Background: an optimization exercise with open tools, aiming at small area and a short achievable clock period. Do not read the settings as production practice. The RTL was checked by simulation tests, not by an equivalence proof against the original design. Not every run is shown, and edits may drop behaviour that the tests do not exercise. Power figures rest on the tool's default switching activity, not on a simulated workload.

==> flow/design.v <==
module mux2_1 #(
    parameter WIDTH = 32  
)(
    input      [WIDTH-1:0] in0,  
    input      [WIDTH-1:0] in1,  
    input                  sel,  
    output reg [WIDTH-1:0] out  
);
    always @(*) begin 
        case (sel) 
            1'b0: out = in0; 
            1'b1: out = in1;
            default: out = {WIDTH{1'b0}};  
        endcase
    end
endmodule
module mux3_1 #(
    parameter WIDTH = 32  
)(
    input      [WIDTH-1:0] in0,  
    input      [WIDTH-1:0] in1,  
    input      [WIDTH-1:0] in2,  
    input      [1:0]         sel,
    output reg [WIDTH-1:0] out
);
    always @(*) begin
        case (sel)
            2'b00:   out = in0;
            2'b01:   out = in1;
            2'b10:   out = in2;
            default: out = {WIDTH{1'b0}};  
        endcase
    end
endmodule
module Unidade_Controle_Principal (
    input  [6:0] opcode,     
    output reg    RegWrite,  
    output reg    ALUSrc,    
    output reg    MemToReg,  
    output reg    MemRead,   
    output reg    MemWrite,  
    output reg    Branch,    
    output reg [1:0] ALUOp
);
    always @(*) begin
        RegWrite = 1'b0; ALUSrc = 1'b0; MemToReg = 1'b0; MemRead  = 1'b0;
        MemWrite = 1'b0; Branch = 1'b0; ALUOp    = 2'b00;  
        case (opcode)
            7'b0110011: begin
                RegWrite = 1'b1; ALUSrc = 1'b0; MemToReg = 1'b0; MemRead = 1'b0;
                MemWrite = 1'b0; Branch = 1'b0; ALUOp    = 2'b10;  
            end
            7'b0000011: begin
                RegWrite = 1'b1; ALUSrc = 1'b1; MemToReg = 1'b1; MemRead = 1'b1;
                MemWrite = 1'b0; Branch = 1'b0; ALUOp    = 2'b00;  
            end
            7'b0010011: begin
                RegWrite = 1'b1; ALUSrc = 1'b1; MemToReg = 1'b0; MemRead = 1'b0;
                MemWrite = 1'b0; Branch = 1'b0; ALUOp    = 2'b11;  
            end
            7'b0100011: begin
                RegWrite = 1'b0; ALUSrc = 1'b1; MemToReg = 1'b0;  
                MemRead  = 1'b0; MemWrite = 1'b1; Branch = 1'b0; ALUOp    = 2'b00;  
            end
            7'b1100011: begin
                RegWrite = 1'b0; ALUSrc = 1'b0; MemToReg = 1'b0;  
                MemRead  = 1'b0; MemWrite = 1'b0; Branch = 1'b1; ALUOp    = 2'b01;  
            end
        endcase
    end
endmodule
module Unidade_Controle_ULA (
    input  [1:0]  ALUOp,                 
    input  [6:0]  funct7,                
    input  [2:0]  funct3,                
    output reg [3:0]  alu_control_out    
);
    localparam ALU_AND = 4'b0000, ALU_OR  = 4'b0001, ALU_ADD = 4'b0010, ALU_SUB = 4'b0100, ALU_SRL = 4'b0101;
    always @(*) begin
        case (ALUOp)
            2'b00: alu_control_out = ALU_ADD;  
            2'b01: alu_control_out = ALU_SUB;  
            2'b11: alu_control_out = ALU_AND;  
            2'b10: begin                       
                case (funct3)
                    3'b000: if (funct7 == 7'b0100000) alu_control_out = ALU_SUB; else alu_control_out = ALU_ADD;  
                    3'b110: alu_control_out = ALU_OR;
                    3'b101: if (funct7 == 7'b0000000) alu_control_out = ALU_SRL; else alu_control_out = ALU_AND;
                    default: alu_control_out = ALU_AND; 
                endcase
            end
            default: alu_control_out = ALU_AND;
        endcase
    end
endmodule
module ULA (
    input  [31:0] in1, in2, 
    input  [3:0]  ula_control,
    output reg [31:0] ula_result,
    output reg        zero_flag
);
    always @(*)
    begin
        case(ula_control)
            4'b0000: ula_result = in1 & in2;     
            4'b0001: ula_result = in1 | in2;     
            4'b0010: ula_result = in1 + in2;     
            4'b0100: ula_result = in1 - in2;     
            4'b0101: ula_result = in1 >> in2;    
            4'b0011: ula_result = in1 << in2;    
            4'b0110: ula_result = in1 * in2;     
            4'b0111: ula_result = in1 ^ in2;     
            4'b1000: begin                       
                if(in1 < in2)
                    ula_result = 32'd1;
                else
                    ula_result = 32'd0;
            end
            default: ula_result = 32'h00000000;  
        endcase
        if (ula_result == 32'd0)
            zero_flag = 1'b1;
        else
            zero_flag = 1'b0;
    end
endmodule
module Forwarding_Unit (
    input EX_MEM_RegWrite,
    input [4:0] EX_MEM_rd,
    input MEM_WB_RegWrite,
    input [4:0] MEM_WB_rd,
    input [4:0] ID_EX_rs1,
    input [4:0] ID_EX_rs2,
    output reg [1:0] ForwardA,
    output reg [1:0] ForwardB
);
    always @(*) begin
        if (EX_MEM_RegWrite && (EX_MEM_rd != 5'b0) && (EX_MEM_rd == ID_EX_rs1)) begin
            ForwardA = 2'b01;  
        end else if (MEM_WB_RegWrite && (MEM_WB_rd != 5'b0) && (MEM_WB_rd == ID_EX_rs1)) begin
            ForwardA = 2'b10;  
        end else begin
            ForwardA = 2'b00;  
        end
        if (EX_MEM_RegWrite && (EX_MEM_rd != 5'b0) && (EX_MEM_rd == ID_EX_rs2)) begin
            ForwardB = 2'b01;  
        end else if (MEM_WB_RegWrite && (MEM_WB_rd != 5'b0) && (MEM_WB_rd == ID_EX_rs2)) begin
            ForwardB = 2'b10;  
        end else begin
            ForwardB = 2'b00;  
        end
    end
endmodule
module Hazard_Detection_Unit (
    input [4:0] IF_ID_rs1,
    input [4:0] IF_ID_rs2,
    input ID_EX_MemRead,
    input [4:0] ID_EX_rd,
    output reg PC_Stall,      
    output reg IF_ID_Stall,   
    output reg ID_EX_Bubble   
);
    always @(*) begin
        if (ID_EX_MemRead &&  
           ( (ID_EX_rd == IF_ID_rs1) || (ID_EX_rd == IF_ID_rs2) ) &&  
           (ID_EX_rd != 5'b0) )  
        begin
            PC_Stall = 1'b1;
            IF_ID_Stall = 1'b1;
            ID_EX_Bubble = 1'b1;
        end else begin
            PC_Stall = 1'b0;
            IF_ID_Stall = 1'b0;
            ID_EX_Bubble = 1'b0;
        end
    end
endmodule
module REG_FILE(
    input  [4:0]  read_reg_num1,
    input  [4:0]  read_reg_num2,
    input  [4:0]  write_reg,
    input  [31:0] write_data,
    output [31:0] read_data1,
    output [31:0] read_data2,
    input         regwrite,
    input         clock,
    input         reset
);
    wire [1023:0] reg_flat;
    assign read_data1 = (read_reg_num1 == 5'b0) ? 32'b0 : reg_flat[32*read_reg_num1 +: 32];
    assign read_data2 = (read_reg_num2 == 5'b0) ? 32'b0 : reg_flat[32*read_reg_num2 +: 32];
    genvar g;
    generate
        for (g = 0; g < 32; g = g + 1) begin : g_reg
            reg [31:0] q;
            always @(posedge clock or posedge reset) begin
                if (reset)
                    q <= g;
                else if (regwrite && (write_reg != 5'b0) && (write_reg == g))
                    q <= write_data;
            end
            assign reg_flat[32*g +: 32] = q;
        end
    endgenerate
endmodule
module stage_if (
    input         clock,
    input         reset,
    input         pc_stall,
    input         branch_taken,
    input  [31:0] branch_target_addr,
    input  [31:0] imem_data,
    output [31:0] instruction,
    output [31:0] pc_current
);
    reg  [31:0] r_pc_current;
    wire [31:0] w_pc_next, w_pc_plus_4;
    always @(posedge clock or posedge reset) begin
        if (reset)
            r_pc_current <= 32'b0;
        else if (!pc_stall)
            r_pc_current <= w_pc_next;
    end
    assign pc_current = r_pc_current;
    assign w_pc_plus_4 = pc_current + 32'd4;
    mux2_1 #( .WIDTH(32) ) u_mux_pc (
        .in0(w_pc_plus_4),
        .in1(branch_target_addr),
        .sel(branch_taken),
        .out(w_pc_next)
    );
    assign instruction = imem_data;
endmodule
module reg_if_id (
    input         clock,
    input         reset,
    input         if_id_stall,
    input         branch_taken,
    input  [31:0] in_instruction,
    input  [31:0] in_pc,
    output reg [31:0] out_instruction,
    output reg [31:0] out_pc
);
    always @(posedge clock or posedge reset) begin
        if (reset) begin
            out_instruction <= 32'h00000013;  
            out_pc          <= 32'b0;
        end else if (!if_id_stall) begin
            out_instruction <= branch_taken ? 32'h00000013 : in_instruction;
            out_pc          <= in_pc;
        end
    end
endmodule
module stage_id (
    input         clock,
    input         reset,
    input  [31:0] if_id_instruction,
    input         mem_wb_regwrite,
    input  [4:0]  mem_wb_rd,
    input  [31:0] wb_write_data,
    output [4:0]  id_rs1,
    output [4:0]  id_rs2,
    output [31:0] id_read_data_1,
    output [31:0] id_read_data_2,
    output [31:0] id_immediate,
    output        id_regwrite,
    output        id_alusrc,
    output        id_memtoreg,
    output        id_memread,
    output        id_memwrite,
    output        id_branch,
    output [1:0]  id_aluop,
    output [4:0]  id_rd,
    output [2:0]  id_funct3,
    output [6:0]  id_funct7
);
    wire [6:0] opcode = if_id_instruction[6:0];
    assign id_rs1    = if_id_instruction[19:15];
    assign id_rs2    = if_id_instruction[24:20];
    assign id_rd     = if_id_instruction[11:7];
    assign id_funct7 = if_id_instruction[31:25];
    assign id_funct3 = if_id_instruction[14:12];
    Unidade_Controle_Principal u_main_control (
        .opcode(opcode),
        .RegWrite(id_regwrite), .ALUSrc(id_alusrc), .MemToReg(id_memtoreg),
        .MemRead(id_memread), .MemWrite(id_memwrite), .Branch(id_branch),
        .ALUOp(id_aluop)
    );
    REG_FILE u_regfile (
        .clock(clock), .reset(reset),
        .regwrite(mem_wb_regwrite),
        .read_reg_num1(id_rs1),
        .read_reg_num2(id_rs2),
        .write_reg(mem_wb_rd),
        .write_data(wb_write_data),
        .read_data1(id_read_data_1),
        .read_data2(id_read_data_2)
    );
    assign id_immediate = (opcode == 7'b0100011) ? {{20{if_id_instruction[31]}}, if_id_instruction[31:25], if_id_instruction[11:7]} :
                          (opcode == 7'b1100011) ? {{20{if_id_instruction[31]}}, if_id_instruction[7], if_id_instruction[30:25], if_id_instruction[11:8], 1'b0} :
                                                   {{20{if_id_instruction[31]}}, if_id_instruction[31:20]};
endmodule
module reg_id_ex (
    input         clock,
    input         reset,
    input         branch_taken,
    input         id_ex_bubble,
    input  [31:0] in_pc,
    input  [31:0] in_read_data_1,
    input  [31:0] in_read_data_2,
    input  [31:0] in_immediate,
    input  [4:0]  in_rs1,
    input  [4:0]  in_rs2,
    input  [4:0]  in_rd,
    input  [2:0]  in_funct3,
    input  [6:0]  in_funct7,
    input         in_regwrite,
    input         in_alusrc,
    input         in_memtoreg,
    input         in_memread,
    input         in_memwrite,
    input         in_branch,
    input  [1:0]  in_aluop,
    output reg [31:0] out_pc,
    output reg [31:0] out_read_data_1,
    output reg [31:0] out_read_data_2,
    output reg [31:0] out_immediate,
    output reg [4:0]  out_rs1,
    output reg [4:0]  out_rs2,
    output reg [4:0]  out_rd,
    output reg [2:0]  out_funct3,
    output reg [6:0]  out_funct7,
    output reg        out_regwrite,
    output reg        out_alusrc,
    output reg        out_memtoreg,
    output reg        out_memread,
    output reg        out_memwrite,
    output reg        out_branch,
    output reg [1:0]  out_aluop
);
    always @(posedge clock or posedge reset) begin
        if (reset) begin
            out_regwrite <= 0; out_alusrc <= 0; out_memtoreg <= 0;
            out_memread  <= 0; out_memwrite <= 0; out_branch <= 0;
            out_aluop    <= 0;
            out_rd <= 0;
        end else if (branch_taken || id_ex_bubble) begin
            out_regwrite <= 0; out_alusrc <= 0; out_memtoreg <= 0;
            out_memread  <= 0; out_memwrite <= 0; out_branch <= 0;
            out_aluop    <= 0;
            out_rd <= 0;
        end else begin
            out_pc            <= in_pc;
            out_read_data_1   <= in_read_data_1;
            out_read_data_2   <= in_read_data_2;
            out_immediate     <= in_immediate;
            out_rs1           <= in_rs1;
            out_rs2           <= in_rs2;
            out_rd            <= in_rd;
            out_funct3        <= in_funct3;
            out_funct7        <= in_funct7;
            out_regwrite      <= in_regwrite;
            out_alusrc        <= in_alusrc;
            out_memtoreg      <= in_memtoreg;
            out_memread       <= in_memread;
            out_memwrite      <= in_memwrite;
            out_branch        <= in_branch;
            out_aluop         <= in_aluop;
        end
    end
endmodule
module stage_ex (
    input  [31:0] id_ex_pc,
    input  [31:0] id_ex_read_data_1,
    input  [31:0] id_ex_read_data_2,
    input  [31:0] id_ex_immediate,
    input  [1:0]  forward_a,
    input  [1:0]  forward_b,
    input         id_ex_alusrc,
    input  [1:0]  id_ex_aluop,
    input  [6:0]  id_ex_funct7,
    input  [2:0]  id_ex_funct3,
    input  [31:0] ex_mem_alu_result_fwd,
    input  [31:0] wb_write_data_fwd,
    output [31:0] ex_alu_result,
    output        ex_zero_flag,
    output [31:0] ex_branch_target_addr,
    output [31:0] ex_write_data_mem
);
    wire [3:0]  final_alu_control;
    wire [31:0] alu_input_1, alu_input_2_forwarded, alu_input_2_final;
    mux3_1 #( .WIDTH(32) ) u_mux_fwd_a (
        .in0(id_ex_read_data_1),
        .in1(ex_mem_alu_result_fwd),
        .in2(wb_write_data_fwd),
        .sel(forward_a),
        .out(alu_input_1)
    );
    mux3_1 #( .WIDTH(32) ) u_mux_fwd_b (
        .in0(id_ex_read_data_2),
        .in1(ex_mem_alu_result_fwd),
        .in2(wb_write_data_fwd),
        .sel(forward_b),
        .out(alu_input_2_forwarded)
    );
    assign ex_write_data_mem = alu_input_2_forwarded;
    mux2_1 #( .WIDTH(32) ) u_mux_alusrc (
        .in0(alu_input_2_forwarded),
        .in1(id_ex_immediate),
        .sel(id_ex_alusrc),
        .out(alu_input_2_final)
    );
    Unidade_Controle_ULA u_alu_control (
        .ALUOp(id_ex_aluop),
        .funct7(id_ex_funct7),
        .funct3(id_ex_funct3),
        .alu_control_out(final_alu_control)
    );
    ULA u_alu (
        .in1(alu_input_1),
        .in2(alu_input_2_final),
        .ula_control(final_alu_control),
        .ula_result(ex_alu_result),
        .zero_flag(ex_zero_flag)
    );
    assign ex_branch_target_addr = id_ex_pc + id_ex_immediate;
endmodule
module reg_ex_mem (
    input         clock,
    input         reset,
    input  [31:0] in_alu_result,
    input  [31:0] in_write_data_mem,
    input  [4:0]  in_rd,
    input         in_zero_flag,
    input         in_regwrite,
    input         in_memtoreg,
    input         in_memread,
    input         in_memwrite,
    input         in_branch,
    output reg [31:0] out_alu_result,
    output reg [31:0] out_write_data_mem,
    output reg [4:0]  out_rd,
    output reg        out_zero_flag,
    output reg        out_regwrite,
    output reg        out_memtoreg,
    output reg        out_memread,
    output reg        out_memwrite,
    output reg        out_branch
);
    always @(posedge clock or posedge reset) begin
        if (reset) begin
            out_regwrite <= 1'b0; out_memtoreg <= 1'b0;
            out_memread  <= 1'b0; out_memwrite <= 1'b0;
            out_branch   <= 1'b0; out_rd       <= 5'b0;
        end else begin
            out_alu_result    <= in_alu_result;
            out_write_data_mem<= in_write_data_mem;
            out_rd            <= in_rd;
            out_zero_flag     <= in_zero_flag;
            out_regwrite      <= in_regwrite;
            out_memtoreg      <= in_memtoreg;
            out_memread       <= in_memread;
            out_memwrite      <= in_memwrite;
            out_branch        <= in_branch;
        end
    end
endmodule
module stage_mem (
    input         clock,
    input         ex_mem_memwrite,
    input         ex_mem_memread,
    input  [31:0] ex_mem_alu_result,
    input  [31:0] ex_mem_write_data_mem,
    input  [31:0] dmem_rdata,
    output [31:0] mem_read_data,
    output [31:0] dmem_addr,
    output [31:0] dmem_wdata,
    output        dmem_we,
    output        dmem_re
);
    assign dmem_addr     = ex_mem_alu_result;
    assign dmem_wdata    = ex_mem_write_data_mem;
    assign dmem_we       = ex_mem_memwrite;
    assign dmem_re       = ex_mem_memread;
    assign mem_read_data = dmem_rdata;
endmodule
module reg_mem_wb (
    input         clock,
    input         reset,
    input  [31:0] in_mem_read_data,
    input  [31:0] in_alu_result,
    input  [4:0]  in_rd,
    input         in_regwrite,
    input         in_memtoreg,
    output reg [31:0] out_mem_read_data,
    output reg [31:0] out_alu_result,
    output reg [4:0]  out_rd,
    output reg        out_regwrite,
    output reg        out_memtoreg
);
    always @(posedge clock or posedge reset) begin
        if (reset) begin
            out_regwrite <= 1'b0;
            out_memtoreg <= 1'b0;
            out_rd       <= 5'b0;
        end else begin
            out_mem_read_data <= in_mem_read_data;
            out_alu_result    <= in_alu_result;
            out_rd            <= in_rd;
            out_regwrite      <= in_regwrite;
            out_memtoreg      <= in_memtoreg;
        end
    end
endmodule
module stage_wb (
    input         mem_wb_memtoreg,
    input  [31:0] mem_wb_mem_read_data,
    input  [31:0] mem_wb_alu_result,
    output [31:0] wb_write_data_to_regfile
);
    mux2_1 #( .WIDTH(32) ) u_mux_wb (
        .in0(mem_wb_alu_result),
        .in1(mem_wb_mem_read_data),
        .sel(mem_wb_memtoreg),
        .out(wb_write_data_to_regfile)
    );
endmodule
module processador_pipeline_modular(
    input clock,
    input reset,
    output [31:0] imem_addr,
    input  [31:0] imem_data,
    output [31:0] dmem_addr,
    output [31:0] dmem_wdata,
    output        dmem_we,
    output        dmem_re,
    input  [31:0] dmem_rdata
);
    wire [31:0] w_if_instruction, w_if_pc;
    wire [31:0] w_if_id_instruction, w_if_id_pc;
    wire [31:0] w_id_read_data_1, w_id_read_data_2, w_id_immediate;
    wire [4:0]  w_id_rs1, w_id_rs2, w_id_rd;
    wire [2:0]  w_id_funct3;
    wire [6:0]  w_id_funct7;
    wire        w_id_regwrite, w_id_alusrc, w_id_memtoreg, w_id_memread, w_id_memwrite, w_id_branch;
    wire [1:0]  w_id_aluop;
    wire [31:0] w_id_ex_pc, w_id_ex_read_data_1, w_id_ex_read_data_2, w_id_ex_immediate;
    wire [4:0]  w_id_ex_rs1, w_id_ex_rs2, w_id_ex_rd;
    wire [2:0]  w_id_ex_funct3;
    wire [6:0]  w_id_ex_funct7;
    wire        w_id_ex_regwrite, w_id_ex_alusrc, w_id_ex_memtoreg, w_id_ex_memread, w_id_ex_memwrite, w_id_ex_branch;
    wire [1:0]  w_id_ex_aluop;
    wire [31:0] w_ex_alu_result, w_ex_branch_target_addr, w_ex_write_data_mem;
    wire        w_ex_zero_flag;
    wire [31:0] w_ex_mem_alu_result, w_ex_mem_write_data_mem;
    wire [4:0]  w_ex_mem_rd;
    wire        w_ex_mem_zero_flag;
    wire        w_ex_mem_regwrite, w_ex_mem_memtoreg, w_ex_mem_memread, w_ex_mem_memwrite, w_ex_mem_branch;
    wire [31:0] w_mem_read_data;
    wire [31:0] w_mem_wb_mem_read_data, w_mem_wb_alu_result;
    wire [4:0]  w_mem_wb_rd;
    wire        w_mem_wb_regwrite, w_mem_wb_memtoreg;
    wire [31:0] w_wb_write_data_to_regfile;
    wire w_pc_stall, w_if_id_stall, w_id_ex_bubble;
    wire w_branch_taken;
    wire [1:0] w_forward_a, w_forward_b;
    assign imem_addr = w_if_pc;
    assign w_branch_taken = w_ex_mem_branch & w_ex_mem_zero_flag;
    Hazard_Detection_Unit u_hazard_detection (
        .IF_ID_rs1(w_id_rs1), .IF_ID_rs2(w_id_rs2),
        .ID_EX_MemRead(w_id_ex_memread), .ID_EX_rd(w_id_ex_rd),
        .PC_Stall(w_pc_stall),
        .IF_ID_Stall(w_if_id_stall),
        .ID_EX_Bubble(w_id_ex_bubble)
    );
    Forwarding_Unit u_forwarding (
        .EX_MEM_RegWrite(w_ex_mem_regwrite), .EX_MEM_rd(w_ex_mem_rd),
        .MEM_WB_RegWrite(w_mem_wb_regwrite), .MEM_WB_rd(w_mem_wb_rd),
        .ID_EX_rs1(w_id_ex_rs1), .ID_EX_rs2(w_id_ex_rs2),
        .ForwardA(w_forward_a), .ForwardB(w_forward_b)
    );
    stage_if u_stage_if (
        .clock(clock), .reset(reset),
        .pc_stall(w_pc_stall),
        .branch_taken(w_branch_taken),
        .branch_target_addr(w_ex_branch_target_addr),
        .imem_data(imem_data),
        .instruction(w_if_instruction),
        .pc_current(w_if_pc)
    );
    reg_if_id u_reg_if_id (
        .clock(clock), .reset(reset),
        .if_id_stall(w_if_id_stall),
        .branch_taken(w_branch_taken),
        .in_instruction(w_if_instruction),
        .in_pc(w_if_pc),
        .out_instruction(w_if_id_instruction),
        .out_pc(w_if_id_pc)
    );
    stage_id u_stage_id (
        .clock(clock), .reset(reset),
        .if_id_instruction(w_if_id_instruction),
        .mem_wb_regwrite(w_mem_wb_regwrite),
        .mem_wb_rd(w_mem_wb_rd),
        .wb_write_data(w_wb_write_data_to_regfile),
        .id_rs1(w_id_rs1), .id_rs2(w_id_rs2),
        .id_read_data_1(w_id_read_data_1), .id_read_data_2(w_id_read_data_2),
        .id_immediate(w_id_immediate),
        .id_regwrite(w_id_regwrite), .id_alusrc(w_id_alusrc), .id_memtoreg(w_id_memtoreg),
        .id_memread(w_id_memread), .id_memwrite(w_id_memwrite), .id_branch(w_id_branch),
        .id_aluop(w_id_aluop),
        .id_rd(w_id_rd), .id_funct3(w_id_funct3), .id_funct7(w_id_funct7)
    );
    reg_id_ex u_reg_id_ex (
        .clock(clock), .reset(reset),
        .branch_taken(w_branch_taken),
        .id_ex_bubble(w_id_ex_bubble),
        .in_pc(w_if_id_pc), .in_read_data_1(w_id_read_data_1), .in_read_data_2(w_id_read_data_2),
        .in_immediate(w_id_immediate),
        .in_rs1(w_id_rs1), .in_rs2(w_id_rs2), .in_rd(w_id_rd),
        .in_funct3(w_id_funct3), .in_funct7(w_id_funct7),
        .in_regwrite(w_id_regwrite), .in_alusrc(w_id_alusrc), .in_memtoreg(w_id_memtoreg),
        .in_memread(w_id_memread), .in_memwrite(w_id_memwrite), .in_branch(w_id_branch),
        .in_aluop(w_id_aluop),
        .out_pc(w_id_ex_pc), .out_read_data_1(w_id_ex_read_data_1), .out_read_data_2(w_id_ex_read_data_2),
        .out_immediate(w_id_ex_immediate),
        .out_rs1(w_id_ex_rs1), .out_rs2(w_id_ex_rs2), .out_rd(w_id_ex_rd),
        .out_funct3(w_id_ex_funct3), .out_funct7(w_id_ex_funct7),
        .out_regwrite(w_id_ex_regwrite), .out_alusrc(w_id_ex_alusrc), .out_memtoreg(w_id_ex_memtoreg),
        .out_memread(w_id_ex_memread), .out_memwrite(w_id_ex_memwrite), .out_branch(w_id_ex_branch),
        .out_aluop(w_id_ex_aluop)
    );
    stage_ex u_stage_ex (
        .id_ex_pc(w_id_ex_pc), .id_ex_read_data_1(w_id_ex_read_data_1), .id_ex_read_data_2(w_id_ex_read_data_2),
        .id_ex_immediate(w_id_ex_immediate),
        .forward_a(w_forward_a), .forward_b(w_forward_b),
        .id_ex_alusrc(w_id_ex_alusrc), .id_ex_aluop(w_id_ex_aluop),
        .id_ex_funct7(w_id_ex_funct7), .id_ex_funct3(w_id_ex_funct3),
        .ex_mem_alu_result_fwd(w_ex_mem_alu_result),
        .wb_write_data_fwd(w_wb_write_data_to_regfile),
        .ex_alu_result(w_ex_alu_result), .ex_zero_flag(w_ex_zero_flag),
        .ex_branch_target_addr(w_ex_branch_target_addr),
        .ex_write_data_mem(w_ex_write_data_mem)
    );
    reg_ex_mem u_reg_ex_mem (
        .clock(clock), .reset(reset),
        .in_alu_result(w_ex_alu_result), .in_write_data_mem(w_ex_write_data_mem),
        .in_rd(w_id_ex_rd), .in_zero_flag(w_ex_zero_flag),
        .in_regwrite(w_id_ex_regwrite), .in_memtoreg(w_id_ex_memtoreg),
        .in_memread(w_id_ex_memread), .in_memwrite(w_id_ex_memwrite), .in_branch(w_id_ex_branch),
        .out_alu_result(w_ex_mem_alu_result), .out_write_data_mem(w_ex_mem_write_data_mem),
        .out_rd(w_ex_mem_rd), .out_zero_flag(w_ex_mem_zero_flag),
        .out_regwrite(w_ex_mem_regwrite), .out_memtoreg(w_ex_mem_memtoreg),
        .out_memread(w_ex_mem_memread), .out_memwrite(w_ex_mem_memwrite), .out_branch(w_ex_mem_branch)
    );
    stage_mem u_stage_mem (
        .clock(clock),
        .ex_mem_memwrite(w_ex_mem_memwrite),
        .ex_mem_memread(w_ex_mem_memread),
        .ex_mem_alu_result(w_ex_mem_alu_result),
        .ex_mem_write_data_mem(w_ex_mem_write_data_mem),
        .dmem_rdata(dmem_rdata),
        .mem_read_data(w_mem_read_data),
        .dmem_addr(dmem_addr),
        .dmem_wdata(dmem_wdata),
        .dmem_we(dmem_we),
        .dmem_re(dmem_re)
    );
    reg_mem_wb u_reg_mem_wb (
        .clock(clock), .reset(reset),
        .in_mem_read_data(w_mem_read_data),
        .in_alu_result(w_ex_mem_alu_result),
        .in_rd(w_ex_mem_rd),
        .in_regwrite(w_ex_mem_regwrite),
        .in_memtoreg(w_ex_mem_memtoreg),
        .out_mem_read_data(w_mem_wb_mem_read_data),
        .out_alu_result(w_mem_wb_alu_result),
        .out_rd(w_mem_wb_rd),
        .out_regwrite(w_mem_wb_regwrite),
        .out_memtoreg(w_mem_wb_memtoreg)
    );
    stage_wb u_stage_wb (
        .mem_wb_memtoreg(w_mem_wb_memtoreg),
        .mem_wb_mem_read_data(w_mem_wb_mem_read_data),
        .mem_wb_alu_result(w_mem_wb_alu_result),
        .wb_write_data_to_regfile(w_wb_write_data_to_regfile)
    );
endmodule
==> flow/run.sh <==
#!/bin/bash
# synth_recipe.tcl (not shown) runs the flow's synth.tcl, then flattens the netlist and writes it again
# the make line also repeats each setting of config.mk as NAME=value (left out here)
make -C /OpenROAD-flow-scripts/flow DESIGN_CONFIG=/design/flow/config.mk WORK_HOME=/design/flow/orfs CLKGATE_MAP_FILE= SYNTH_SCRIPT=/design/flow/synth_recipe.tcl finish
==> flow/config.mk <==
export PLATFORM = sky130hd
export DESIGN_NAME = processador_pipeline_modular
export DESIGN_NICKNAME = processador_pipeline_modular
export VERILOG_FILES = /design/flow/design.v
export SDC_FILE = /design/flow/constraint.sdc
export NUM_CORES = 4
export LEC_CHECK = 0
export CAP_MARGIN = 20
export CORE_MARGIN = 2
export CORE_UTILIZATION = 40
export SLEW_MARGIN = 20
==> flow/constraint.sdc <==
create_clock -name core_clock -period 13.0 [get_ports {clock}]
set_input_delay 2.6000 -clock core_clock [delete_from_list [all_inputs] [get_ports {clock}]]
set_output_delay 2.6000 -clock core_clock [all_outputs]
set_load 0.01 [all_outputs]
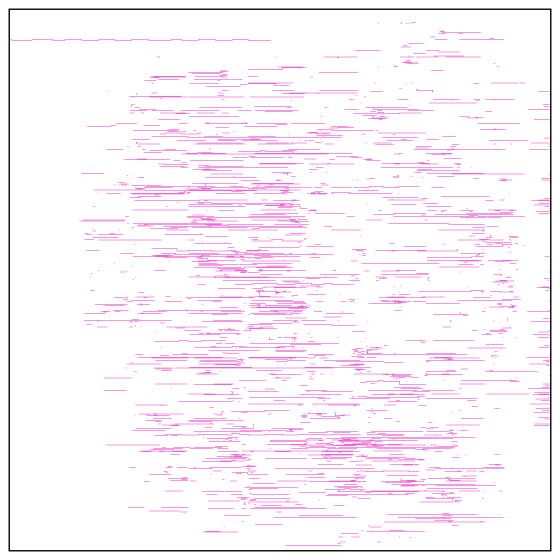
*Met3 routing, run 1*
main direction: horizontal
share of all routed wire: 8.3%
longest straight run: 128 um
GRT met3 Usage: 0.0493
Vias: 58,600

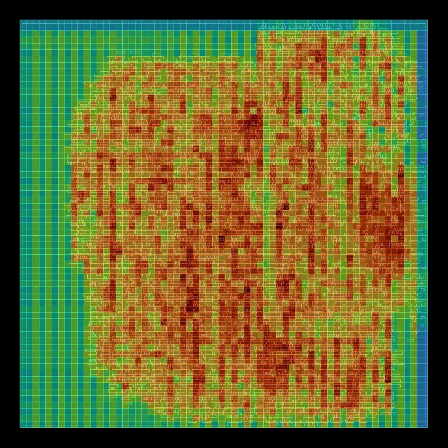
*Track usage over the die, run 1*
final core utilization: 0.451
busiest grt layer: met2

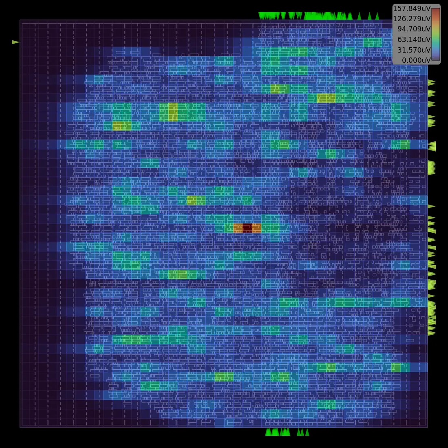
*Supply voltage drop heat map, run 1*
Psw: 3.00 mW
internal power: 7.88 mW
power density over the cells: 128 nW/um2
total power: 10.9 mW

==> impl_metrics.json, run 1 <==
{
  "p_comb_frac": 0.128,
  "tns_ns": 0,
  "worstHoldPathCells": 0,
  "syn_area_um2": 75700,
  "synth-seq-cells": 1399,
  "largest_register": "u_stage_id.u_regfile.g.q",
  "drc": 0,
  "rows": 159,
  "avgSynthCellArea_um2": 10.6,
  "wl_met3_um": 22500,
  "synth-edff-count": 251,
  "synth_top_family_by_area": "multiplexers",
  "seq_cell_count": 1399,
  "switching_share": 0.276,
  "path_cells": "buf_4, mux2i_4, and3_1, o31ai_4, mux2i_4, buf_4, ha_1, nand4_1, o21ai_0, xnor2_1, ha_1, a21o_1, a2111oi_0, o21a_1, nand3_1, a31oi_1, a21oi_1, a311oi_1, xor2_1, o221ai_1, or4_1, nor4_1, nand4b_1, nor3_2",
  "worstPathRequired_ns": 13.67,
  "startpoint": "u_reg_mem_wb.out_memtoreg",
  "grt_max_degree": 174,
  "antenna_found_initial": 9,
  "status": "complete, no violations",
  "clk_pin_slew_ns": 0.06,
  "worstHoldPathType": "reg -> reg",
  "cp-start-kind": "flop",
  "tapCellCount": 2495,
  "finalNonFillerCells": 9495,
  "start_util": 0.403,
  "comb.multi_input.count": 4891,
  "root_buffer": "clkbuf_16",
  "synth_commonest_cells": "dfrtp_1 (1,065), a21oi_1 (777), nand2_1 (773), nor2_1 (747), o21ai_0 (618)",
  "grt_pass1_wl_um": 395000,
  "synthXorXnorAreaFrac": 0.0127,
  "via_per_inst": 6.17,
  "clock_buffers": 223
}
### Pin map, run 1

Pins as bars across the die edge, other pins in gray.
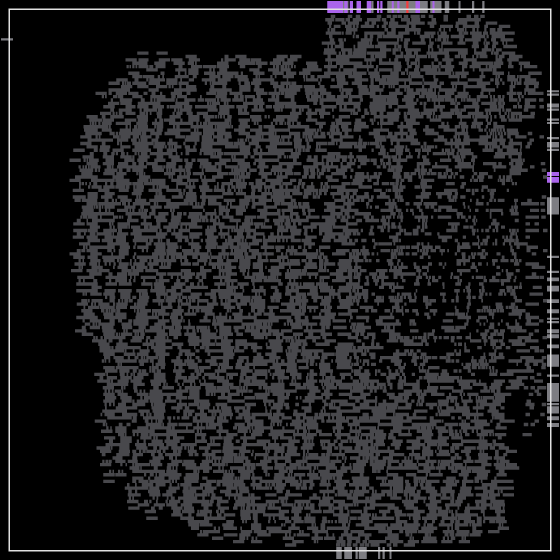

--- run 2 (changed files replaced; the others as in run 1) ---
==> flow/design.v <==
module processador_pipeline_modular(
    input clock,
    input reset,
    output [31:0] imem_addr,
    input  [31:0] imem_data,
    output [31:0] dmem_addr,
    output [31:0] dmem_wdata,
    output        dmem_we,
    output        dmem_re,
    input  [31:0] dmem_rdata
);
    localparam NOP = 32'h00000013;
    reg  [31:0] pc;
    reg  [31:0] ifid_inst, ifid_pc;
    reg         idex_regwrite, idex_memread, idex_memwrite, idex_branch;
    reg  [4:0]  idex_rd;
    reg  [31:0] idex_rd1, idex_rd2;
    reg  [11:0] idex_imm;
    reg         idex_imm_s;
    reg  [31:0] idex_target;
    reg         idex_a_m, idex_a_w, idex_a_r;           
    reg         idex_b_m, idex_b_w, idex_b_r, idex_b_i;  
    reg         idex_s_m, idex_s_w, idex_s_r;           
    reg         idex_add, idex_sub, idex_or, idex_srl, idex_and;
    reg  [31:0] exmem_alu, exmem_wdata;
    reg  [4:0]  exmem_rd;
    reg         exmem_regwrite, exmem_memread, exmem_memwrite, exmem_taken;
    reg  [31:0] memwb_data;
    reg  [4:0]  memwb_rd;
    reg         memwb_regwrite;
    wire        wb_we = memwb_regwrite && (memwb_rd != 5'd0);
    wire [1023:0] rf_flat;
    wire [31:0]   rf_valid;
    assign rf_flat[31:0] = 32'b0;
    assign rf_valid[0]   = 1'b0;
    genvar g;
    generate
        for (g = 1; g < 32; g = g + 1) begin : g_reg
            reg [31:0] q;
            reg        v;
            always @(posedge clock)
                if (wb_we && (memwb_rd == g))
                    q <= memwb_data;
            always @(posedge clock or posedge reset)
                if (reset)
                    v <= 1'b0;
                else if (wb_we && (memwb_rd == g))
                    v <= 1'b1;
            assign rf_flat[32*g +: 32] = q;
            assign rf_valid[g] = v;
        end
    endgenerate
    wire [6:0] opcode = ifid_inst[6:0];
    wire [4:0] rs1    = ifid_inst[19:15];
    wire [4:0] rs2    = ifid_inst[24:20];
    wire [4:0] rd     = ifid_inst[11:7];
    wire [2:0] funct3 = ifid_inst[14:12];
    wire [6:0] funct7 = ifid_inst[31:25];
    wire is_r  = (opcode == 7'b0110011);
    wire is_ld = (opcode == 7'b0000011);
    wire is_ai = (opcode == 7'b0010011);
    wire is_st = (opcode == 7'b0100011);
    wire is_br = (opcode == 7'b1100011);
    wire id_regwrite = is_r | is_ld | is_ai;
    wire id_alusrc   = is_ld | is_ai | is_st;
    reg id_add, id_sub, id_or, id_srl, id_and;
    always @(*) begin
        id_add = 1'b0; id_sub = 1'b0; id_or = 1'b0; id_srl = 1'b0; id_and = 1'b0;
        if (is_br)
            id_sub = 1'b1;
        else if (is_ai)
            id_and = 1'b1;
        else if (is_r) begin
            case (funct3)
                3'b000: if (funct7 == 7'b0100000) id_sub = 1'b1; else id_add = 1'b1;
                3'b110: id_or = 1'b1;
                3'b101: if (funct7 == 7'b0000000) id_srl = 1'b1; else id_and = 1'b1;
                default: id_and = 1'b1;
            endcase
        end else
            id_add = 1'b1;
    end
    wire [11:0] id_imm = is_st ? {ifid_inst[31:25], ifid_inst[11:7]} :
                         is_br ? {ifid_inst[7], ifid_inst[30:25], ifid_inst[11:8], 1'b0} :
                                 ifid_inst[31:20];
    wire [31:0] id_imm32 = {{20{ifid_inst[31]}}, id_imm};
    wire [31:0] sel1 = (32'b1 << rs1) & rf_valid;
    wire [31:0] sel2 = (32'b1 << rs2) & rf_valid;
    reg  [31:0] id_rd1, id_rd2;
    integer i;
    always @(*) begin
        id_rd1 = {27'b0, rs1 & {5{~|sel1}}};
        id_rd2 = {27'b0, rs2 & {5{~|sel2}}};
        for (i = 1; i < 32; i = i + 1) begin
            id_rd1 = id_rd1 | ({32{sel1[i]}} & rf_flat[32*i +: 32]);
            id_rd2 = id_rd2 | ({32{sel2[i]}} & rf_flat[32*i +: 32]);
        end
    end
    wire stall = idex_memread && (idex_rd != 5'd0) && ((idex_rd == rs1) || (idex_rd == rs2));
    wire m1 = idex_regwrite  && (idex_rd  != 5'd0) && (idex_rd  == rs1);
    wire w1 = exmem_regwrite && (exmem_rd != 5'd0) && (exmem_rd == rs1);
    wire m2 = idex_regwrite  && (idex_rd  != 5'd0) && (idex_rd  == rs2);
    wire w2 = exmem_regwrite && (exmem_rd != 5'd0) && (exmem_rd == rs2);
    wire [31:0] wb_data = memwb_data;
    wire [31:0] ex_a  = ({32{idex_a_m}} & exmem_alu) | ({32{idex_a_w}} & wb_data) | ({32{idex_a_r}} & idex_rd1);
    wire [31:0] ex_sd = ({32{idex_s_m}} & exmem_alu) | ({32{idex_s_w}} & wb_data) | ({32{idex_s_r}} & idex_rd2);
    wire [31:0] ex_b  = ({32{idex_b_m}} & exmem_alu) | ({32{idex_b_w}} & wb_data) | ({32{idex_b_r}} & idex_rd2) |
                        ({32{idex_b_i}} & {{20{idex_imm_s}}, idex_imm});
    wire [31:0] ex_sum = ex_a + (ex_b ^ {32{idex_sub}}) + {31'b0, idex_sub};
    wire [31:0] ex_shr = (|ex_b[31:5]) ? 32'b0 : (ex_a >> ex_b[4:0]);
    wire [31:0] ex_res = ({32{idex_add | idex_sub}} & ex_sum) |
                         ({32{idex_or}}  & (ex_a | ex_b)) |
                         ({32{idex_and}} & (ex_a & ex_b)) |
                         ({32{idex_srl}} & ex_shr);
    wire ex_taken = idex_branch && (ex_a == ex_sd);
    wire taken = exmem_taken;
    assign dmem_addr  = exmem_alu;
    assign dmem_wdata = exmem_wdata;
    assign dmem_we    = exmem_memwrite;
    assign dmem_re    = exmem_memread;
    wire [31:0] mem_wb_next = exmem_memread ? dmem_rdata : exmem_alu;
    assign imem_addr = pc;
    always @(posedge clock or posedge reset) begin
        if (reset)
            pc <= 32'b0;
        else if (!stall)
            pc <= taken ? idex_target : pc + 32'd4;
    end
    always @(posedge clock or posedge reset) begin
        if (reset) begin
            ifid_inst <= NOP;
            ifid_pc   <= 32'b0;
        end else if (!stall) begin
            ifid_inst <= taken ? NOP : imem_data;
            ifid_pc   <= pc;
        end
    end
    always @(posedge clock or posedge reset) begin
        if (reset) begin
            idex_regwrite <= 1'b0; idex_memread <= 1'b0;
            idex_memwrite <= 1'b0; idex_branch  <= 1'b0;
        end else if (taken || stall) begin
            idex_regwrite <= 1'b0; idex_memread <= 1'b0;
            idex_memwrite <= 1'b0; idex_branch  <= 1'b0;
        end else begin
            idex_regwrite <= id_regwrite; idex_memread <= is_ld;
            idex_memwrite <= is_st;       idex_branch  <= is_br;
        end
    end
    always @(posedge clock)
        if (!(taken || stall))
            idex_target <= ifid_pc + id_imm32;
    always @(posedge clock) begin
        idex_rd    <= rd;
        idex_rd1   <= id_rd1;
        idex_rd2   <= id_rd2;
        idex_imm   <= id_imm;
        idex_imm_s <= ifid_inst[31];
        idex_a_m   <= m1;
        idex_a_w   <= !m1 && w1;
        idex_a_r   <= !m1 && !w1;
        idex_s_m   <= m2;
        idex_s_w   <= !m2 && w2;
        idex_s_r   <= !m2 && !w2;
        idex_b_m   <= !id_alusrc && m2;
        idex_b_w   <= !id_alusrc && !m2 && w2;
        idex_b_r   <= !id_alusrc && !m2 && !w2;
        idex_b_i   <= id_alusrc;
        idex_add   <= id_add;
        idex_sub   <= id_sub;
        idex_or    <= id_or;
        idex_srl   <= id_srl;
        idex_and   <= id_and;
    end
    always @(posedge clock or posedge reset) begin
        if (reset) begin
            exmem_regwrite <= 1'b0; exmem_memread <= 1'b0;
            exmem_memwrite <= 1'b0; exmem_taken   <= 1'b0;
        end else begin
            exmem_regwrite <= idex_regwrite; exmem_memread <= idex_memread;
            exmem_memwrite <= idex_memwrite; exmem_taken   <= ex_taken;
        end
    end
    always @(posedge clock) begin
        exmem_alu   <= ex_res;
        exmem_wdata <= ex_sd;
        exmem_rd    <= idex_rd;
    end
    always @(posedge clock or posedge reset) begin
        if (reset)
            memwb_regwrite <= 1'b0;
        else
            memwb_regwrite <= exmem_regwrite;
    end
    always @(posedge clock) begin
        memwb_data <= mem_wb_next;
        memwb_rd   <= exmem_rd;
    end
endmodule
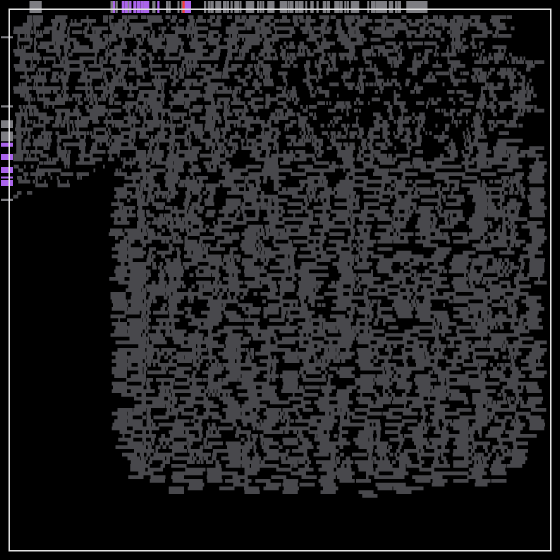
*Pin map, run 2*
Pins as bars across the die edge, other pins in gray.
| color | port | pins | direction | edge |
|---|---|---|---|---|
| red | `dmem_re` | 1 | output | top |
| purple | `imem_data` | 32 | input | 20 top, 12 left |

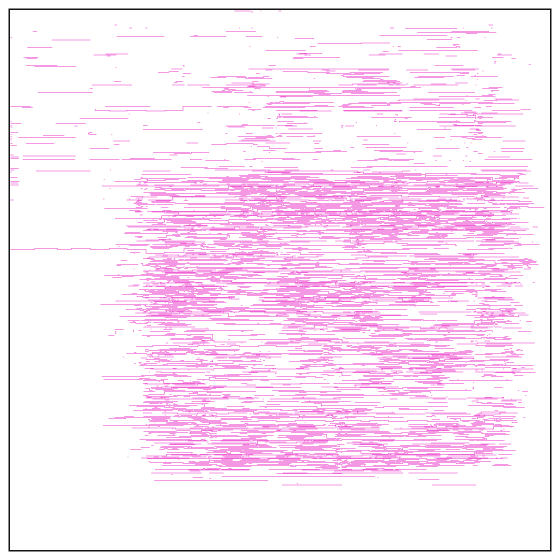
*Met3 routing, run 2*
main direction: horizontal
longest straight run: 208 um
wire length on this layer: 47.0 mm
nets with wire on the layer: 717

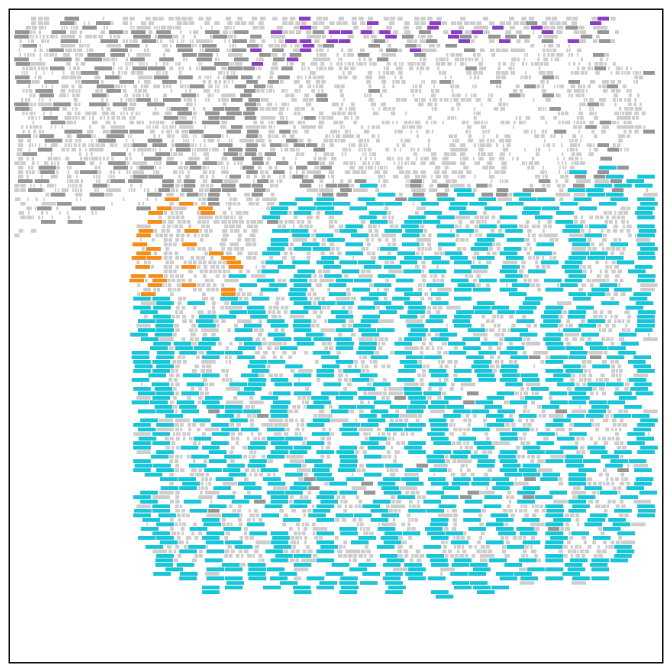
*Register map, names as in the netlist, run 2*
Other sequential cells in the stronger gray, the rest of the logic in the fainter gray.
| color | netlist name | sequential cells |
|---|---|---|
| cyan | `g_reg.q` | 992 |
| orange | `g_reg.v` | 31 |
| purple | `exmem_wdata` | 32 |
not colored: 308

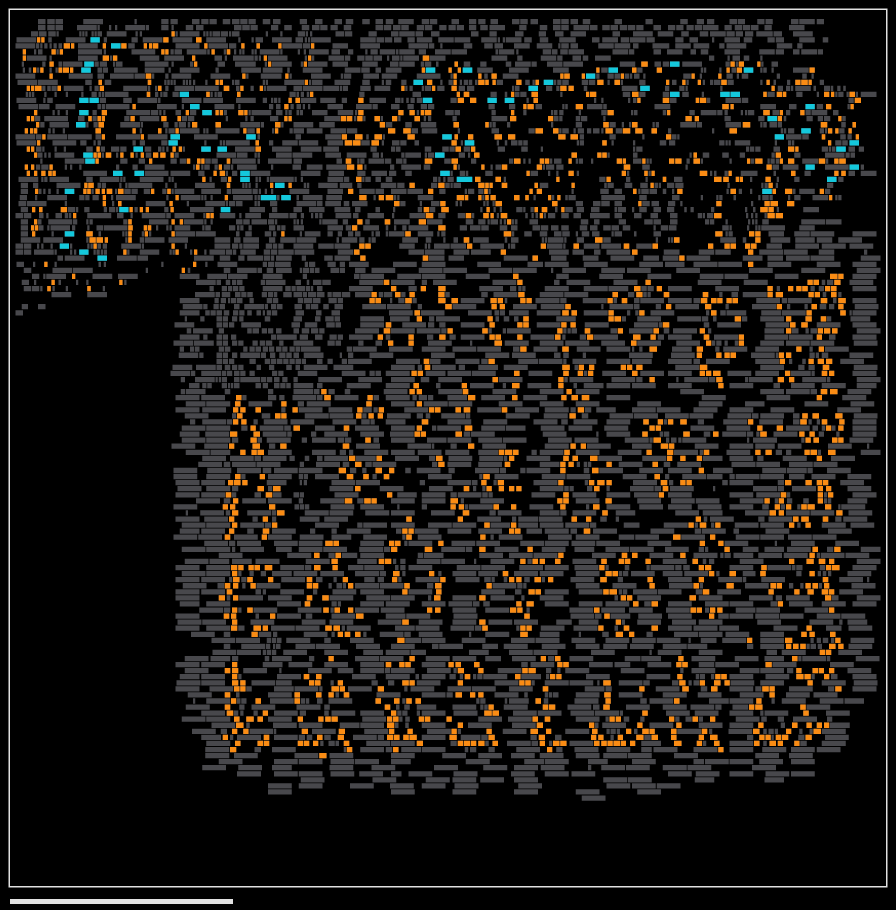
*Gate families picked out, run 2*
Scale bar: 100 um.
| color | family | cells | most used | where |
|---|---|---|---|---|
| orange | aoi and oai cells | 1,294 | a22oi_1 | spread over the die |
| cyan | fa/ha/maj cells | 64 | ha_1 | a horizontal strip, top |

==> run 2 against run 1 <==
  * Still clean
  * Cell count down 26%
  * Non-clock buffer count down 15
  * Clock skew up 0.0095 ns
  * Core utilization up 1.4 points
  * Area after synthesis down 20%
  * Register-to-register slack better by 3.2 ns
  * Clock-buffer cell count down 36
  * Global-route usage up 8.2 points
  * First-iteration DRC count up 72%
  * Hold slack better by 0.024 ns
  * Flip-flop and latch count down 36
==> impl_metrics.json, run 2 <==
{
  "start_util": 0.403,
  "p_clk_frac": 0.440,
  "synth_commonest_cells": "edfxtp_1 (1,024), a22oi_1 (661), nand2_1 (356), clkbuf_1 (329), nand3_1 (251)",
  "p_comb_frac": 0.059,
  "max_freq_ghz": 0.182,
  "power.density_nw_per_um2": 142,
  "worstHoldPathCells": 0,
  "cp.depth": 14,
  "clock_sinks": 1363,
  "vias": 51100,
  "detailed_place.area_um2": 64700,
  "clk_pin_slew_ns": 0.07,
  "busiest_layer": "met2",
  "worstPathRequired_ns": 13.71,
  "synth_top_family_by_area": "compound AO/OA/AOI/OAI gates",
  "area_growth_pct": 15.2,
  "tapCellCount": 2016,
  "tns_ns": 0,
  "startpoint": "memwb_data[0]",
  "clock_buffers": 187,
  "final_area_um2": 69700,
  "antenna_found_initial": 20,
  "rows": 142,
  "comb.multi_input.count": 2986,
  "worstHoldPathType": "reg -> reg",
  "cp-start-kind": "flop",
  "synthXorXnorAreaFrac": 0.0190,
  "intPower_mw": 7.53,
  "finalNonFillerCells": 7029,
  "drc": 0,
  "path_cells": "a22oi_1, nand2_2, buf_4, a21oi_1, fa_1, a211oi_1, nor2_1, o31ai_1, a211oi_1, nor4_1, nor4_1, nor2_1, o21ai_0, a31o_1",
  "synth_area_leaders": "edfxtp_1 (51%), a22oi_1 (8.2%), dfxtp_1 (6.7%)",
  "layout_common_cells": "edfxtp_1 (1,024), a22oi_1 (661), nand2_1 (355), nand3_1 (250), dfxtp_1 (197)",
  "yosysWarnings": 1,
  "syn_area_um2": 60500,
  "grt_max_degree": 85,
  "switching_share": 0.237,
  "power_mw": 9.87,
  "largest_register": "g.q",
  "post-route-min-period_ns": 5.49,
  "avgSynthCellArea_um2": 12.6,
  "grt_pass1_wl_um": 385000,
  "ant_nets": 0,
  "synth-edff-count": 1024,
  "clkCellAreaFrac": 0.0712,
  "rsz0062_at_grt": "no",
  "status": "complete, no violations",
  "ctsHoldBuffers": 0,
  "synth-seq-cells": 1363,
  "power_switching_mw": 2.34,
  "grt_util_met3": 0.151,
  "via_per_inst": 7.27,
  "root_buffer": "clkbuf_16",
  "wl_met3_um": 47000
}
### Supply voltage drop heat map, run 2

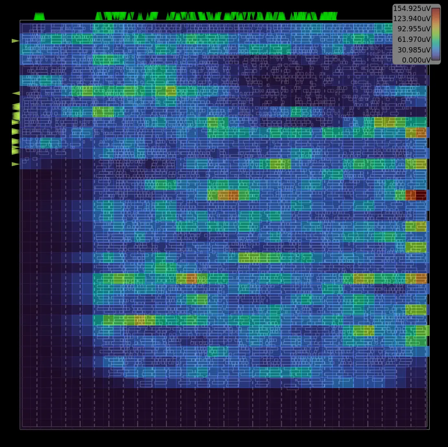

==> inputs of run 3 (changes only) <==
--- a/flow/design.v
+++ b/flow/design.v
@@ -14,2 +14,3 @@
     reg  [31:0] ifid_inst, ifid_pc;
+    reg         ifid_st, ifid_br;    
     reg         idex_regwrite, idex_memread, idex_memwrite, idex_branch;
@@ -61,4 +62,4 @@
     wire is_ai = (opcode == 7'b0010011);
-    wire is_st = (opcode == 7'b0100011);
-    wire is_br = (opcode == 7'b1100011);
+    wire is_st = ifid_st;
+    wire is_br = ifid_br;
     wire id_regwrite = is_r | is_ld | is_ai;
@@ -108,3 +109,4 @@
                         ({32{idex_b_i}} & {{20{idex_imm_s}}, idex_imm});
-    wire [31:0] ex_sum = ex_a + (ex_b ^ {32{idex_sub}}) + {31'b0, idex_sub};
+    wire [32:0] ex_sum33 = {ex_a, 1'b1} + {ex_b ^ {32{idex_sub}}, idex_sub};
+    wire [31:0] ex_sum = ex_sum33[32:1];
     wire [31:0] ex_shr = (|ex_b[31:5]) ? 32'b0 : (ex_a >> ex_b[4:0]);
@@ -132,2 +134,4 @@
             ifid_pc   <= 32'b0;
+            ifid_st   <= 1'b0;
+            ifid_br   <= 1'b0;
         end else if (!stall) begin
@@ -135,2 +139,4 @@
             ifid_pc   <= pc;
+            ifid_st   <= !taken && (imem_data[6:0] == 7'b0100011);
+            ifid_br   <= !taken && (imem_data[6:0] == 7'b1100011);
         end
==> flow/flow/run.sh (new file) <==
#!/bin/bash
# Standard ORFS flow (standard.sh) with a timing-driven repair margin,
# port buffers of a fixed drive, and a clock tree of large clusters without
# dummy loads. The full make output is kept in flow_make.log.
set -uo pipefail
bash standard.sh \
  SETUP_SLACK_MARGIN=9.0 \
  MATCH_CELL_FOOTPRINT=0 \
  "BUFFER_PORTS_ARGS=-buffer_cell sky130_fd_sc_hd__buf_2" \
  "CTS_ARGS=-sink_clustering_enable -repair_clock_nets -dont_use_dummy_load -buf_list sky130_fd_sc_hd__clkbuf_16 -sink_clustering_size 20 -sink_clustering_max_diameter 200" \
  finish > flow_make.log 2>&1
rc=$?
tail -20 flow_make.log
exit $rc
==> flow/standard.sh (new file) <==
#!/bin/bash
# synth_recipe.tcl (not shown) runs the flow's synth.tcl, then flattens the netlist and writes it again
# the make line also repeats each setting of config.mk as NAME=value (left out here)
make -C /OpenROAD-flow-scripts/flow DESIGN_CONFIG=/design/flow/config.mk WORK_HOME=/design/flow/orfs CLKGATE_MAP_FILE= SYNTH_SCRIPT=/design/flow/synth_recipe.tcl "${@:-finish}"
--- a/flow/config.mk
+++ b/flow/config.mk
@@ -9,3 +9,3 @@
 export CORE_MARGIN = 2
-export CORE_UTILIZATION = 40
+export CORE_UTILIZATION = 45
 export SLEW_MARGIN = 20
removed: flow/run.sh
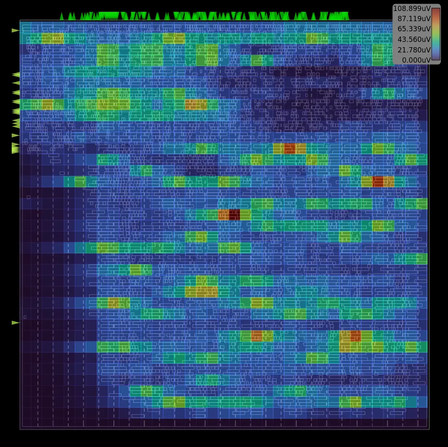
*Supply voltage drop heat map, run 3*
internal power: 6.18 mW
power density over the cells: 124 nW/um2
total power: 8.16 mW

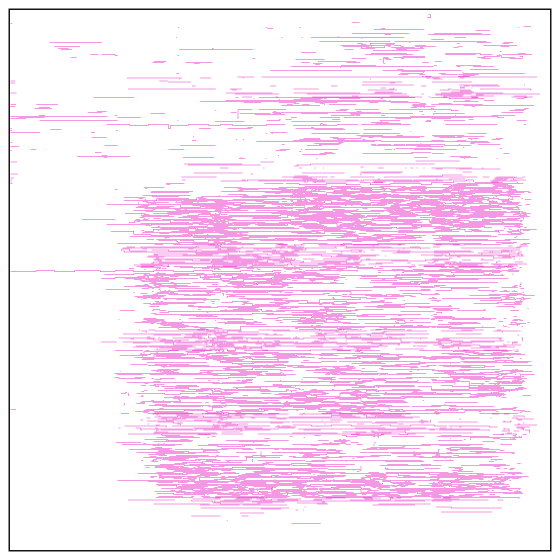
*Met3 routing, run 3*
Vias: 50,700
DRT Wirelength: 282,000 um
GRT met3 Usage: 0.160

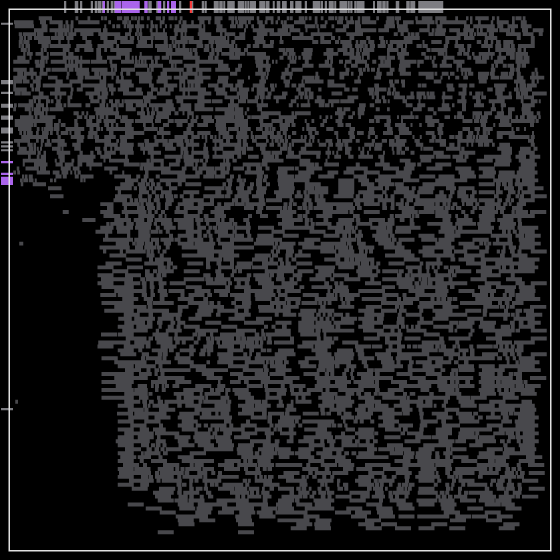
*Pin map, run 3*
Pins as bars across the die edge, other pins in gray.
| color | port | pins | direction | edge |
|---|---|---|---|---|
| red | `dmem_re` | 1 | output | top |
| purple | `imem_data` | 32 | input | 26 top, 6 left |
all pins by edge: 143 top, 21 left

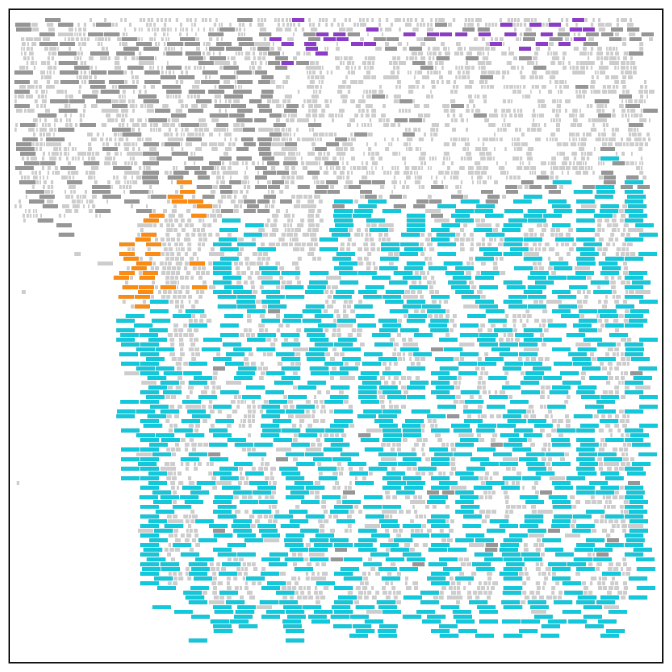
*Register map, names as in the netlist, run 3*
Other sequential cells in the stronger gray, the rest of the logic in the fainter gray.
sequential share of cell area: 0.580
final core utilization: 0.494
Seq power: 5.02 mW
register area: 38,400 um2

==> run 3 against run 2 <==
  * Still clean on timing, DRC and antenna
  * Area after synthesis up 0.54%
  * Sequential share of layout area grew 3.2 points
  * Clock power shrank 43%
  * Hold slack worse by 0.025 ns
  * Clock-buffer cell count shrank 109
  * Via count shrank 0.78%
  * Synthesized cell count decreased by 0.75%
  * Critical path type unchanged
==> impl_metrics.json, run 3 <==
{
  "worstHoldPathCells": 0,
  "finalNonFillerCells": 6558,
  "clock_buffers": 78,
  "cp-start-kind": "flop",
  "ant_nets": 0,
  "p_comb_frac": 0.081,
  "wl_met3_um": 47300,
  "startpoint": "ifid_inst[16]",
  "rows": 134,
  "tapCellCount": 1768,
  "max_freq_ghz": 0.241,
  "grt_max_degree": 85,
  "final_area_um2": 66100,
  "clock_sinks": 1365,
  "grt_pass1_wl_um": 380000,
  "power_switching_mw": 1.99,
  "cp.depth": 8,
  "largest_register": "g.q",
  "tns_ns": 0,
  "syn_area_um2": 60800,
  "synth_area_leaders": "edfxtp_1 (51%), dfxtp_1 (6.7%), a22oi_1 (6.3%)",
  "synth-seq-cells": 1365,
  "drc": 0,
  "detailed_place.area_um2": 63800,
  "clkCellAreaFrac": 0.0295,
  "worstHoldPathType": "reg -> reg",
  "layout_common_cells": "edfxtp_1 (1,024), a22oi_1 (507), nand2_1 (246), nand3_1 (240)",
  "p_clk_frac": 0.304,
  "rsz0062_at_grt": "yes",
  "ctsHoldBuffers": 0,
  "area_growth_pct": 8.71,
  "path_cells": "nor2b_1, nor2b_1, and3_2, buf_4, nor4_1, nand4_1, nor2_1, a2111o_1",
  "antenna_found_initial": 19,
  "clk_pin_slew_ns": 0.09,
  "status": "complete, no violations",
  "post-route-min-period_ns": 4.15,
  "min_to": "exmem_memwrite",
  "synth_commonest_cells": "edfxtp_1 (1,024), a22oi_1 (513), clkbuf_1 (290), nand2_1 (248), nand3_1 (240)",
  "yosysWarnings": 1,
  "avgSynthCellArea_um2": 12.8,
  "root_buffer": "clkbuf_16",
  "dpl_worst_slack_ns": 8.15,
  "switching_share": 0.243,
  "seq_cell_count": 1365,
  "start_util": 0.454,
  "synth-edff-count": 1024,
  "comb.multi_input.count": 2947
}
### Gate families picked out, run 3

Scale bar: 100 um.
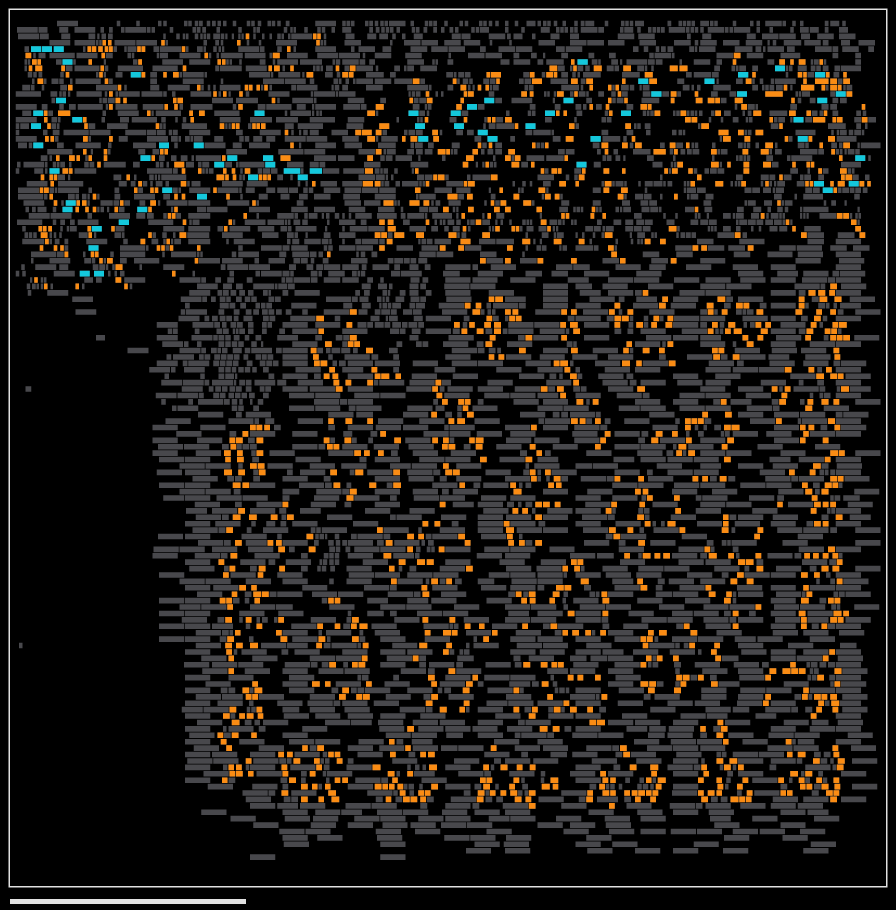

==> inputs of run 4 (changes only) <==
--- a/flow/design.v
+++ b/flow/design.v
@@ -20,3 +20,3 @@
     reg         idex_imm_s;
-    reg  [31:0] idex_target;
+    reg  [31:0] idex_pc;
     reg         idex_a_m, idex_a_w, idex_a_r;           
@@ -86,3 +86,4 @@
                                  ifid_inst[31:20];
-    wire [31:0] id_imm32 = {{20{ifid_inst[31]}}, id_imm};
+    wire        v1 = rf_valid[rs1];
+    wire        v2 = rf_valid[rs2];
     wire [31:0] sel1 = (32'b1 << rs1) & rf_valid;
@@ -92,4 +93,4 @@
     always @(*) begin
-        id_rd1 = {27'b0, rs1 & {5{~|sel1}}};
-        id_rd2 = {27'b0, rs2 & {5{~|sel2}}};
+        id_rd1 = {27'b0, rs1 & {5{~v1}}};
+        id_rd2 = {27'b0, rs2 & {5{~v2}}};
         for (i = 1; i < 32; i = i + 1) begin
@@ -128,3 +129,3 @@
         else if (!stall)
-            pc <= taken ? idex_target : pc + 32'd4;
+            pc <= taken ? idex_pc + {{20{idex_imm_s}}, idex_imm} : pc + 32'd4;
     end
@@ -156,4 +157,7 @@
     always @(posedge clock)
-        if (!(taken || stall))
-            idex_target <= ifid_pc + id_imm32;
+        if (!(taken || stall)) begin
+            idex_pc    <= ifid_pc;
+            idex_imm   <= id_imm;
+            idex_imm_s <= ifid_inst[31];
+        end
     always @(posedge clock) begin
@@ -162,4 +166,2 @@
         idex_rd2   <= id_rd2;
-        idex_imm   <= id_imm;
-        idex_imm_s <= ifid_inst[31];
         idex_a_m   <= m1;
--- a/flow/flow/run.sh
+++ b/flow/flow/run.sh
@@ -6,3 +6,3 @@
 bash standard.sh \
-  SETUP_SLACK_MARGIN=9.0 \
+  SETUP_SLACK_MARGIN=9.3 \
   MATCH_CELL_FOOTPRINT=0 \
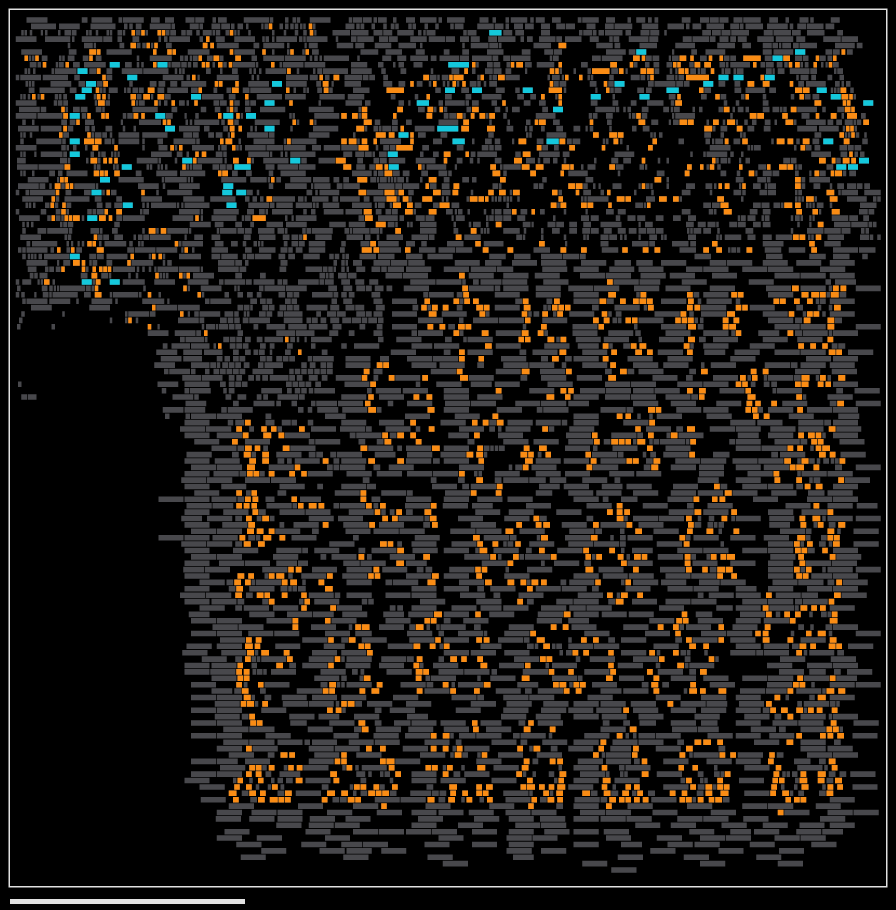
*Gate families picked out, run 4*
Scale bar: 100 um.
commonest non-fill, non-tap cell in the layout: edfxtp_1
multi-input combinational area share: 0.318
Layout Cells excl Fill: 6,744

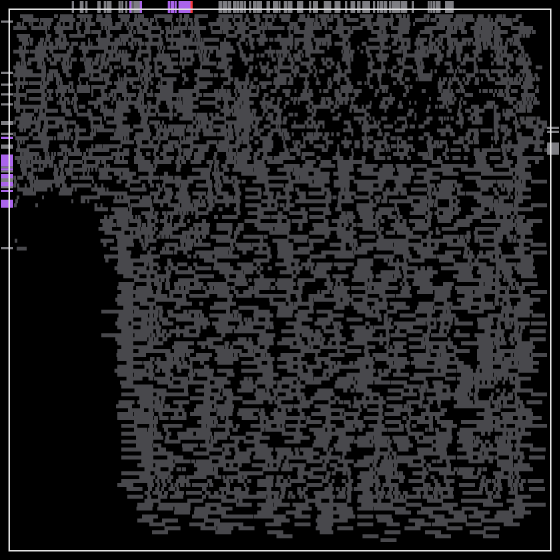
*Pin map, run 4*
Pins as bars across the die edge, other pins in gray.
| color | port | pins | direction | edge |
|---|---|---|---|---|
| purple | `imem_data` | 32 | input | 17 left, 15 top |
| red | `dmem_re` | 1 | output | top |
all pins by edge: 123 top, 33 left, 8 right

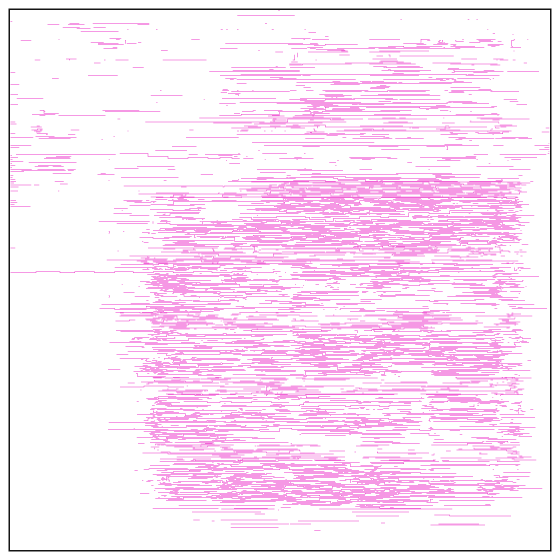
*Met3 routing, run 4*
wire length on this layer: 46.9 mm
nets with wire on the layer: 850
longest straight run: 187 um
main direction: horizontal
share of all routed wire: 16%

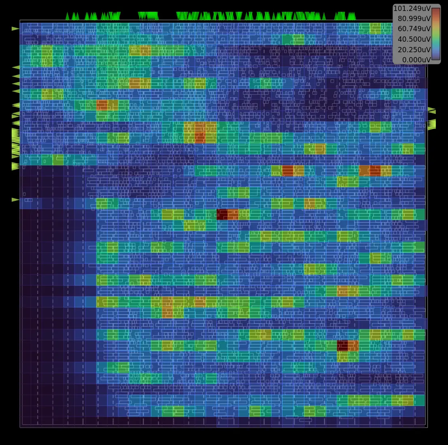
*Supply voltage drop heat map, run 4*
power density over the cells: 121 nW/um2
Psw: 2.03 mW
internal power: 6.21 mW
total power: 8.24 mW

==> run 4 against run 3 <==
  * Still clean on timing, DRC and antenna
  * Critical path depth is 6 lower
  * Clock power hardly changed
  * Area after synthesis is 0.68% higher
  * Critical path type is now reg -> out
  * Largest cell class unchanged
  * Largest power group unchanged
==> impl_metrics.json, run 4 <==
{
  "clock_buffers": 78,
  "worstHoldPathCells": 0,
  "ctsHoldBuffers": 0,
  "area_growth_pct": 11.4,
  "cp.depth": 2,
  "p_comb_frac": 0.097,
  "clkCellAreaFrac": 0.0286,
  "avgSynthCellArea_um2": 12.7,
  "clock_sinks": 1365,
  "switching_share": 0.246,
  "worstPathRequired_ns": 10.40,
  "detailed_place.area_um2": 64300,
  "drc": 0,
  "antenna_found_initial": 18,
  "final_area_um2": 68200,
  "synthXorXnorAreaFrac": 0.0187,
  "comb.multi_input.count": 3025,
  "grt_max_degree": 80,
  "clk_pin_slew_ns": 0.07,
  "largest_register": "g.q",
  "utilization": 0.504,
  "vias": 51600,
  "tapCellCount": 1781,
  "status": "complete, no violations",
  "max_freq_ghz": 0.253,
  "ant_nets": 0,
  "grt_pass1_wl_um": 389000,
  "synth_area_leaders": "edfxtp_1 (51%), a22oi_1 (7.9%), dfxtp_1 (6.2%)",
  "wl_met3_um": 46900,
  "synth-seq-cells": 1365,
  "wirelength_um": 289000,
  "rsz0062_at_grt": "yes",
  "synth-edff-count": 1037,
  "start_util": 0.452,
  "syn_area_um2": 61200,
  "path_cells": "buf_12, buf_6",
  "root_buffer": "clkbuf_16",
  "busiest_layer": "met2"
}
### Track usage over the die, run 4

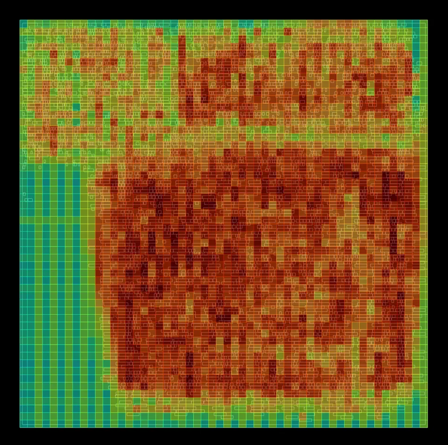

==> inputs of run 5 (changes only) <==
--- a/flow/flow/run.sh
+++ b/flow/flow/run.sh
@@ -6,3 +6,3 @@
 bash standard.sh \
-  SETUP_SLACK_MARGIN=9.3 \
+  SETUP_SLACK_MARGIN=9.0 \
   MATCH_CELL_FOOTPRINT=0 \
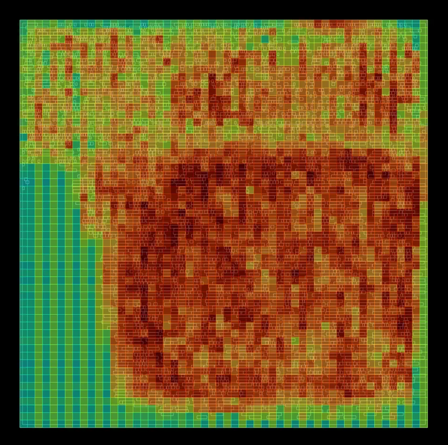
*Track usage over the die, run 5*
wire length per cell: 43.0 um
met2 usage: 0.548
GRT met3 Usage: 0.150

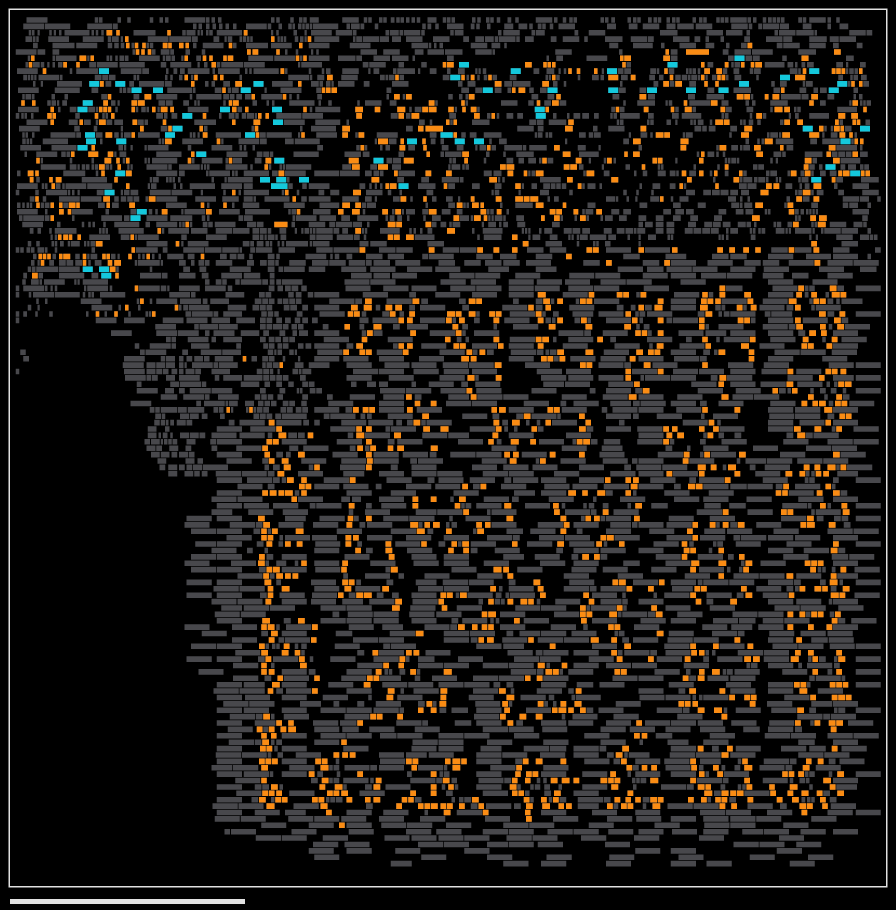
*Gate families picked out, run 5*
Scale bar: 100 um.
| color | family | cells | most used | where |
|---|---|---|---|---|
| orange | aoi and oai cells | 1,263 | a22oi_1 | spread over the die |
| cyan | fa/ha/maj cells | 64 | ha_1 | a horizontal strip, top |

==> run 5 against run 4 <==
  * Maximum frequency decreased by 1.4%
  * Highest routed layer unchanged
  * Area after synthesis unchanged
  * Critical path type unchanged
  * Core utilization decreased by 1.1 points
  * Clock power barely moved
  * Cell area decreased by 2.3%
  * Critical path depth down 1
  * Worst setup slack lost 0.055 ns
  * Cell count decreased by 1.5%
  * Die area is the same
  * Flip-flop and latch count stayed put
  * Register-to-register slack lost 0.14 ns
==> impl_metrics.json, run 5 <==
{
  "synth-edff-count": 1037,
  "detailed_place.area_um2": 64300,
  "grt_pass1_wl_um": 386000,
  "switching_share": 0.243,
  "final-seq-area_um2": 38500,
  "rows": 135,
  "worstHoldPathType": "reg -> reg",
  "seq_cell_count": 1365,
  "synth_top_family_by_area": "compound AO/OA/AOI/OAI gates",
  "multi_input_area_share": 0.323,
  "max_freq_ghz": 0.250,
  "pg_seq_mw": 4.98,
  "synthXorXnorAreaFrac": 0.0187,
  "root_buffer": "clkbuf_16",
  "post-route-min-period_ns": 4.00,
  "status": "complete, no violations",
  "rsz0062_at_grt": "yes",
  "path_cells": "buf_2",
  "yosysWarnings": 1,
  "avgSynthCellArea_um2": 12.7,
  "synth_area_leaders": "edfxtp_1 (51%), a22oi_1 (7.9%), dfxtp_1 (6.2%)",
  "cp-start-kind": "flop",
  "finalNonFillerCells": 6643,
  "ant_nets": 0,
  "grt_max_degree": 73,
  "final_common_cell": "edfxtp_1",
  "seq_share": 0.578,
  "clk_pin_slew_ns": 0.09,
  "clock_buffers": 78
}
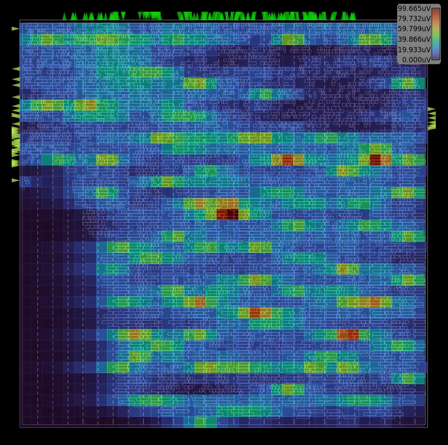
*Supply voltage drop heat map, run 5*
power density over the cells: 121 nW/um2
internal power: 6.13 mW
total power: 8.09 mW
Psw: 1.96 mW

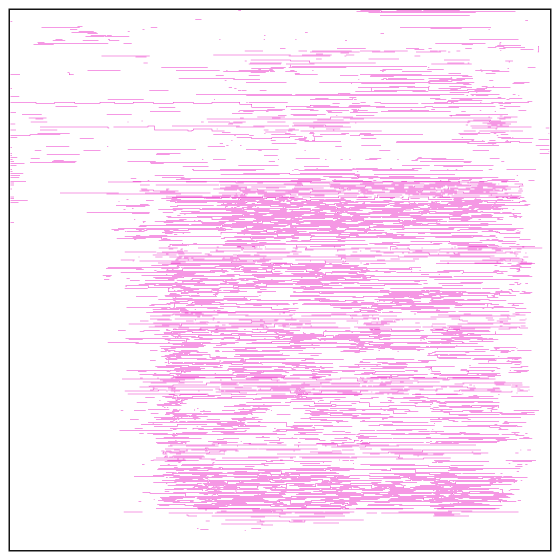
*Met3 routing, run 5*
wire length on this layer: 47.4 mm
main direction: horizontal
share of all routed wire: 17%
DRT Wirelength: 285,000 um
Vias: 51,000

### Pin map, run 5

Pins as bars across the die edge, other pins in gray.
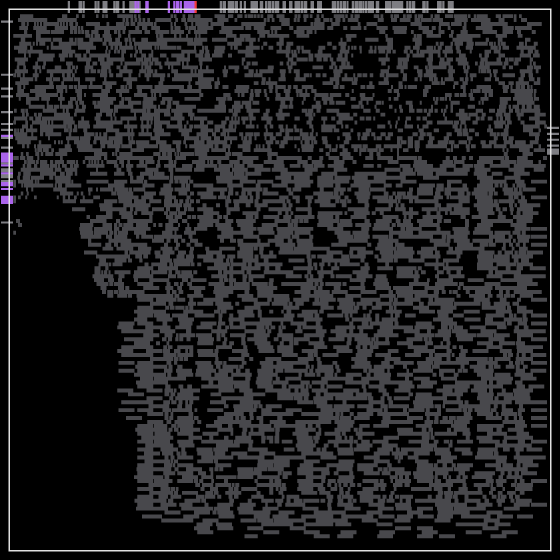

==> inputs of run 6 (changes only) <==
--- a/flow/design.v
+++ b/flow/design.v
@@ -26,2 +26,3 @@
     reg  [31:0] exmem_alu, exmem_wdata;
+    reg         exmem_ld;        
     reg  [4:0]  exmem_rd;
@@ -123,3 +124,3 @@
     assign dmem_re    = exmem_memread;
-    wire [31:0] mem_wb_next = exmem_memread ? dmem_rdata : exmem_alu;
+    wire [31:0] mem_wb_next = exmem_ld ? dmem_rdata : exmem_alu;
     assign imem_addr = pc;
@@ -193,2 +194,3 @@
         exmem_alu   <= ex_res;
+        exmem_ld    <= idex_memread;
         exmem_wdata <= ex_sd;
--- a/flow/flow/run.sh
+++ b/flow/flow/run.sh
@@ -6,3 +6,3 @@
 bash standard.sh \
-  SETUP_SLACK_MARGIN=9.0 \
+  SETUP_SLACK_MARGIN=9.3 \
   MATCH_CELL_FOOTPRINT=0 \
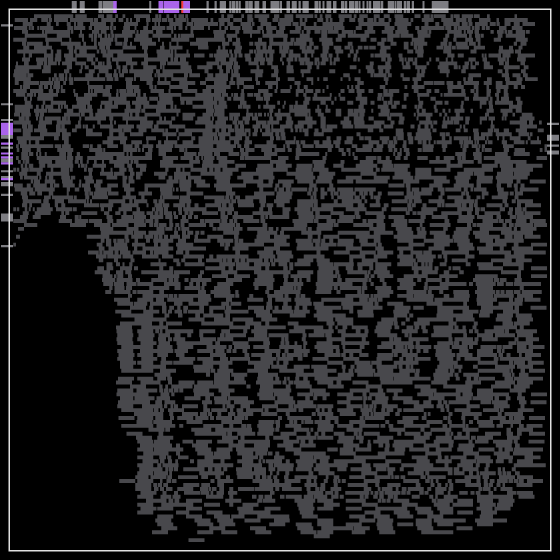
*Pin map, run 6*
Pins as bars across the die edge, other pins in gray.
| color | port | pins | direction | edge |
|---|---|---|---|---|
| red | `dmem_re` | 1 | output | top |
| purple | `imem_data` | 32 | input | 21 top, 11 left |

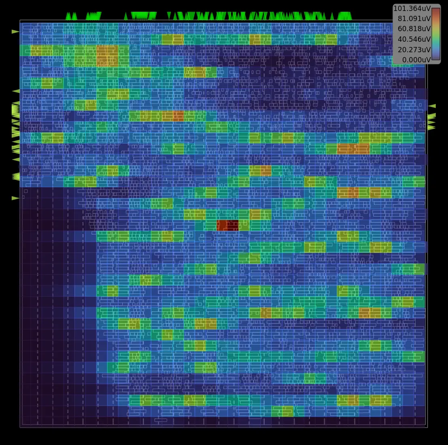
*Supply voltage drop heat map, run 6*
internal power: 6.25 mW
total power: 8.28 mW
power density over the cells: 121 nW/um2

==> run 6 against run 5 <==
  * Still clean
  * Clock-buffer cell count unchanged
  * Die area about the same
  * Critical path depth unchanged
  * Wire length increased by 1.1%
  * Register-to-register slack improved by 0.17 ns
  * Global-route usage increased by 0.55 points
  * Via count increased by 1.3%
  * Core utilization increased by 1.4 points
  * Critical endpoint is now imem_addr[2]
  * Largest cell class unchanged
==> impl_metrics.json, run 6 <==
{
  "status": "complete, no violations",
  "synth-edff-count": 1037,
  "avgSynthCellArea_um2": 12.7,
  "comb.multi_input.count": 3005,
  "dpl_worst_slack_ns": 7.99,
  "layout_common_cells": "edfxtp_1 (1,037), a22oi_1 (600), nand2_1 (336), nand3_1 (276), buf_4 (264)",
  "cp-start-kind": "flop",
  "rows": 135,
  "vias": 51700,
  "p_clk_frac": 0.300,
  "rsz0062_at_grt": "yes",
  "synth_commonest_cells": "edfxtp_1 (1,037), a22oi_1 (611), nand2_1 (341), clkbuf_1 (317), nand3_1 (278)",
  "syn_area_um2": 61200,
  "tns_ns": 0,
  "grt_pass1_wl_um": 390000,
  "wl_met3_um": 49800,
  "clock_buffers": 78,
  "ant_nets": 0,
  "worstHoldPathCells": 0,
  "via_per_inst": 7.64,
  "yosysWarnings": 1,
  "root_buffer": "clkbuf_16",
  "start_util": 0.452,
  "p_comb_frac": 0.099,
  "seq_cell_count": 1366,
  "synthXorXnorAreaFrac": 0.0186,
  "cp.depth": 1,
  "final_area_um2": 68600,
  "tapCellCount": 1781,
  "drc": 0,
  "grt_max_degree": 76,
  "clkCellAreaFrac": 0.0285,
  "clk_pin_slew_ns": 0.09,
  "post-route-min-period_ns": 3.90,
  "clock_sinks": 1366,
  "min_to": "exmem_memwrite",
  "largest_register": "g.q",
  "final-seq-area_um2": 38600,
  "area_growth_pct": 12.0
}
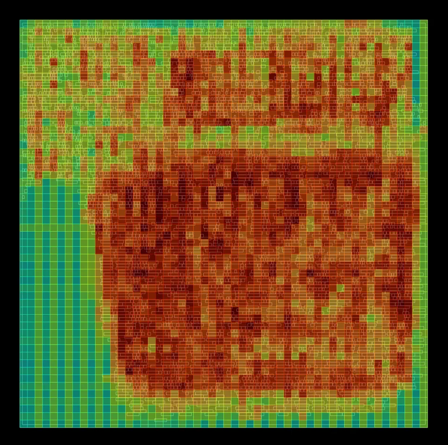
*Track usage over the die, run 6*
Total GRT Usage: 0.403
GRT met3 Usage: 0.163
met2 usage: 0.552
final core utilization: 0.507

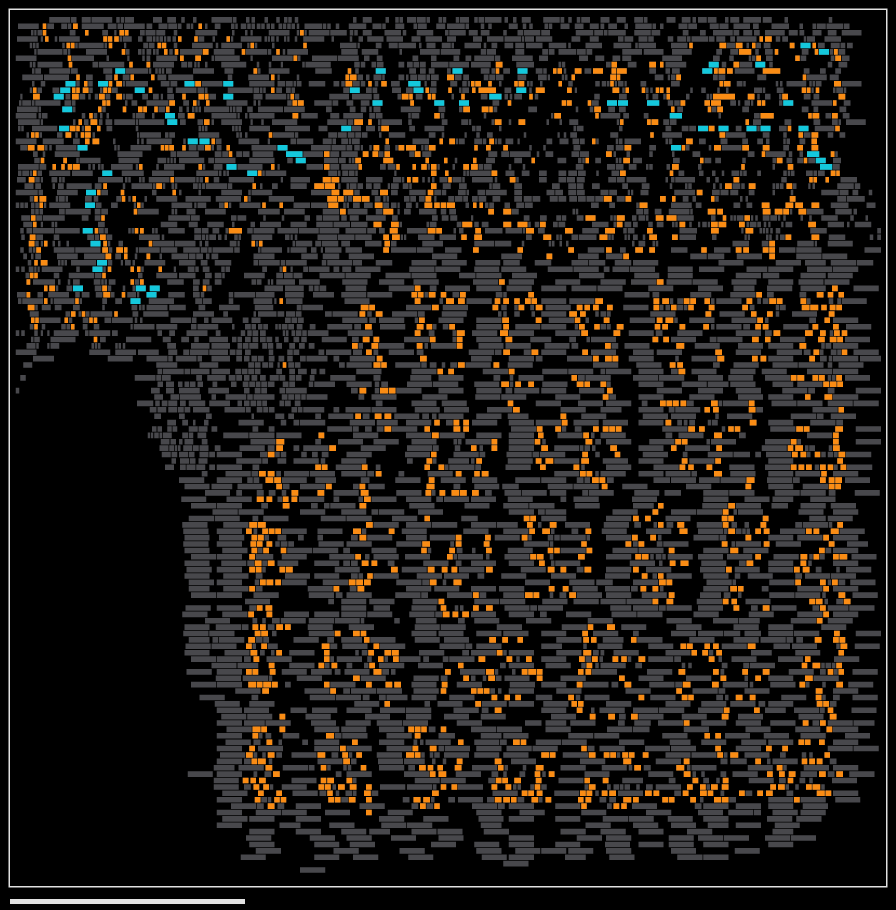
*Gate families picked out, run 6*
Scale bar: 100 um.
| color | family | cells | most used | where |
|---|---|---|---|---|
| orange | aoi and oai cells | 1,261 | a22oi_1 | spread over the die |
| cyan | fa/ha/maj cells | 64 | ha_1 | a horizontal strip, top |
multi-input combinational area share: 0.317
Layout Cells excl Fill: 6,764

### Register map, names as in the netlist, run 6

Other sequential cells in the stronger gray, the rest of the logic in the fainter gray.
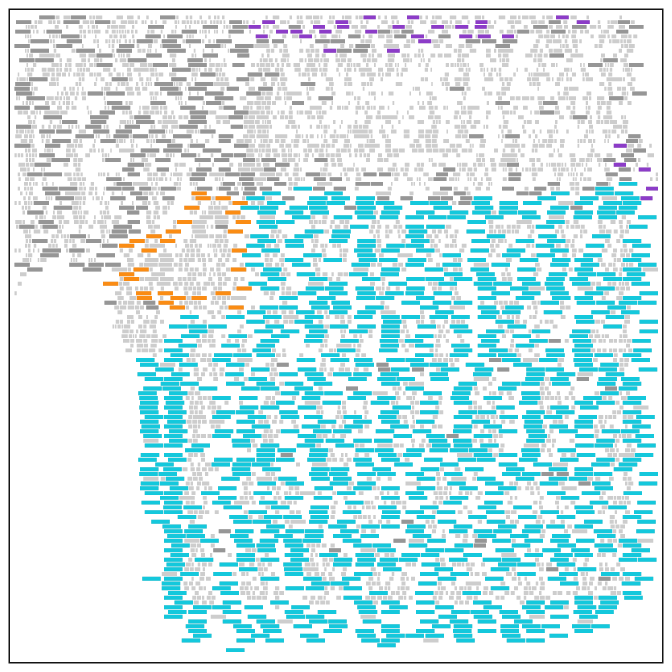

==> inputs of run 7 (changes only) <==
--- a/flow/design.v
+++ b/flow/design.v
@@ -13,3 +13,3 @@
     reg  [31:0] pc;
-    reg  [31:0] ifid_inst, ifid_pc;
+    reg  [31:0] ifid_inst;
     reg         ifid_st, ifid_br;    
@@ -135,3 +135,2 @@
             ifid_inst <= NOP;
-            ifid_pc   <= 32'b0;
             ifid_st   <= 1'b0;
@@ -140,3 +139,2 @@
             ifid_inst <= taken ? NOP : imem_data;
-            ifid_pc   <= pc;
             ifid_st   <= !taken && (imem_data[6:0] == 7'b0100011);
@@ -159,3 +157,3 @@
         if (!(taken || stall)) begin
-            idex_pc    <= ifid_pc;
+            idex_pc    <= pc - 32'd4;
             idex_imm   <= id_imm;
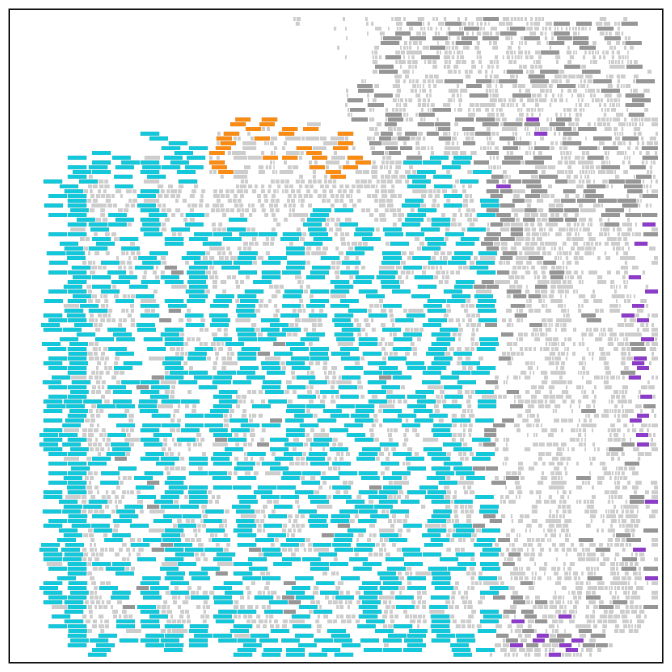
*Register map, names as in the netlist, run 7*
Other sequential cells in the stronger gray, the rest of the logic in the fainter gray.
sequential share of cell area: 0.557
register area: 37,900 um2

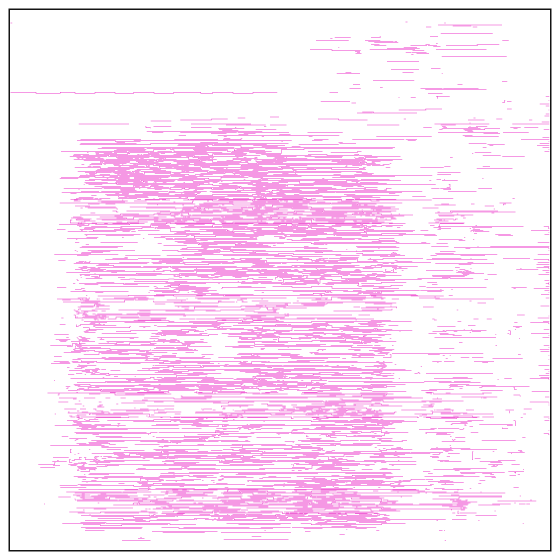
*Met3 routing, run 7*
share of all routed wire: 17%
longest straight run: 233 um
nets with wire on the layer: 832
wire length on this layer: 49.6 mm
Vias: 51,900
DRT Wirelength: 289,000 um
GRT met3 Usage: 0.182

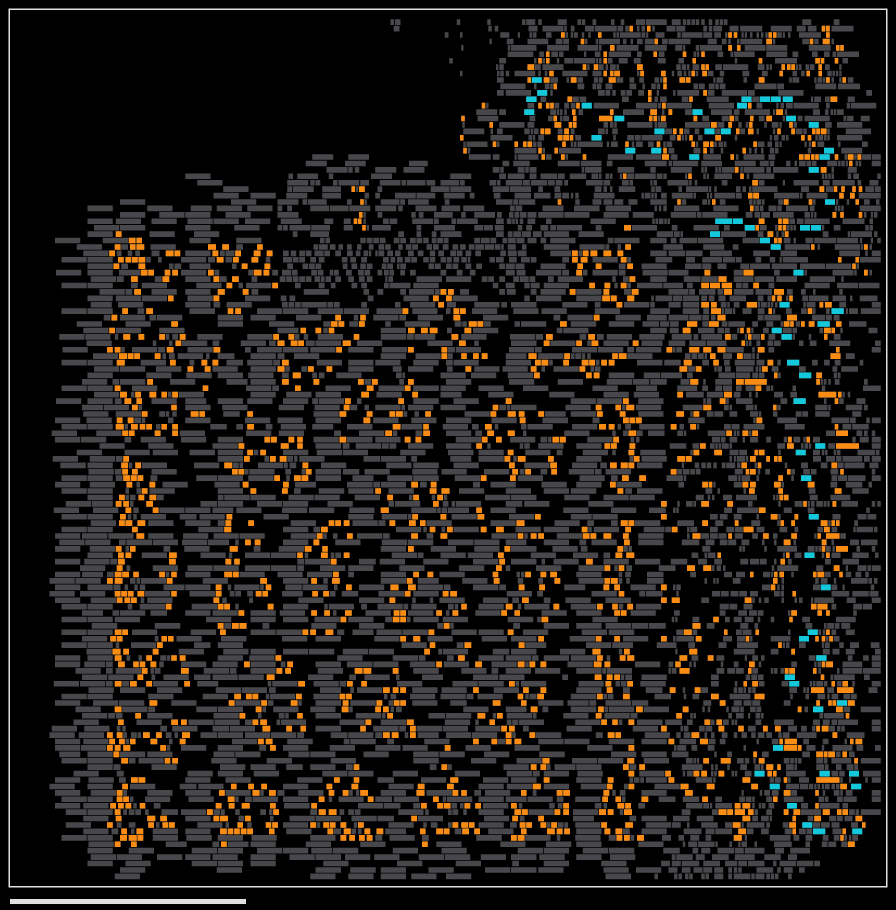
*Gate families picked out, run 7*
Scale bar: 100 um.
Layout Cells excl Fill: 6,737
multi-input combinational area share: 0.323

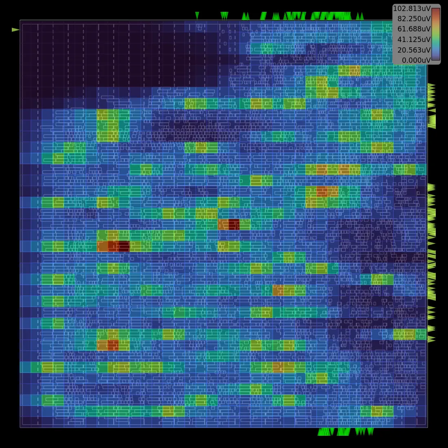
*Supply voltage drop heat map, run 7*
internal power: 6.11 mW
total power: 8.14 mW
Psw: 2.03 mW

==> run 7 against run 6 <==
  * Cell area shrank 0.86%
  * Maximum frequency about the same
  * Global-route usage up 0.43 points
  * Sequential power decreased by 2%
  * Clock skew grew 0.058 ns
  * Flip-flop and latch count down 32
  * Critical path type is now reg -> reg
  * Largest cell class unchanged
  * Non-clock buffer count decreased by 11
  * Combinational power rose by 2%
==> impl_metrics.json, run 7 <==
{
  "clkCellAreaFrac": 0.0280,
  "final_common_cell": "edfxtp_1",
  "tns_ns": 0,
  "status": "complete, no violations",
  "cp-start-kind": "flop",
  "grt_usage": 0.407,
  "comb.multi_input.count": 3026,
  "reg2reg_slack_ns": 9.10,
  "worstHoldPathCells": 0,
  "layout_common_cells": "edfxtp_1 (1,037), a22oi_1 (629), nand3_1 (258), nand2_1 (258), buf_4 (256)",
  "root_buffer": "clkbuf_16",
  "clock_buffers": 76,
  "clock_sinks": 1334,
  "ctsHoldBuffers": 0,
  "postCtsResizedCells": 269,
  "powerClk_mw": 2.43,
  "grt_pass1_wl_um": 388000,
  "p_comb_frac": 0.103,
  "startpoint": "ifid_inst[16]",
  "antenna_found_initial": 17,
  "slowest_delay_ns": 0.70,
  "detailed_place.area_um2": 63700,
  "drc": 0,
  "synth_commonest_cells": "edfxtp_1 (1,037), a22oi_1 (641), clkbuf_1 (348), nand2_1 (264), nand3_1 (262)",
  "min_to": "exmem_memwrite",
  "start_util": 0.454,
  "busiest_layer": "met2",
  "met2_usage": 0.580,
  "post-route-min-period_ns": 3.90,
  "synthesis.nets": 4944,
  "pg_seq_mw": 4.87,
  "wl_per_cell_um": 42.9,
  "tapCellCount": 1768,
  "area_growth_pct": 12.1,
  "synth_area_leaders": "edfxtp_1 (51%), a22oi_1 (7.9%), dfxtp_1 (6.3%)",
  "via_per_inst": 7.71,
  "worstHoldPathType": "reg -> reg",
  "rows": 134,
  "synth_top_family_by_area": "compound AO/OA/AOI/OAI gates",
  "grt_max_degree": 103,
  "p_clk_frac": 0.299,
  "switching_share": 0.250,
  "cts_buffer_depth": 3,
  "yosysTopAreaCell": "edfxtp_1",
  "avgSynthCellArea_um2": 12.6,
  "yosysWarnings": 1,
  "max_freq_ghz": 0.256,
  "synth-seq-cells": 1334,
  "synthXorXnorAreaFrac": 0.0223,
  "wl_met3_um": 49600,
  "clk_pin_slew_ns": 0.09,
  "rsz0062_at_grt": "yes",
  "worstPathRequired_ns": 13.53
}
### Pin map, run 7

Pins as bars across the die edge, other pins in gray.
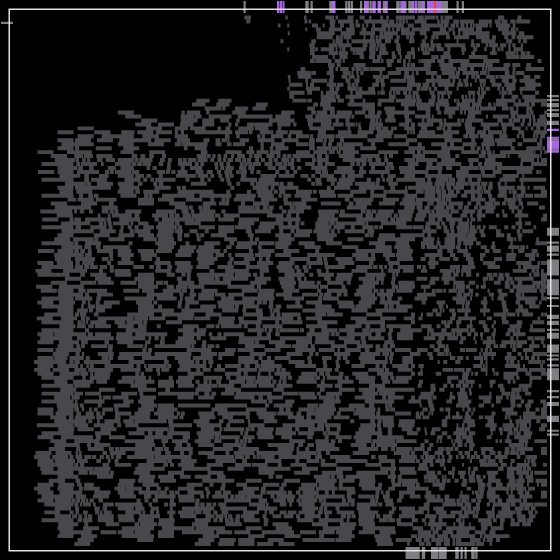

==> inputs of run 8 (changes only) <==
--- a/flow/design.v
+++ b/flow/design.v
@@ -11,6 +11,5 @@
 );
-    localparam NOP = 32'h00000013;
     reg  [31:0] pc;
     reg  [31:0] ifid_inst;
-    reg         ifid_st, ifid_br;    
+    reg         ifid_valid;          
     reg         idex_regwrite, idex_memread, idex_memwrite, idex_branch;
@@ -60,7 +59,7 @@
     wire [6:0] funct7 = ifid_inst[31:25];
-    wire is_r  = (opcode == 7'b0110011);
-    wire is_ld = (opcode == 7'b0000011);
-    wire is_ai = (opcode == 7'b0010011);
-    wire is_st = ifid_st;
-    wire is_br = ifid_br;
+    wire is_r  = ifid_valid && (opcode == 7'b0110011);
+    wire is_ld = ifid_valid && (opcode == 7'b0000011);
+    wire is_ai = ifid_valid && (opcode == 7'b0010011);
+    wire is_st = ifid_valid && (opcode == 7'b0100011);
+    wire is_br = ifid_valid && (opcode == 7'b1100011);
     wire id_regwrite = is_r | is_ld | is_ai;
@@ -84,3 +83,4 @@
     end
-    wire [11:0] id_imm = is_st ? {ifid_inst[31:25], ifid_inst[11:7]} :
+    wire [11:0] id_imm = !ifid_valid ? 12'b0 :
+                         is_st ? {ifid_inst[31:25], ifid_inst[11:7]} :
                          is_br ? {ifid_inst[7], ifid_inst[30:25], ifid_inst[11:8], 1'b0} :
@@ -101,3 +101,3 @@
     end
-    wire stall = idex_memread && (idex_rd != 5'd0) && ((idex_rd == rs1) || (idex_rd == rs2));
+    wire stall = ifid_valid && idex_memread && (idex_rd != 5'd0) && ((idex_rd == rs1) || (idex_rd == rs2));
     wire m1 = idex_regwrite  && (idex_rd  != 5'd0) && (idex_rd  == rs1);
@@ -133,12 +133,10 @@
     always @(posedge clock or posedge reset) begin
-        if (reset) begin
-            ifid_inst <= NOP;
-            ifid_st   <= 1'b0;
-            ifid_br   <= 1'b0;
-        end else if (!stall) begin
-            ifid_inst <= taken ? NOP : imem_data;
-            ifid_st   <= !taken && (imem_data[6:0] == 7'b0100011);
-            ifid_br   <= !taken && (imem_data[6:0] == 7'b1100011);
-        end
-    end
+        if (reset)
+            ifid_valid <= 1'b0;
+        else if (!stall)
+            ifid_valid <= !taken;
+    end
+    always @(posedge clock)
+        if (!stall)
+            ifid_inst <= imem_data;
     always @(posedge clock or posedge reset) begin
@@ -159,3 +157,3 @@
             idex_imm   <= id_imm;
-            idex_imm_s <= ifid_inst[31];
+            idex_imm_s <= ifid_valid && ifid_inst[31];
         end
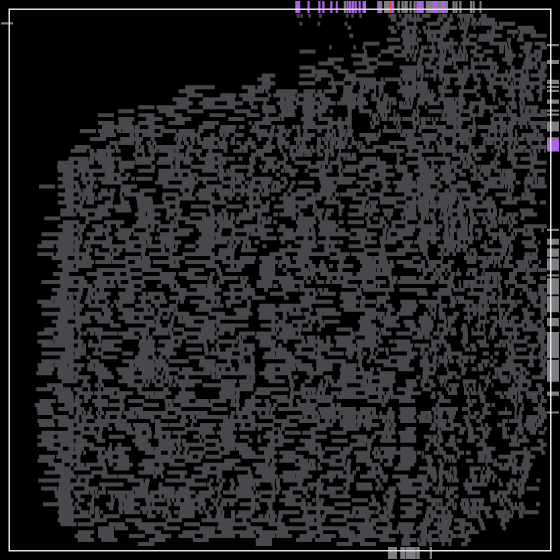
*Pin map, run 8*
Pins as bars across the die edge, other pins in gray.
| color | port | pins | direction | edge |
|---|---|---|---|---|
| red | `dmem_re` | 1 | output | top |
| purple | `imem_data` | 32 | input | 26 top, 6 right |
all pins by edge: 85 right, 59 top, 19 bottom, 1 left

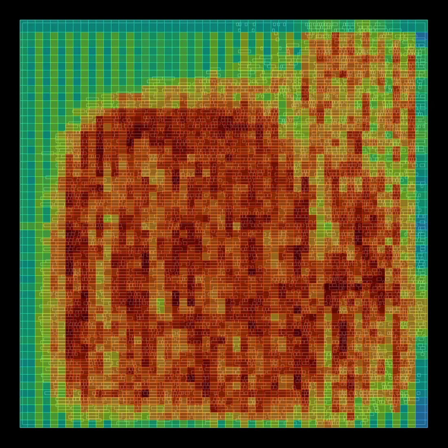
*Track usage over the die, run 8*
final core utilization: 0.508
Total GRT Usage: 0.397

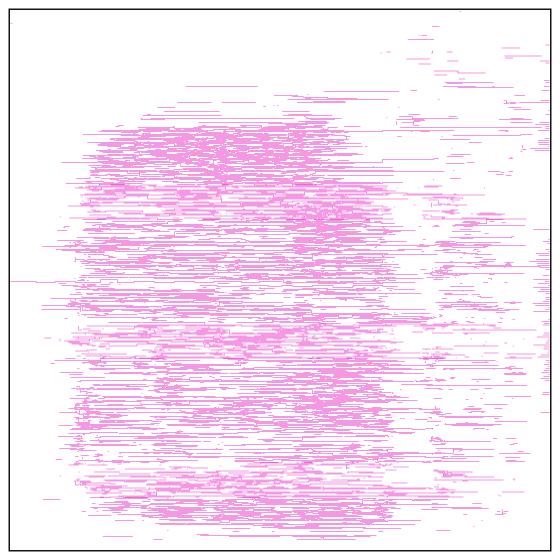
*Met3 routing, run 8*
wire length on this layer: 48.9 mm
longest straight run: 204 um
main direction: horizontal
nets with wire on the layer: 894

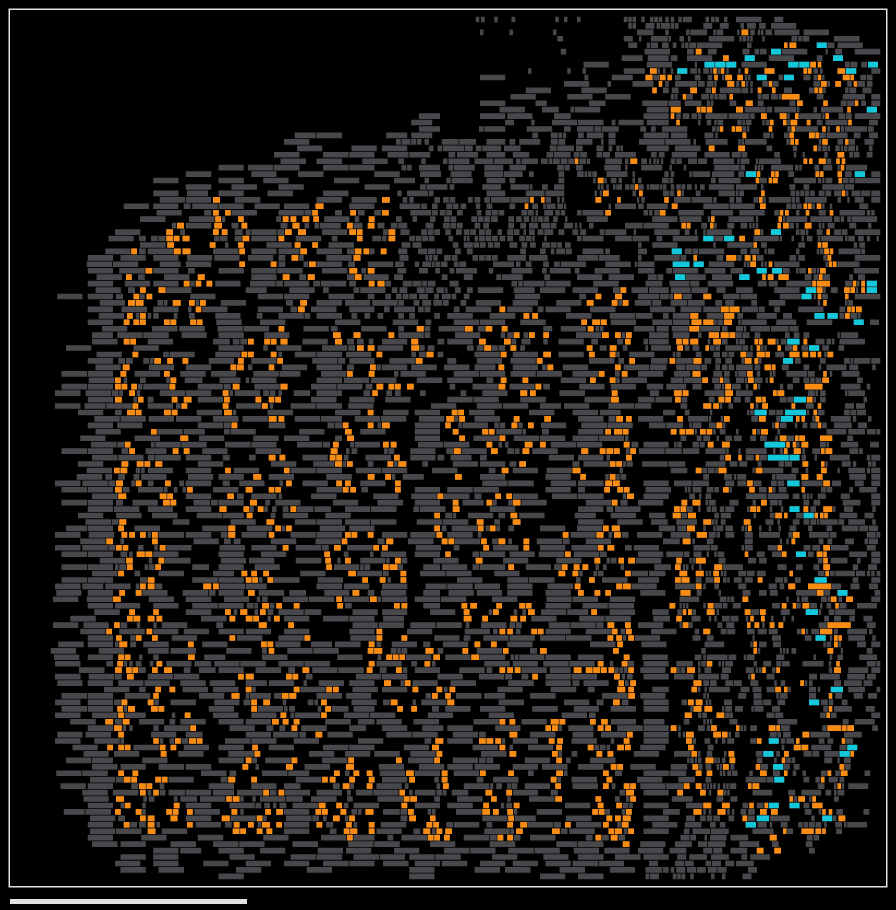
*Gate families picked out, run 8*
Scale bar: 100 um.
multi-input combinational area share: 0.317
Layout Cells excl Fill: 6,569

==> run 8 against run 7 <==
  * Clock skew is 0.030 ns lower
  * Largest power group unchanged
  * Maximum frequency is 1.8% higher
  * Flip-flop and latch count is 1 lower
  * Still clean
  * Critical path depth is 6 lower
  * Clock power hardly changed
  * Worst setup slack better by 0.068 ns
  * Wire length is 2.0% lower
==> impl_metrics.json, run 8 <==
{
  "met2_usage": 0.577,
  "grt_util_met3": 0.175,
  "post-route-min-period_ns": 3.83,
  "area_growth_pct": 12.2,
  "cts_buffer_depth": 3,
  "clk_pin_slew_ns": 0.10,
  "final_common_cell": "edfxtp_1",
  "synthXorXnorAreaFrac": 0.0225,
  "largest_register": "g.q",
  "busiest_layer": "met2",
  "max_freq_ghz": 0.261,
  "worstHoldPathCells": 0,
  "power_mw": 8.08,
  "postCtsResizedCells": 265,
  "pg_seq_mw": 4.86,
  "vias": 50800,
  "intPower_mw": 6.09,
  "synth_area_leaders": "edfxtp_1 (53%), a22oi_1 (7.6%), dfxtp_1 (6.3%)",
  "tns_ns": 0,
  "grt_pass1_wl_um": 378000,
  "tapCellCount": 1768,
  "path_cells": "buf_6",
  "startpoint": "exmem_alu[31]",
  "yosysTopAreaCell": "edfxtp_1",
  "synth_commonest_cells": "edfxtp_1 (1,069), a22oi_1 (611), clkbuf_1 (298), nand3_1 (256), dfxtp_1 (191)",
  "via_per_inst": 7.74,
  "avgSynthCellArea_um2": 13.0,
  "ctsHoldBuffers": 0,
  "power_switching_mw": 1.98,
  "ant_nets": 0,
  "seq_cell_count": 1333,
  "synth_top_family_by_area": "compound AO/OA/AOI/OAI gates",
  "rsz0062_at_grt": "yes",
  "cp.depth": 1,
  "cp-start-kind": "flop",
  "synth-seq-cells": 1333,
  "clock_sinks": 1333,
  "detailed_place.area_um2": 63200,
  "final_area_um2": 67600,
  "clkCellAreaFrac": 0.0281,
  "drc": 0,
  "status": "complete, no violations",
  "syn_area_um2": 60200,
  "synth-edff-count": 1069,
  "switching_share": 0.245,
  "grt_max_degree": 74,
  "synthesis.nets": 4777,
  "min_to": "exmem_memwrite",
  "p_clk_frac": 0.300,
  "root_buffer": "clkbuf_16",
  "wl_met3_um": 48900
}
### Supply voltage drop heat map, run 8

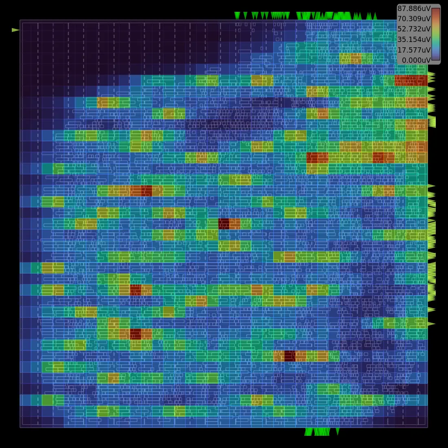

==> inputs of run 9 (changes only) <==
--- a/flow/flow/run.sh
+++ b/flow/flow/run.sh
@@ -6,3 +6,3 @@
 bash standard.sh \
-  SETUP_SLACK_MARGIN=9.3 \
+  SETUP_SLACK_MARGIN=9.15 \
   MATCH_CELL_FOOTPRINT=0 \
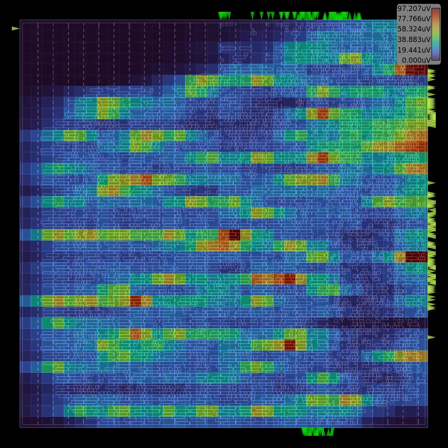
*Supply voltage drop heat map, run 9*
power density over the cells: 121 nW/um2
total power: 8.05 mW
internal power: 6.07 mW
Psw: 1.98 mW

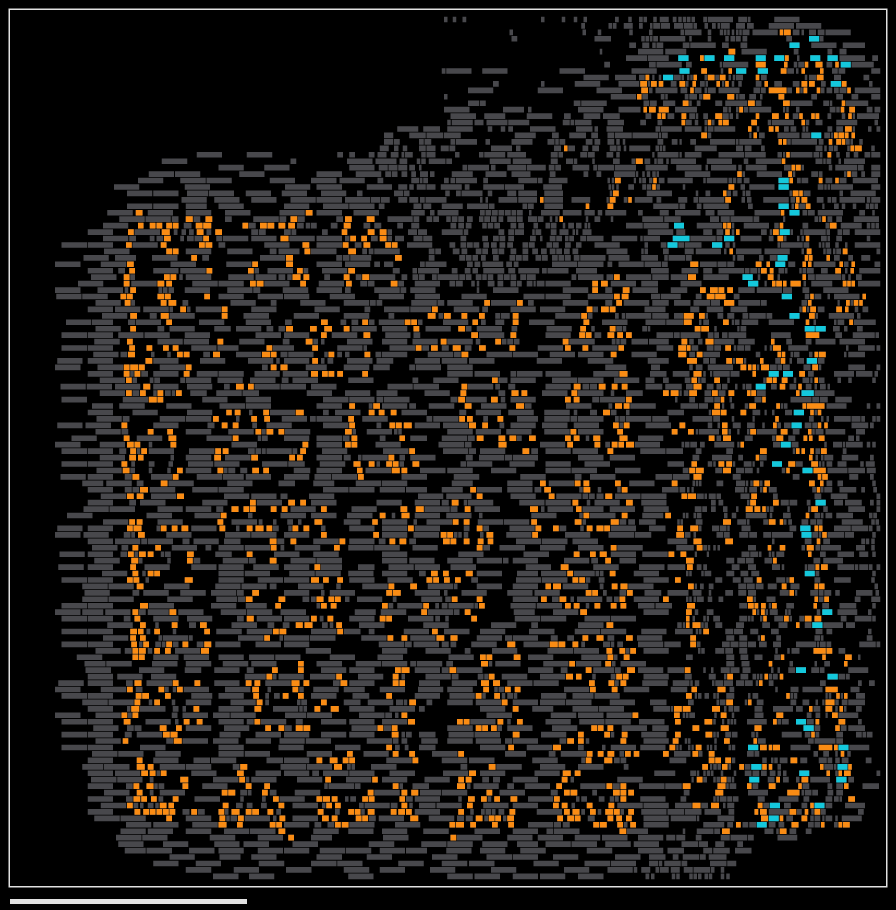
*Gate families picked out, run 9*
Scale bar: 100 um.
Layout Cells excl Fill: 6,537
multi-input combinational area share: 0.319

==> run 9 against run 8 <==
  * Still clean on timing, DRC and antenna
  * First-iteration DRC count shrank 7.2%
  * Core utilization shrank 0.85 points
  * Area after synthesis is the same
  * Clock power is essentially flat
  * Wire length shrank 1.6%
  * Combinational power shrank 5.5%
  * Clock-buffer cell count is the same
  * Die area is the same
  * Critical path type unchanged
  * Critical endpoint unchanged
  * Largest cell class unchanged
==> impl_metrics.json, run 9 <==
{
  "status": "complete, no violations",
  "rsz0062_at_grt": "yes",
  "final-seq-area_um2": 37900,
  "final_common_cell": "edfxtp_1",
  "startpoint": "exmem_alu[31]",
  "utilization": 0.499,
  "start_util": 0.452,
  "seq_share": 0.571,
  "final_area_um2": 66500,
  "root_buffer": "clkbuf_16",
  "tns_ns": 0,
  "synth-seq-cells": 1333,
  "syn_area_um2": 60200,
  "synth_area_leaders": "edfxtp_1 (53%), a22oi_1 (7.6%), dfxtp_1 (6.3%)",
  "slowest_delay_ns": 0.45,
  "dpl_worst_slack_ns": 8.09,
  "ant_nets": 0,
  "post-route-min-period_ns": 3.91,
  "clkCellAreaFrac": 0.0286,
  "drc": 0,
  "grt_usage": 0.394,
  "wl_met3_um": 46200,
  "antenna_found_initial": 16,
  "switching_share": 0.246,
  "rows": 134,
  "synth_top_family_by_area": "compound AO/OA/AOI/OAI gates",
  "grt_pass1_wl_um": 375000,
  "pg_seq_mw": 4.84,
  "grt_max_degree": 68,
  "synth_commonest_cells": "edfxtp_1 (1,069), a22oi_1 (611), clkbuf_1 (298), nand3_1 (256), dfxtp_1 (191)",
  "synthXorXnorAreaFrac": 0.0225,
  "via_per_inst": 7.70
}
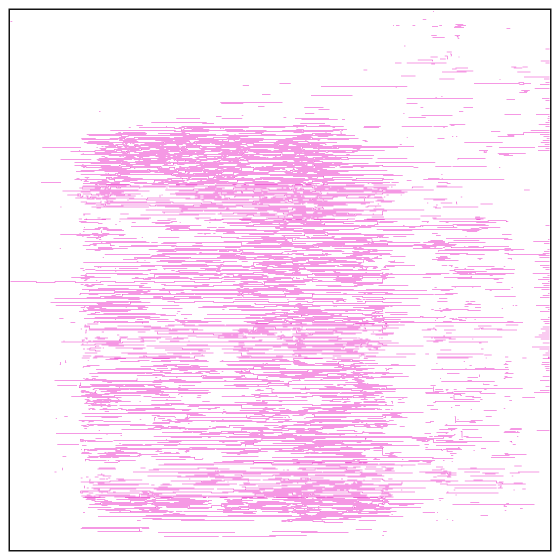
*Met3 routing, run 9*
Vias: 50,300
GRT met3 Usage: 0.168
DRT Wirelength: 279,000 um

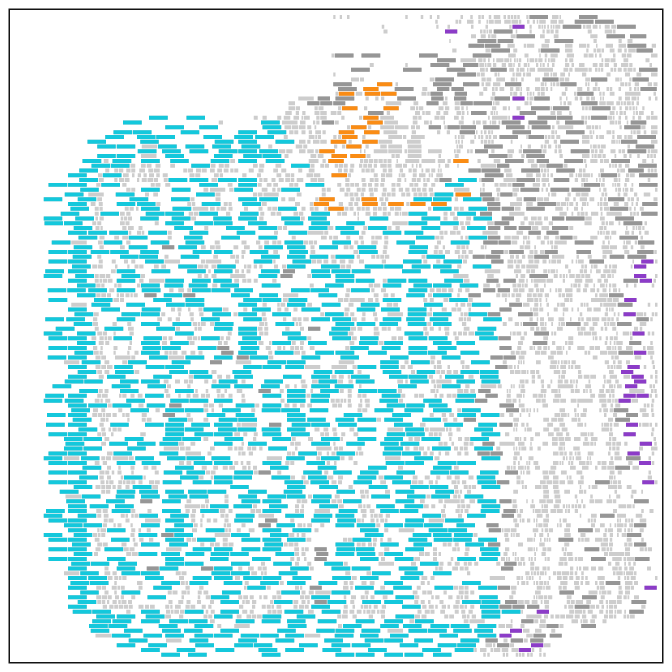
*Register map, names as in the netlist, run 9*
Other sequential cells in the stronger gray, the rest of the logic in the fainter gray.
| color | netlist name | sequential cells |
|---|---|---|
| orange | `g_reg.v` | 31 |
| purple | `exmem_wdata` | 32 |
| cyan | `g_reg.q` | 992 |
not colored: 278

### Track usage over the die, run 9

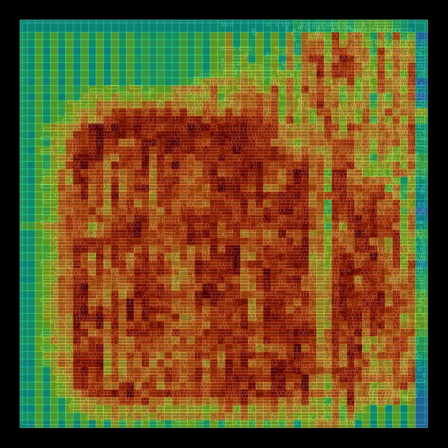

==> inputs of run 10 (changes only) <==
--- a/flow/design.v
+++ b/flow/design.v
@@ -14,2 +14,4 @@
     reg         ifid_valid;          
+    reg  [3:0]  ifid_h1, ifid_h2;    
+    reg  [7:0]  ifid_l1, ifid_l2;    
     reg         idex_regwrite, idex_memread, idex_memwrite, idex_branch;
@@ -89,4 +91,9 @@
     wire        v2 = rf_valid[rs2];
-    wire [31:0] sel1 = (32'b1 << rs1) & rf_valid;
-    wire [31:0] sel2 = (32'b1 << rs2) & rf_valid;
+    reg  [31:0] sel1, sel2;
+    integer j;
+    always @(*)
+        for (j = 0; j < 32; j = j + 1) begin
+            sel1[j] = ifid_h1[j / 8] & ifid_l1[j % 8] & rf_valid[j];
+            sel2[j] = ifid_h2[j / 8] & ifid_l2[j % 8] & rf_valid[j];
+        end
     reg  [31:0] id_rd1, id_rd2;
@@ -139,4 +146,9 @@
     always @(posedge clock)
-        if (!stall)
+        if (!stall) begin
             ifid_inst <= imem_data;
+            ifid_h1   <= 4'b1 << imem_data[19:18];
+            ifid_l1   <= 8'b1 << imem_data[17:15];
+            ifid_h2   <= 4'b1 << imem_data[24:23];
+            ifid_l2   <= 8'b1 << imem_data[22:20];
+        end
     always @(posedge clock or posedge reset) begin
--- a/flow/flow/run.sh
+++ b/flow/flow/run.sh
@@ -6,3 +6,3 @@
 bash standard.sh \
-  SETUP_SLACK_MARGIN=9.15 \
+  SETUP_SLACK_MARGIN=9.3 \
   MATCH_CELL_FOOTPRINT=0 \
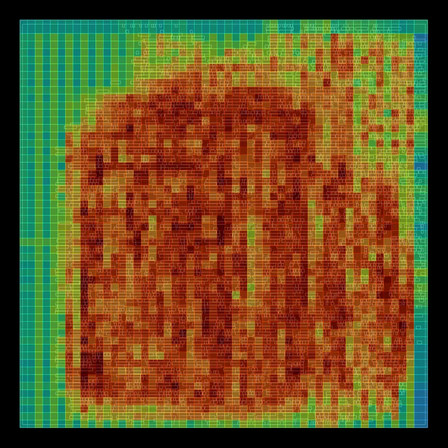
*Track usage over the die, run 10*
final core utilization: 0.509
met2 usage: 0.596
GRT met3 Usage: 0.156
wire length per cell: 43.1 um

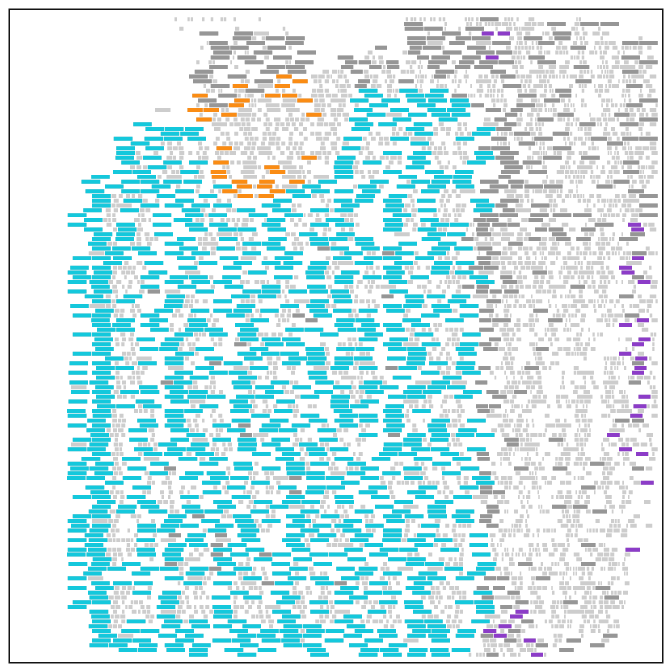
*Register map, names as in the netlist, run 10*
Other sequential cells in the stronger gray, the rest of the logic in the fainter gray.
| color | netlist name | sequential cells |
|---|---|---|
| purple | `exmem_wdata` | 32 |
| orange | `g_reg.v` | 31 |
| cyan | `g_reg.q` | 992 |
not colored: 302
Seq power: 4.94 mW
sequential share of cell area: 0.569

==> run 10 against run 9 <==
  * Cell count grew 0.89%
  * Synthesized cell count grew 0.60%
  * Clock-buffer cell count up 1
  * Via count is 0.15% higher
  * Highest routed layer unchanged
  * Register-to-register slack better by 0.19 ns
  * Flip-flop and latch count up 24
  * Combinational power grew 4.6%
  * Critical endpoint is now dmem_addr[28]
  * Non-clock buffer count grew 28
==> impl_metrics.json, run 10 <==
{
  "busiest_layer": "met2",
  "cp.depth": 1,
  "startpoint": "exmem_alu[28]",
  "antenna_found_initial": 15,
  "grt_max_degree": 71,
  "p_comb_frac": 0.096,
  "avgSynthCellArea_um2": 13.0,
  "cp-start-kind": "flop",
  "synth-edff-count": 1093,
  "ctsHoldBuffers": 0,
  "synthXorXnorAreaFrac": 0.0234,
  "dpl_worst_slack_ns": 8.34,
  "start_util": 0.454,
  "path_cells": "buf_6",
  "status": "complete, no violations",
  "postCtsResizedCells": 275,
  "ant_nets": 0,
  "synth_commonest_cells": "edfxtp_1 (1,093), a22oi_1 (720), clkbuf_1 (324), nand3_1 (234), nand2_1 (213)",
  "clk_pin_slew_ns": 0.11,
  "yosysWarnings": 1,
  "power.density_nw_per_um2": 121,
  "detailed_place.area_um2": 63700,
  "powerClk_mw": 2.48,
  "min_to": "exmem_memwrite",
  "p_clk_frac": 0.302,
  "worstPathRequired_ns": 10.40,
  "grt_pass1_wl_um": 379000,
  "area_growth_pct": 12.3,
  "rsz0062_at_grt": "yes",
  "syn_area_um2": 60600,
  "cts_buffer_depth": 3,
  "tns_ns": 0,
  "comb.multi_input.count": 2878,
  "seq_cell_count": 1357,
  "reg2reg_slack_ns": 9.30,
  "clock_sinks": 1357,
  "synthesis.nets": 4805,
  "tapCellCount": 1768,
  "final_area_um2": 68100,
  "worstHoldPathType": "reg -> reg",
  "clkCellAreaFrac": 0.0283,
  "layout_common_cells": "edfxtp_1 (1,093), a22oi_1 (705), buf_4 (237), nand3_1 (229), nand2_1 (205)",
  "slowest_delay_ns": 0.46,
  "switching_share": 0.246,
  "final_common_cell": "edfxtp_1",
  "root_buffer": "clkbuf_16",
  "power_switching_mw": 2.02,
  "rows": 134,
  "largest_register": "g.q",
  "synth_top_family_by_area": "compound AO/OA/AOI/OAI gates",
  "clock_buffers": 77,
  "intPower_mw": 6.18,
  "drc": 0,
  "synth_area_leaders": "edfxtp_1 (54%), a22oi_1 (8.9%), dfxtp_1 (6.3%)",
  "grt_usage": 0.400,
  "yosysTopAreaCell": "edfxtp_1",
  "post-route-min-period_ns": 3.96
}
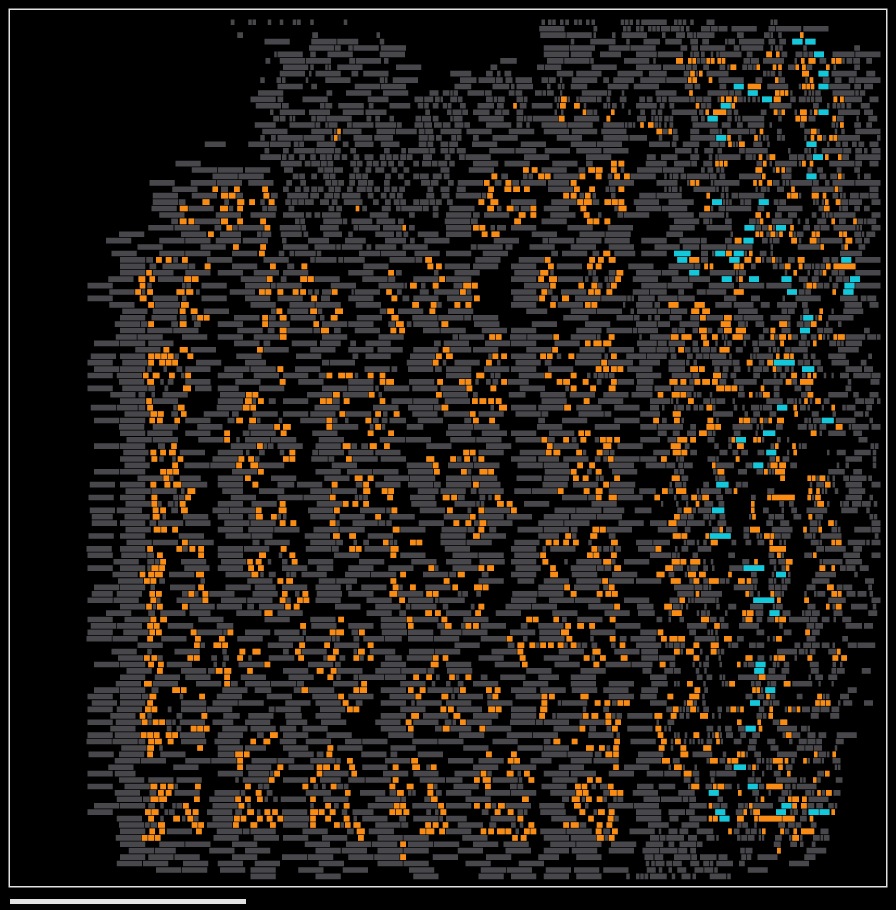
*Gate families picked out, run 10*
Scale bar: 100 um.
Layout Cells excl Fill: 6,595
multi-input combinational area share: 0.313

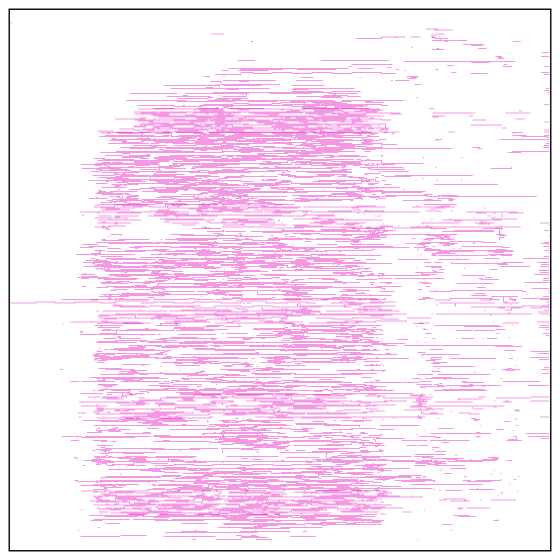
*Met3 routing, run 10*
longest straight run: 180 um
wire length on this layer: 45.8 mm
DRT Wirelength: 284,000 um
Vias: 50,400

port drivers added, routing unchanged:
The results above use ideal ports. As a check the final layouts listed here were re-extracted and re-timed, cells and wires unchanged.
Step 1: set_driving_cell puts a clkbuf_16 on clock and a buf_2 on each other input, an assumption about the parent block.
Step 2 adds t to the input delays and takes it off the output delays; t is the mean of the earliest and latest rising clock arrival at the registers after step 1. Input paths then give back, and output paths get back, about the clock's delay inside the block.
Three values: ideal, step 1, step 2; two values: the first two.
| run | t (ns) | setup WS [ns] | latest minus earliest clock arrival (ns) | slew at the worst register clock pin (ns) | worst data-port slew with drivers (ns) |
|---|---|---|---|---|---|
| run 1 | 0.892 | 4.326 / 4.326 / 4.326 | 0.038 / 0.038 | 0.07 / 0.07 | 0.05 |
| run 2 | 0.877 | 7.511 / 7.511 / 7.511 | 0.047 / 0.047 | 0.07 / 0.07 | 0.10 |
| run 3 | 0.771 | 8.851 / 8.851 / 8.649 | 0.103 / 0.103 | 0.10 / 0.10 | 0.09 |
| run 4 | 0.761 | 9.053 / 8.976 / 9.036 | 0.139 / 0.139 | 0.11 / 0.11 | 0.09 |
| run 5 | 0.780 | 8.999 / 8.915 / 8.859 | 0.089 / 0.090 | 0.10 / 0.10 | 0.08 |
| run 6 | 0.778 | 9.100 / 9.021 / 8.997 | 0.093 / 0.092 | 0.10 / 0.10 | 0.08 |
| run 7 | 0.764 | 9.098 / 9.054 / 8.903 | 0.124 / 0.124 | 0.10 / 0.10 | 0.09 |
| run 8 | 0.752 | 9.166 / 9.089 / 9.331 | 0.089 / 0.089 | 0.10 / 0.10 | 0.12 |
| run 9 | 0.764 | 9.093 / 9.015 / 9.107 | 0.077 / 0.076 | 0.10 / 0.10 | 0.08 |
| run 10 | 0.792 | 9.038 / 8.957 / 9.065 | 0.104 / 0.104 | 0.11 / 0.11 | 0.11 |
After both steps every run listed still meets setup and hold. For run 3, which loses most, drivers alone change the setup slack by 0.000 ns; drivers and shift together by -0.202 ns. Setup slack includes reset recovery checks.
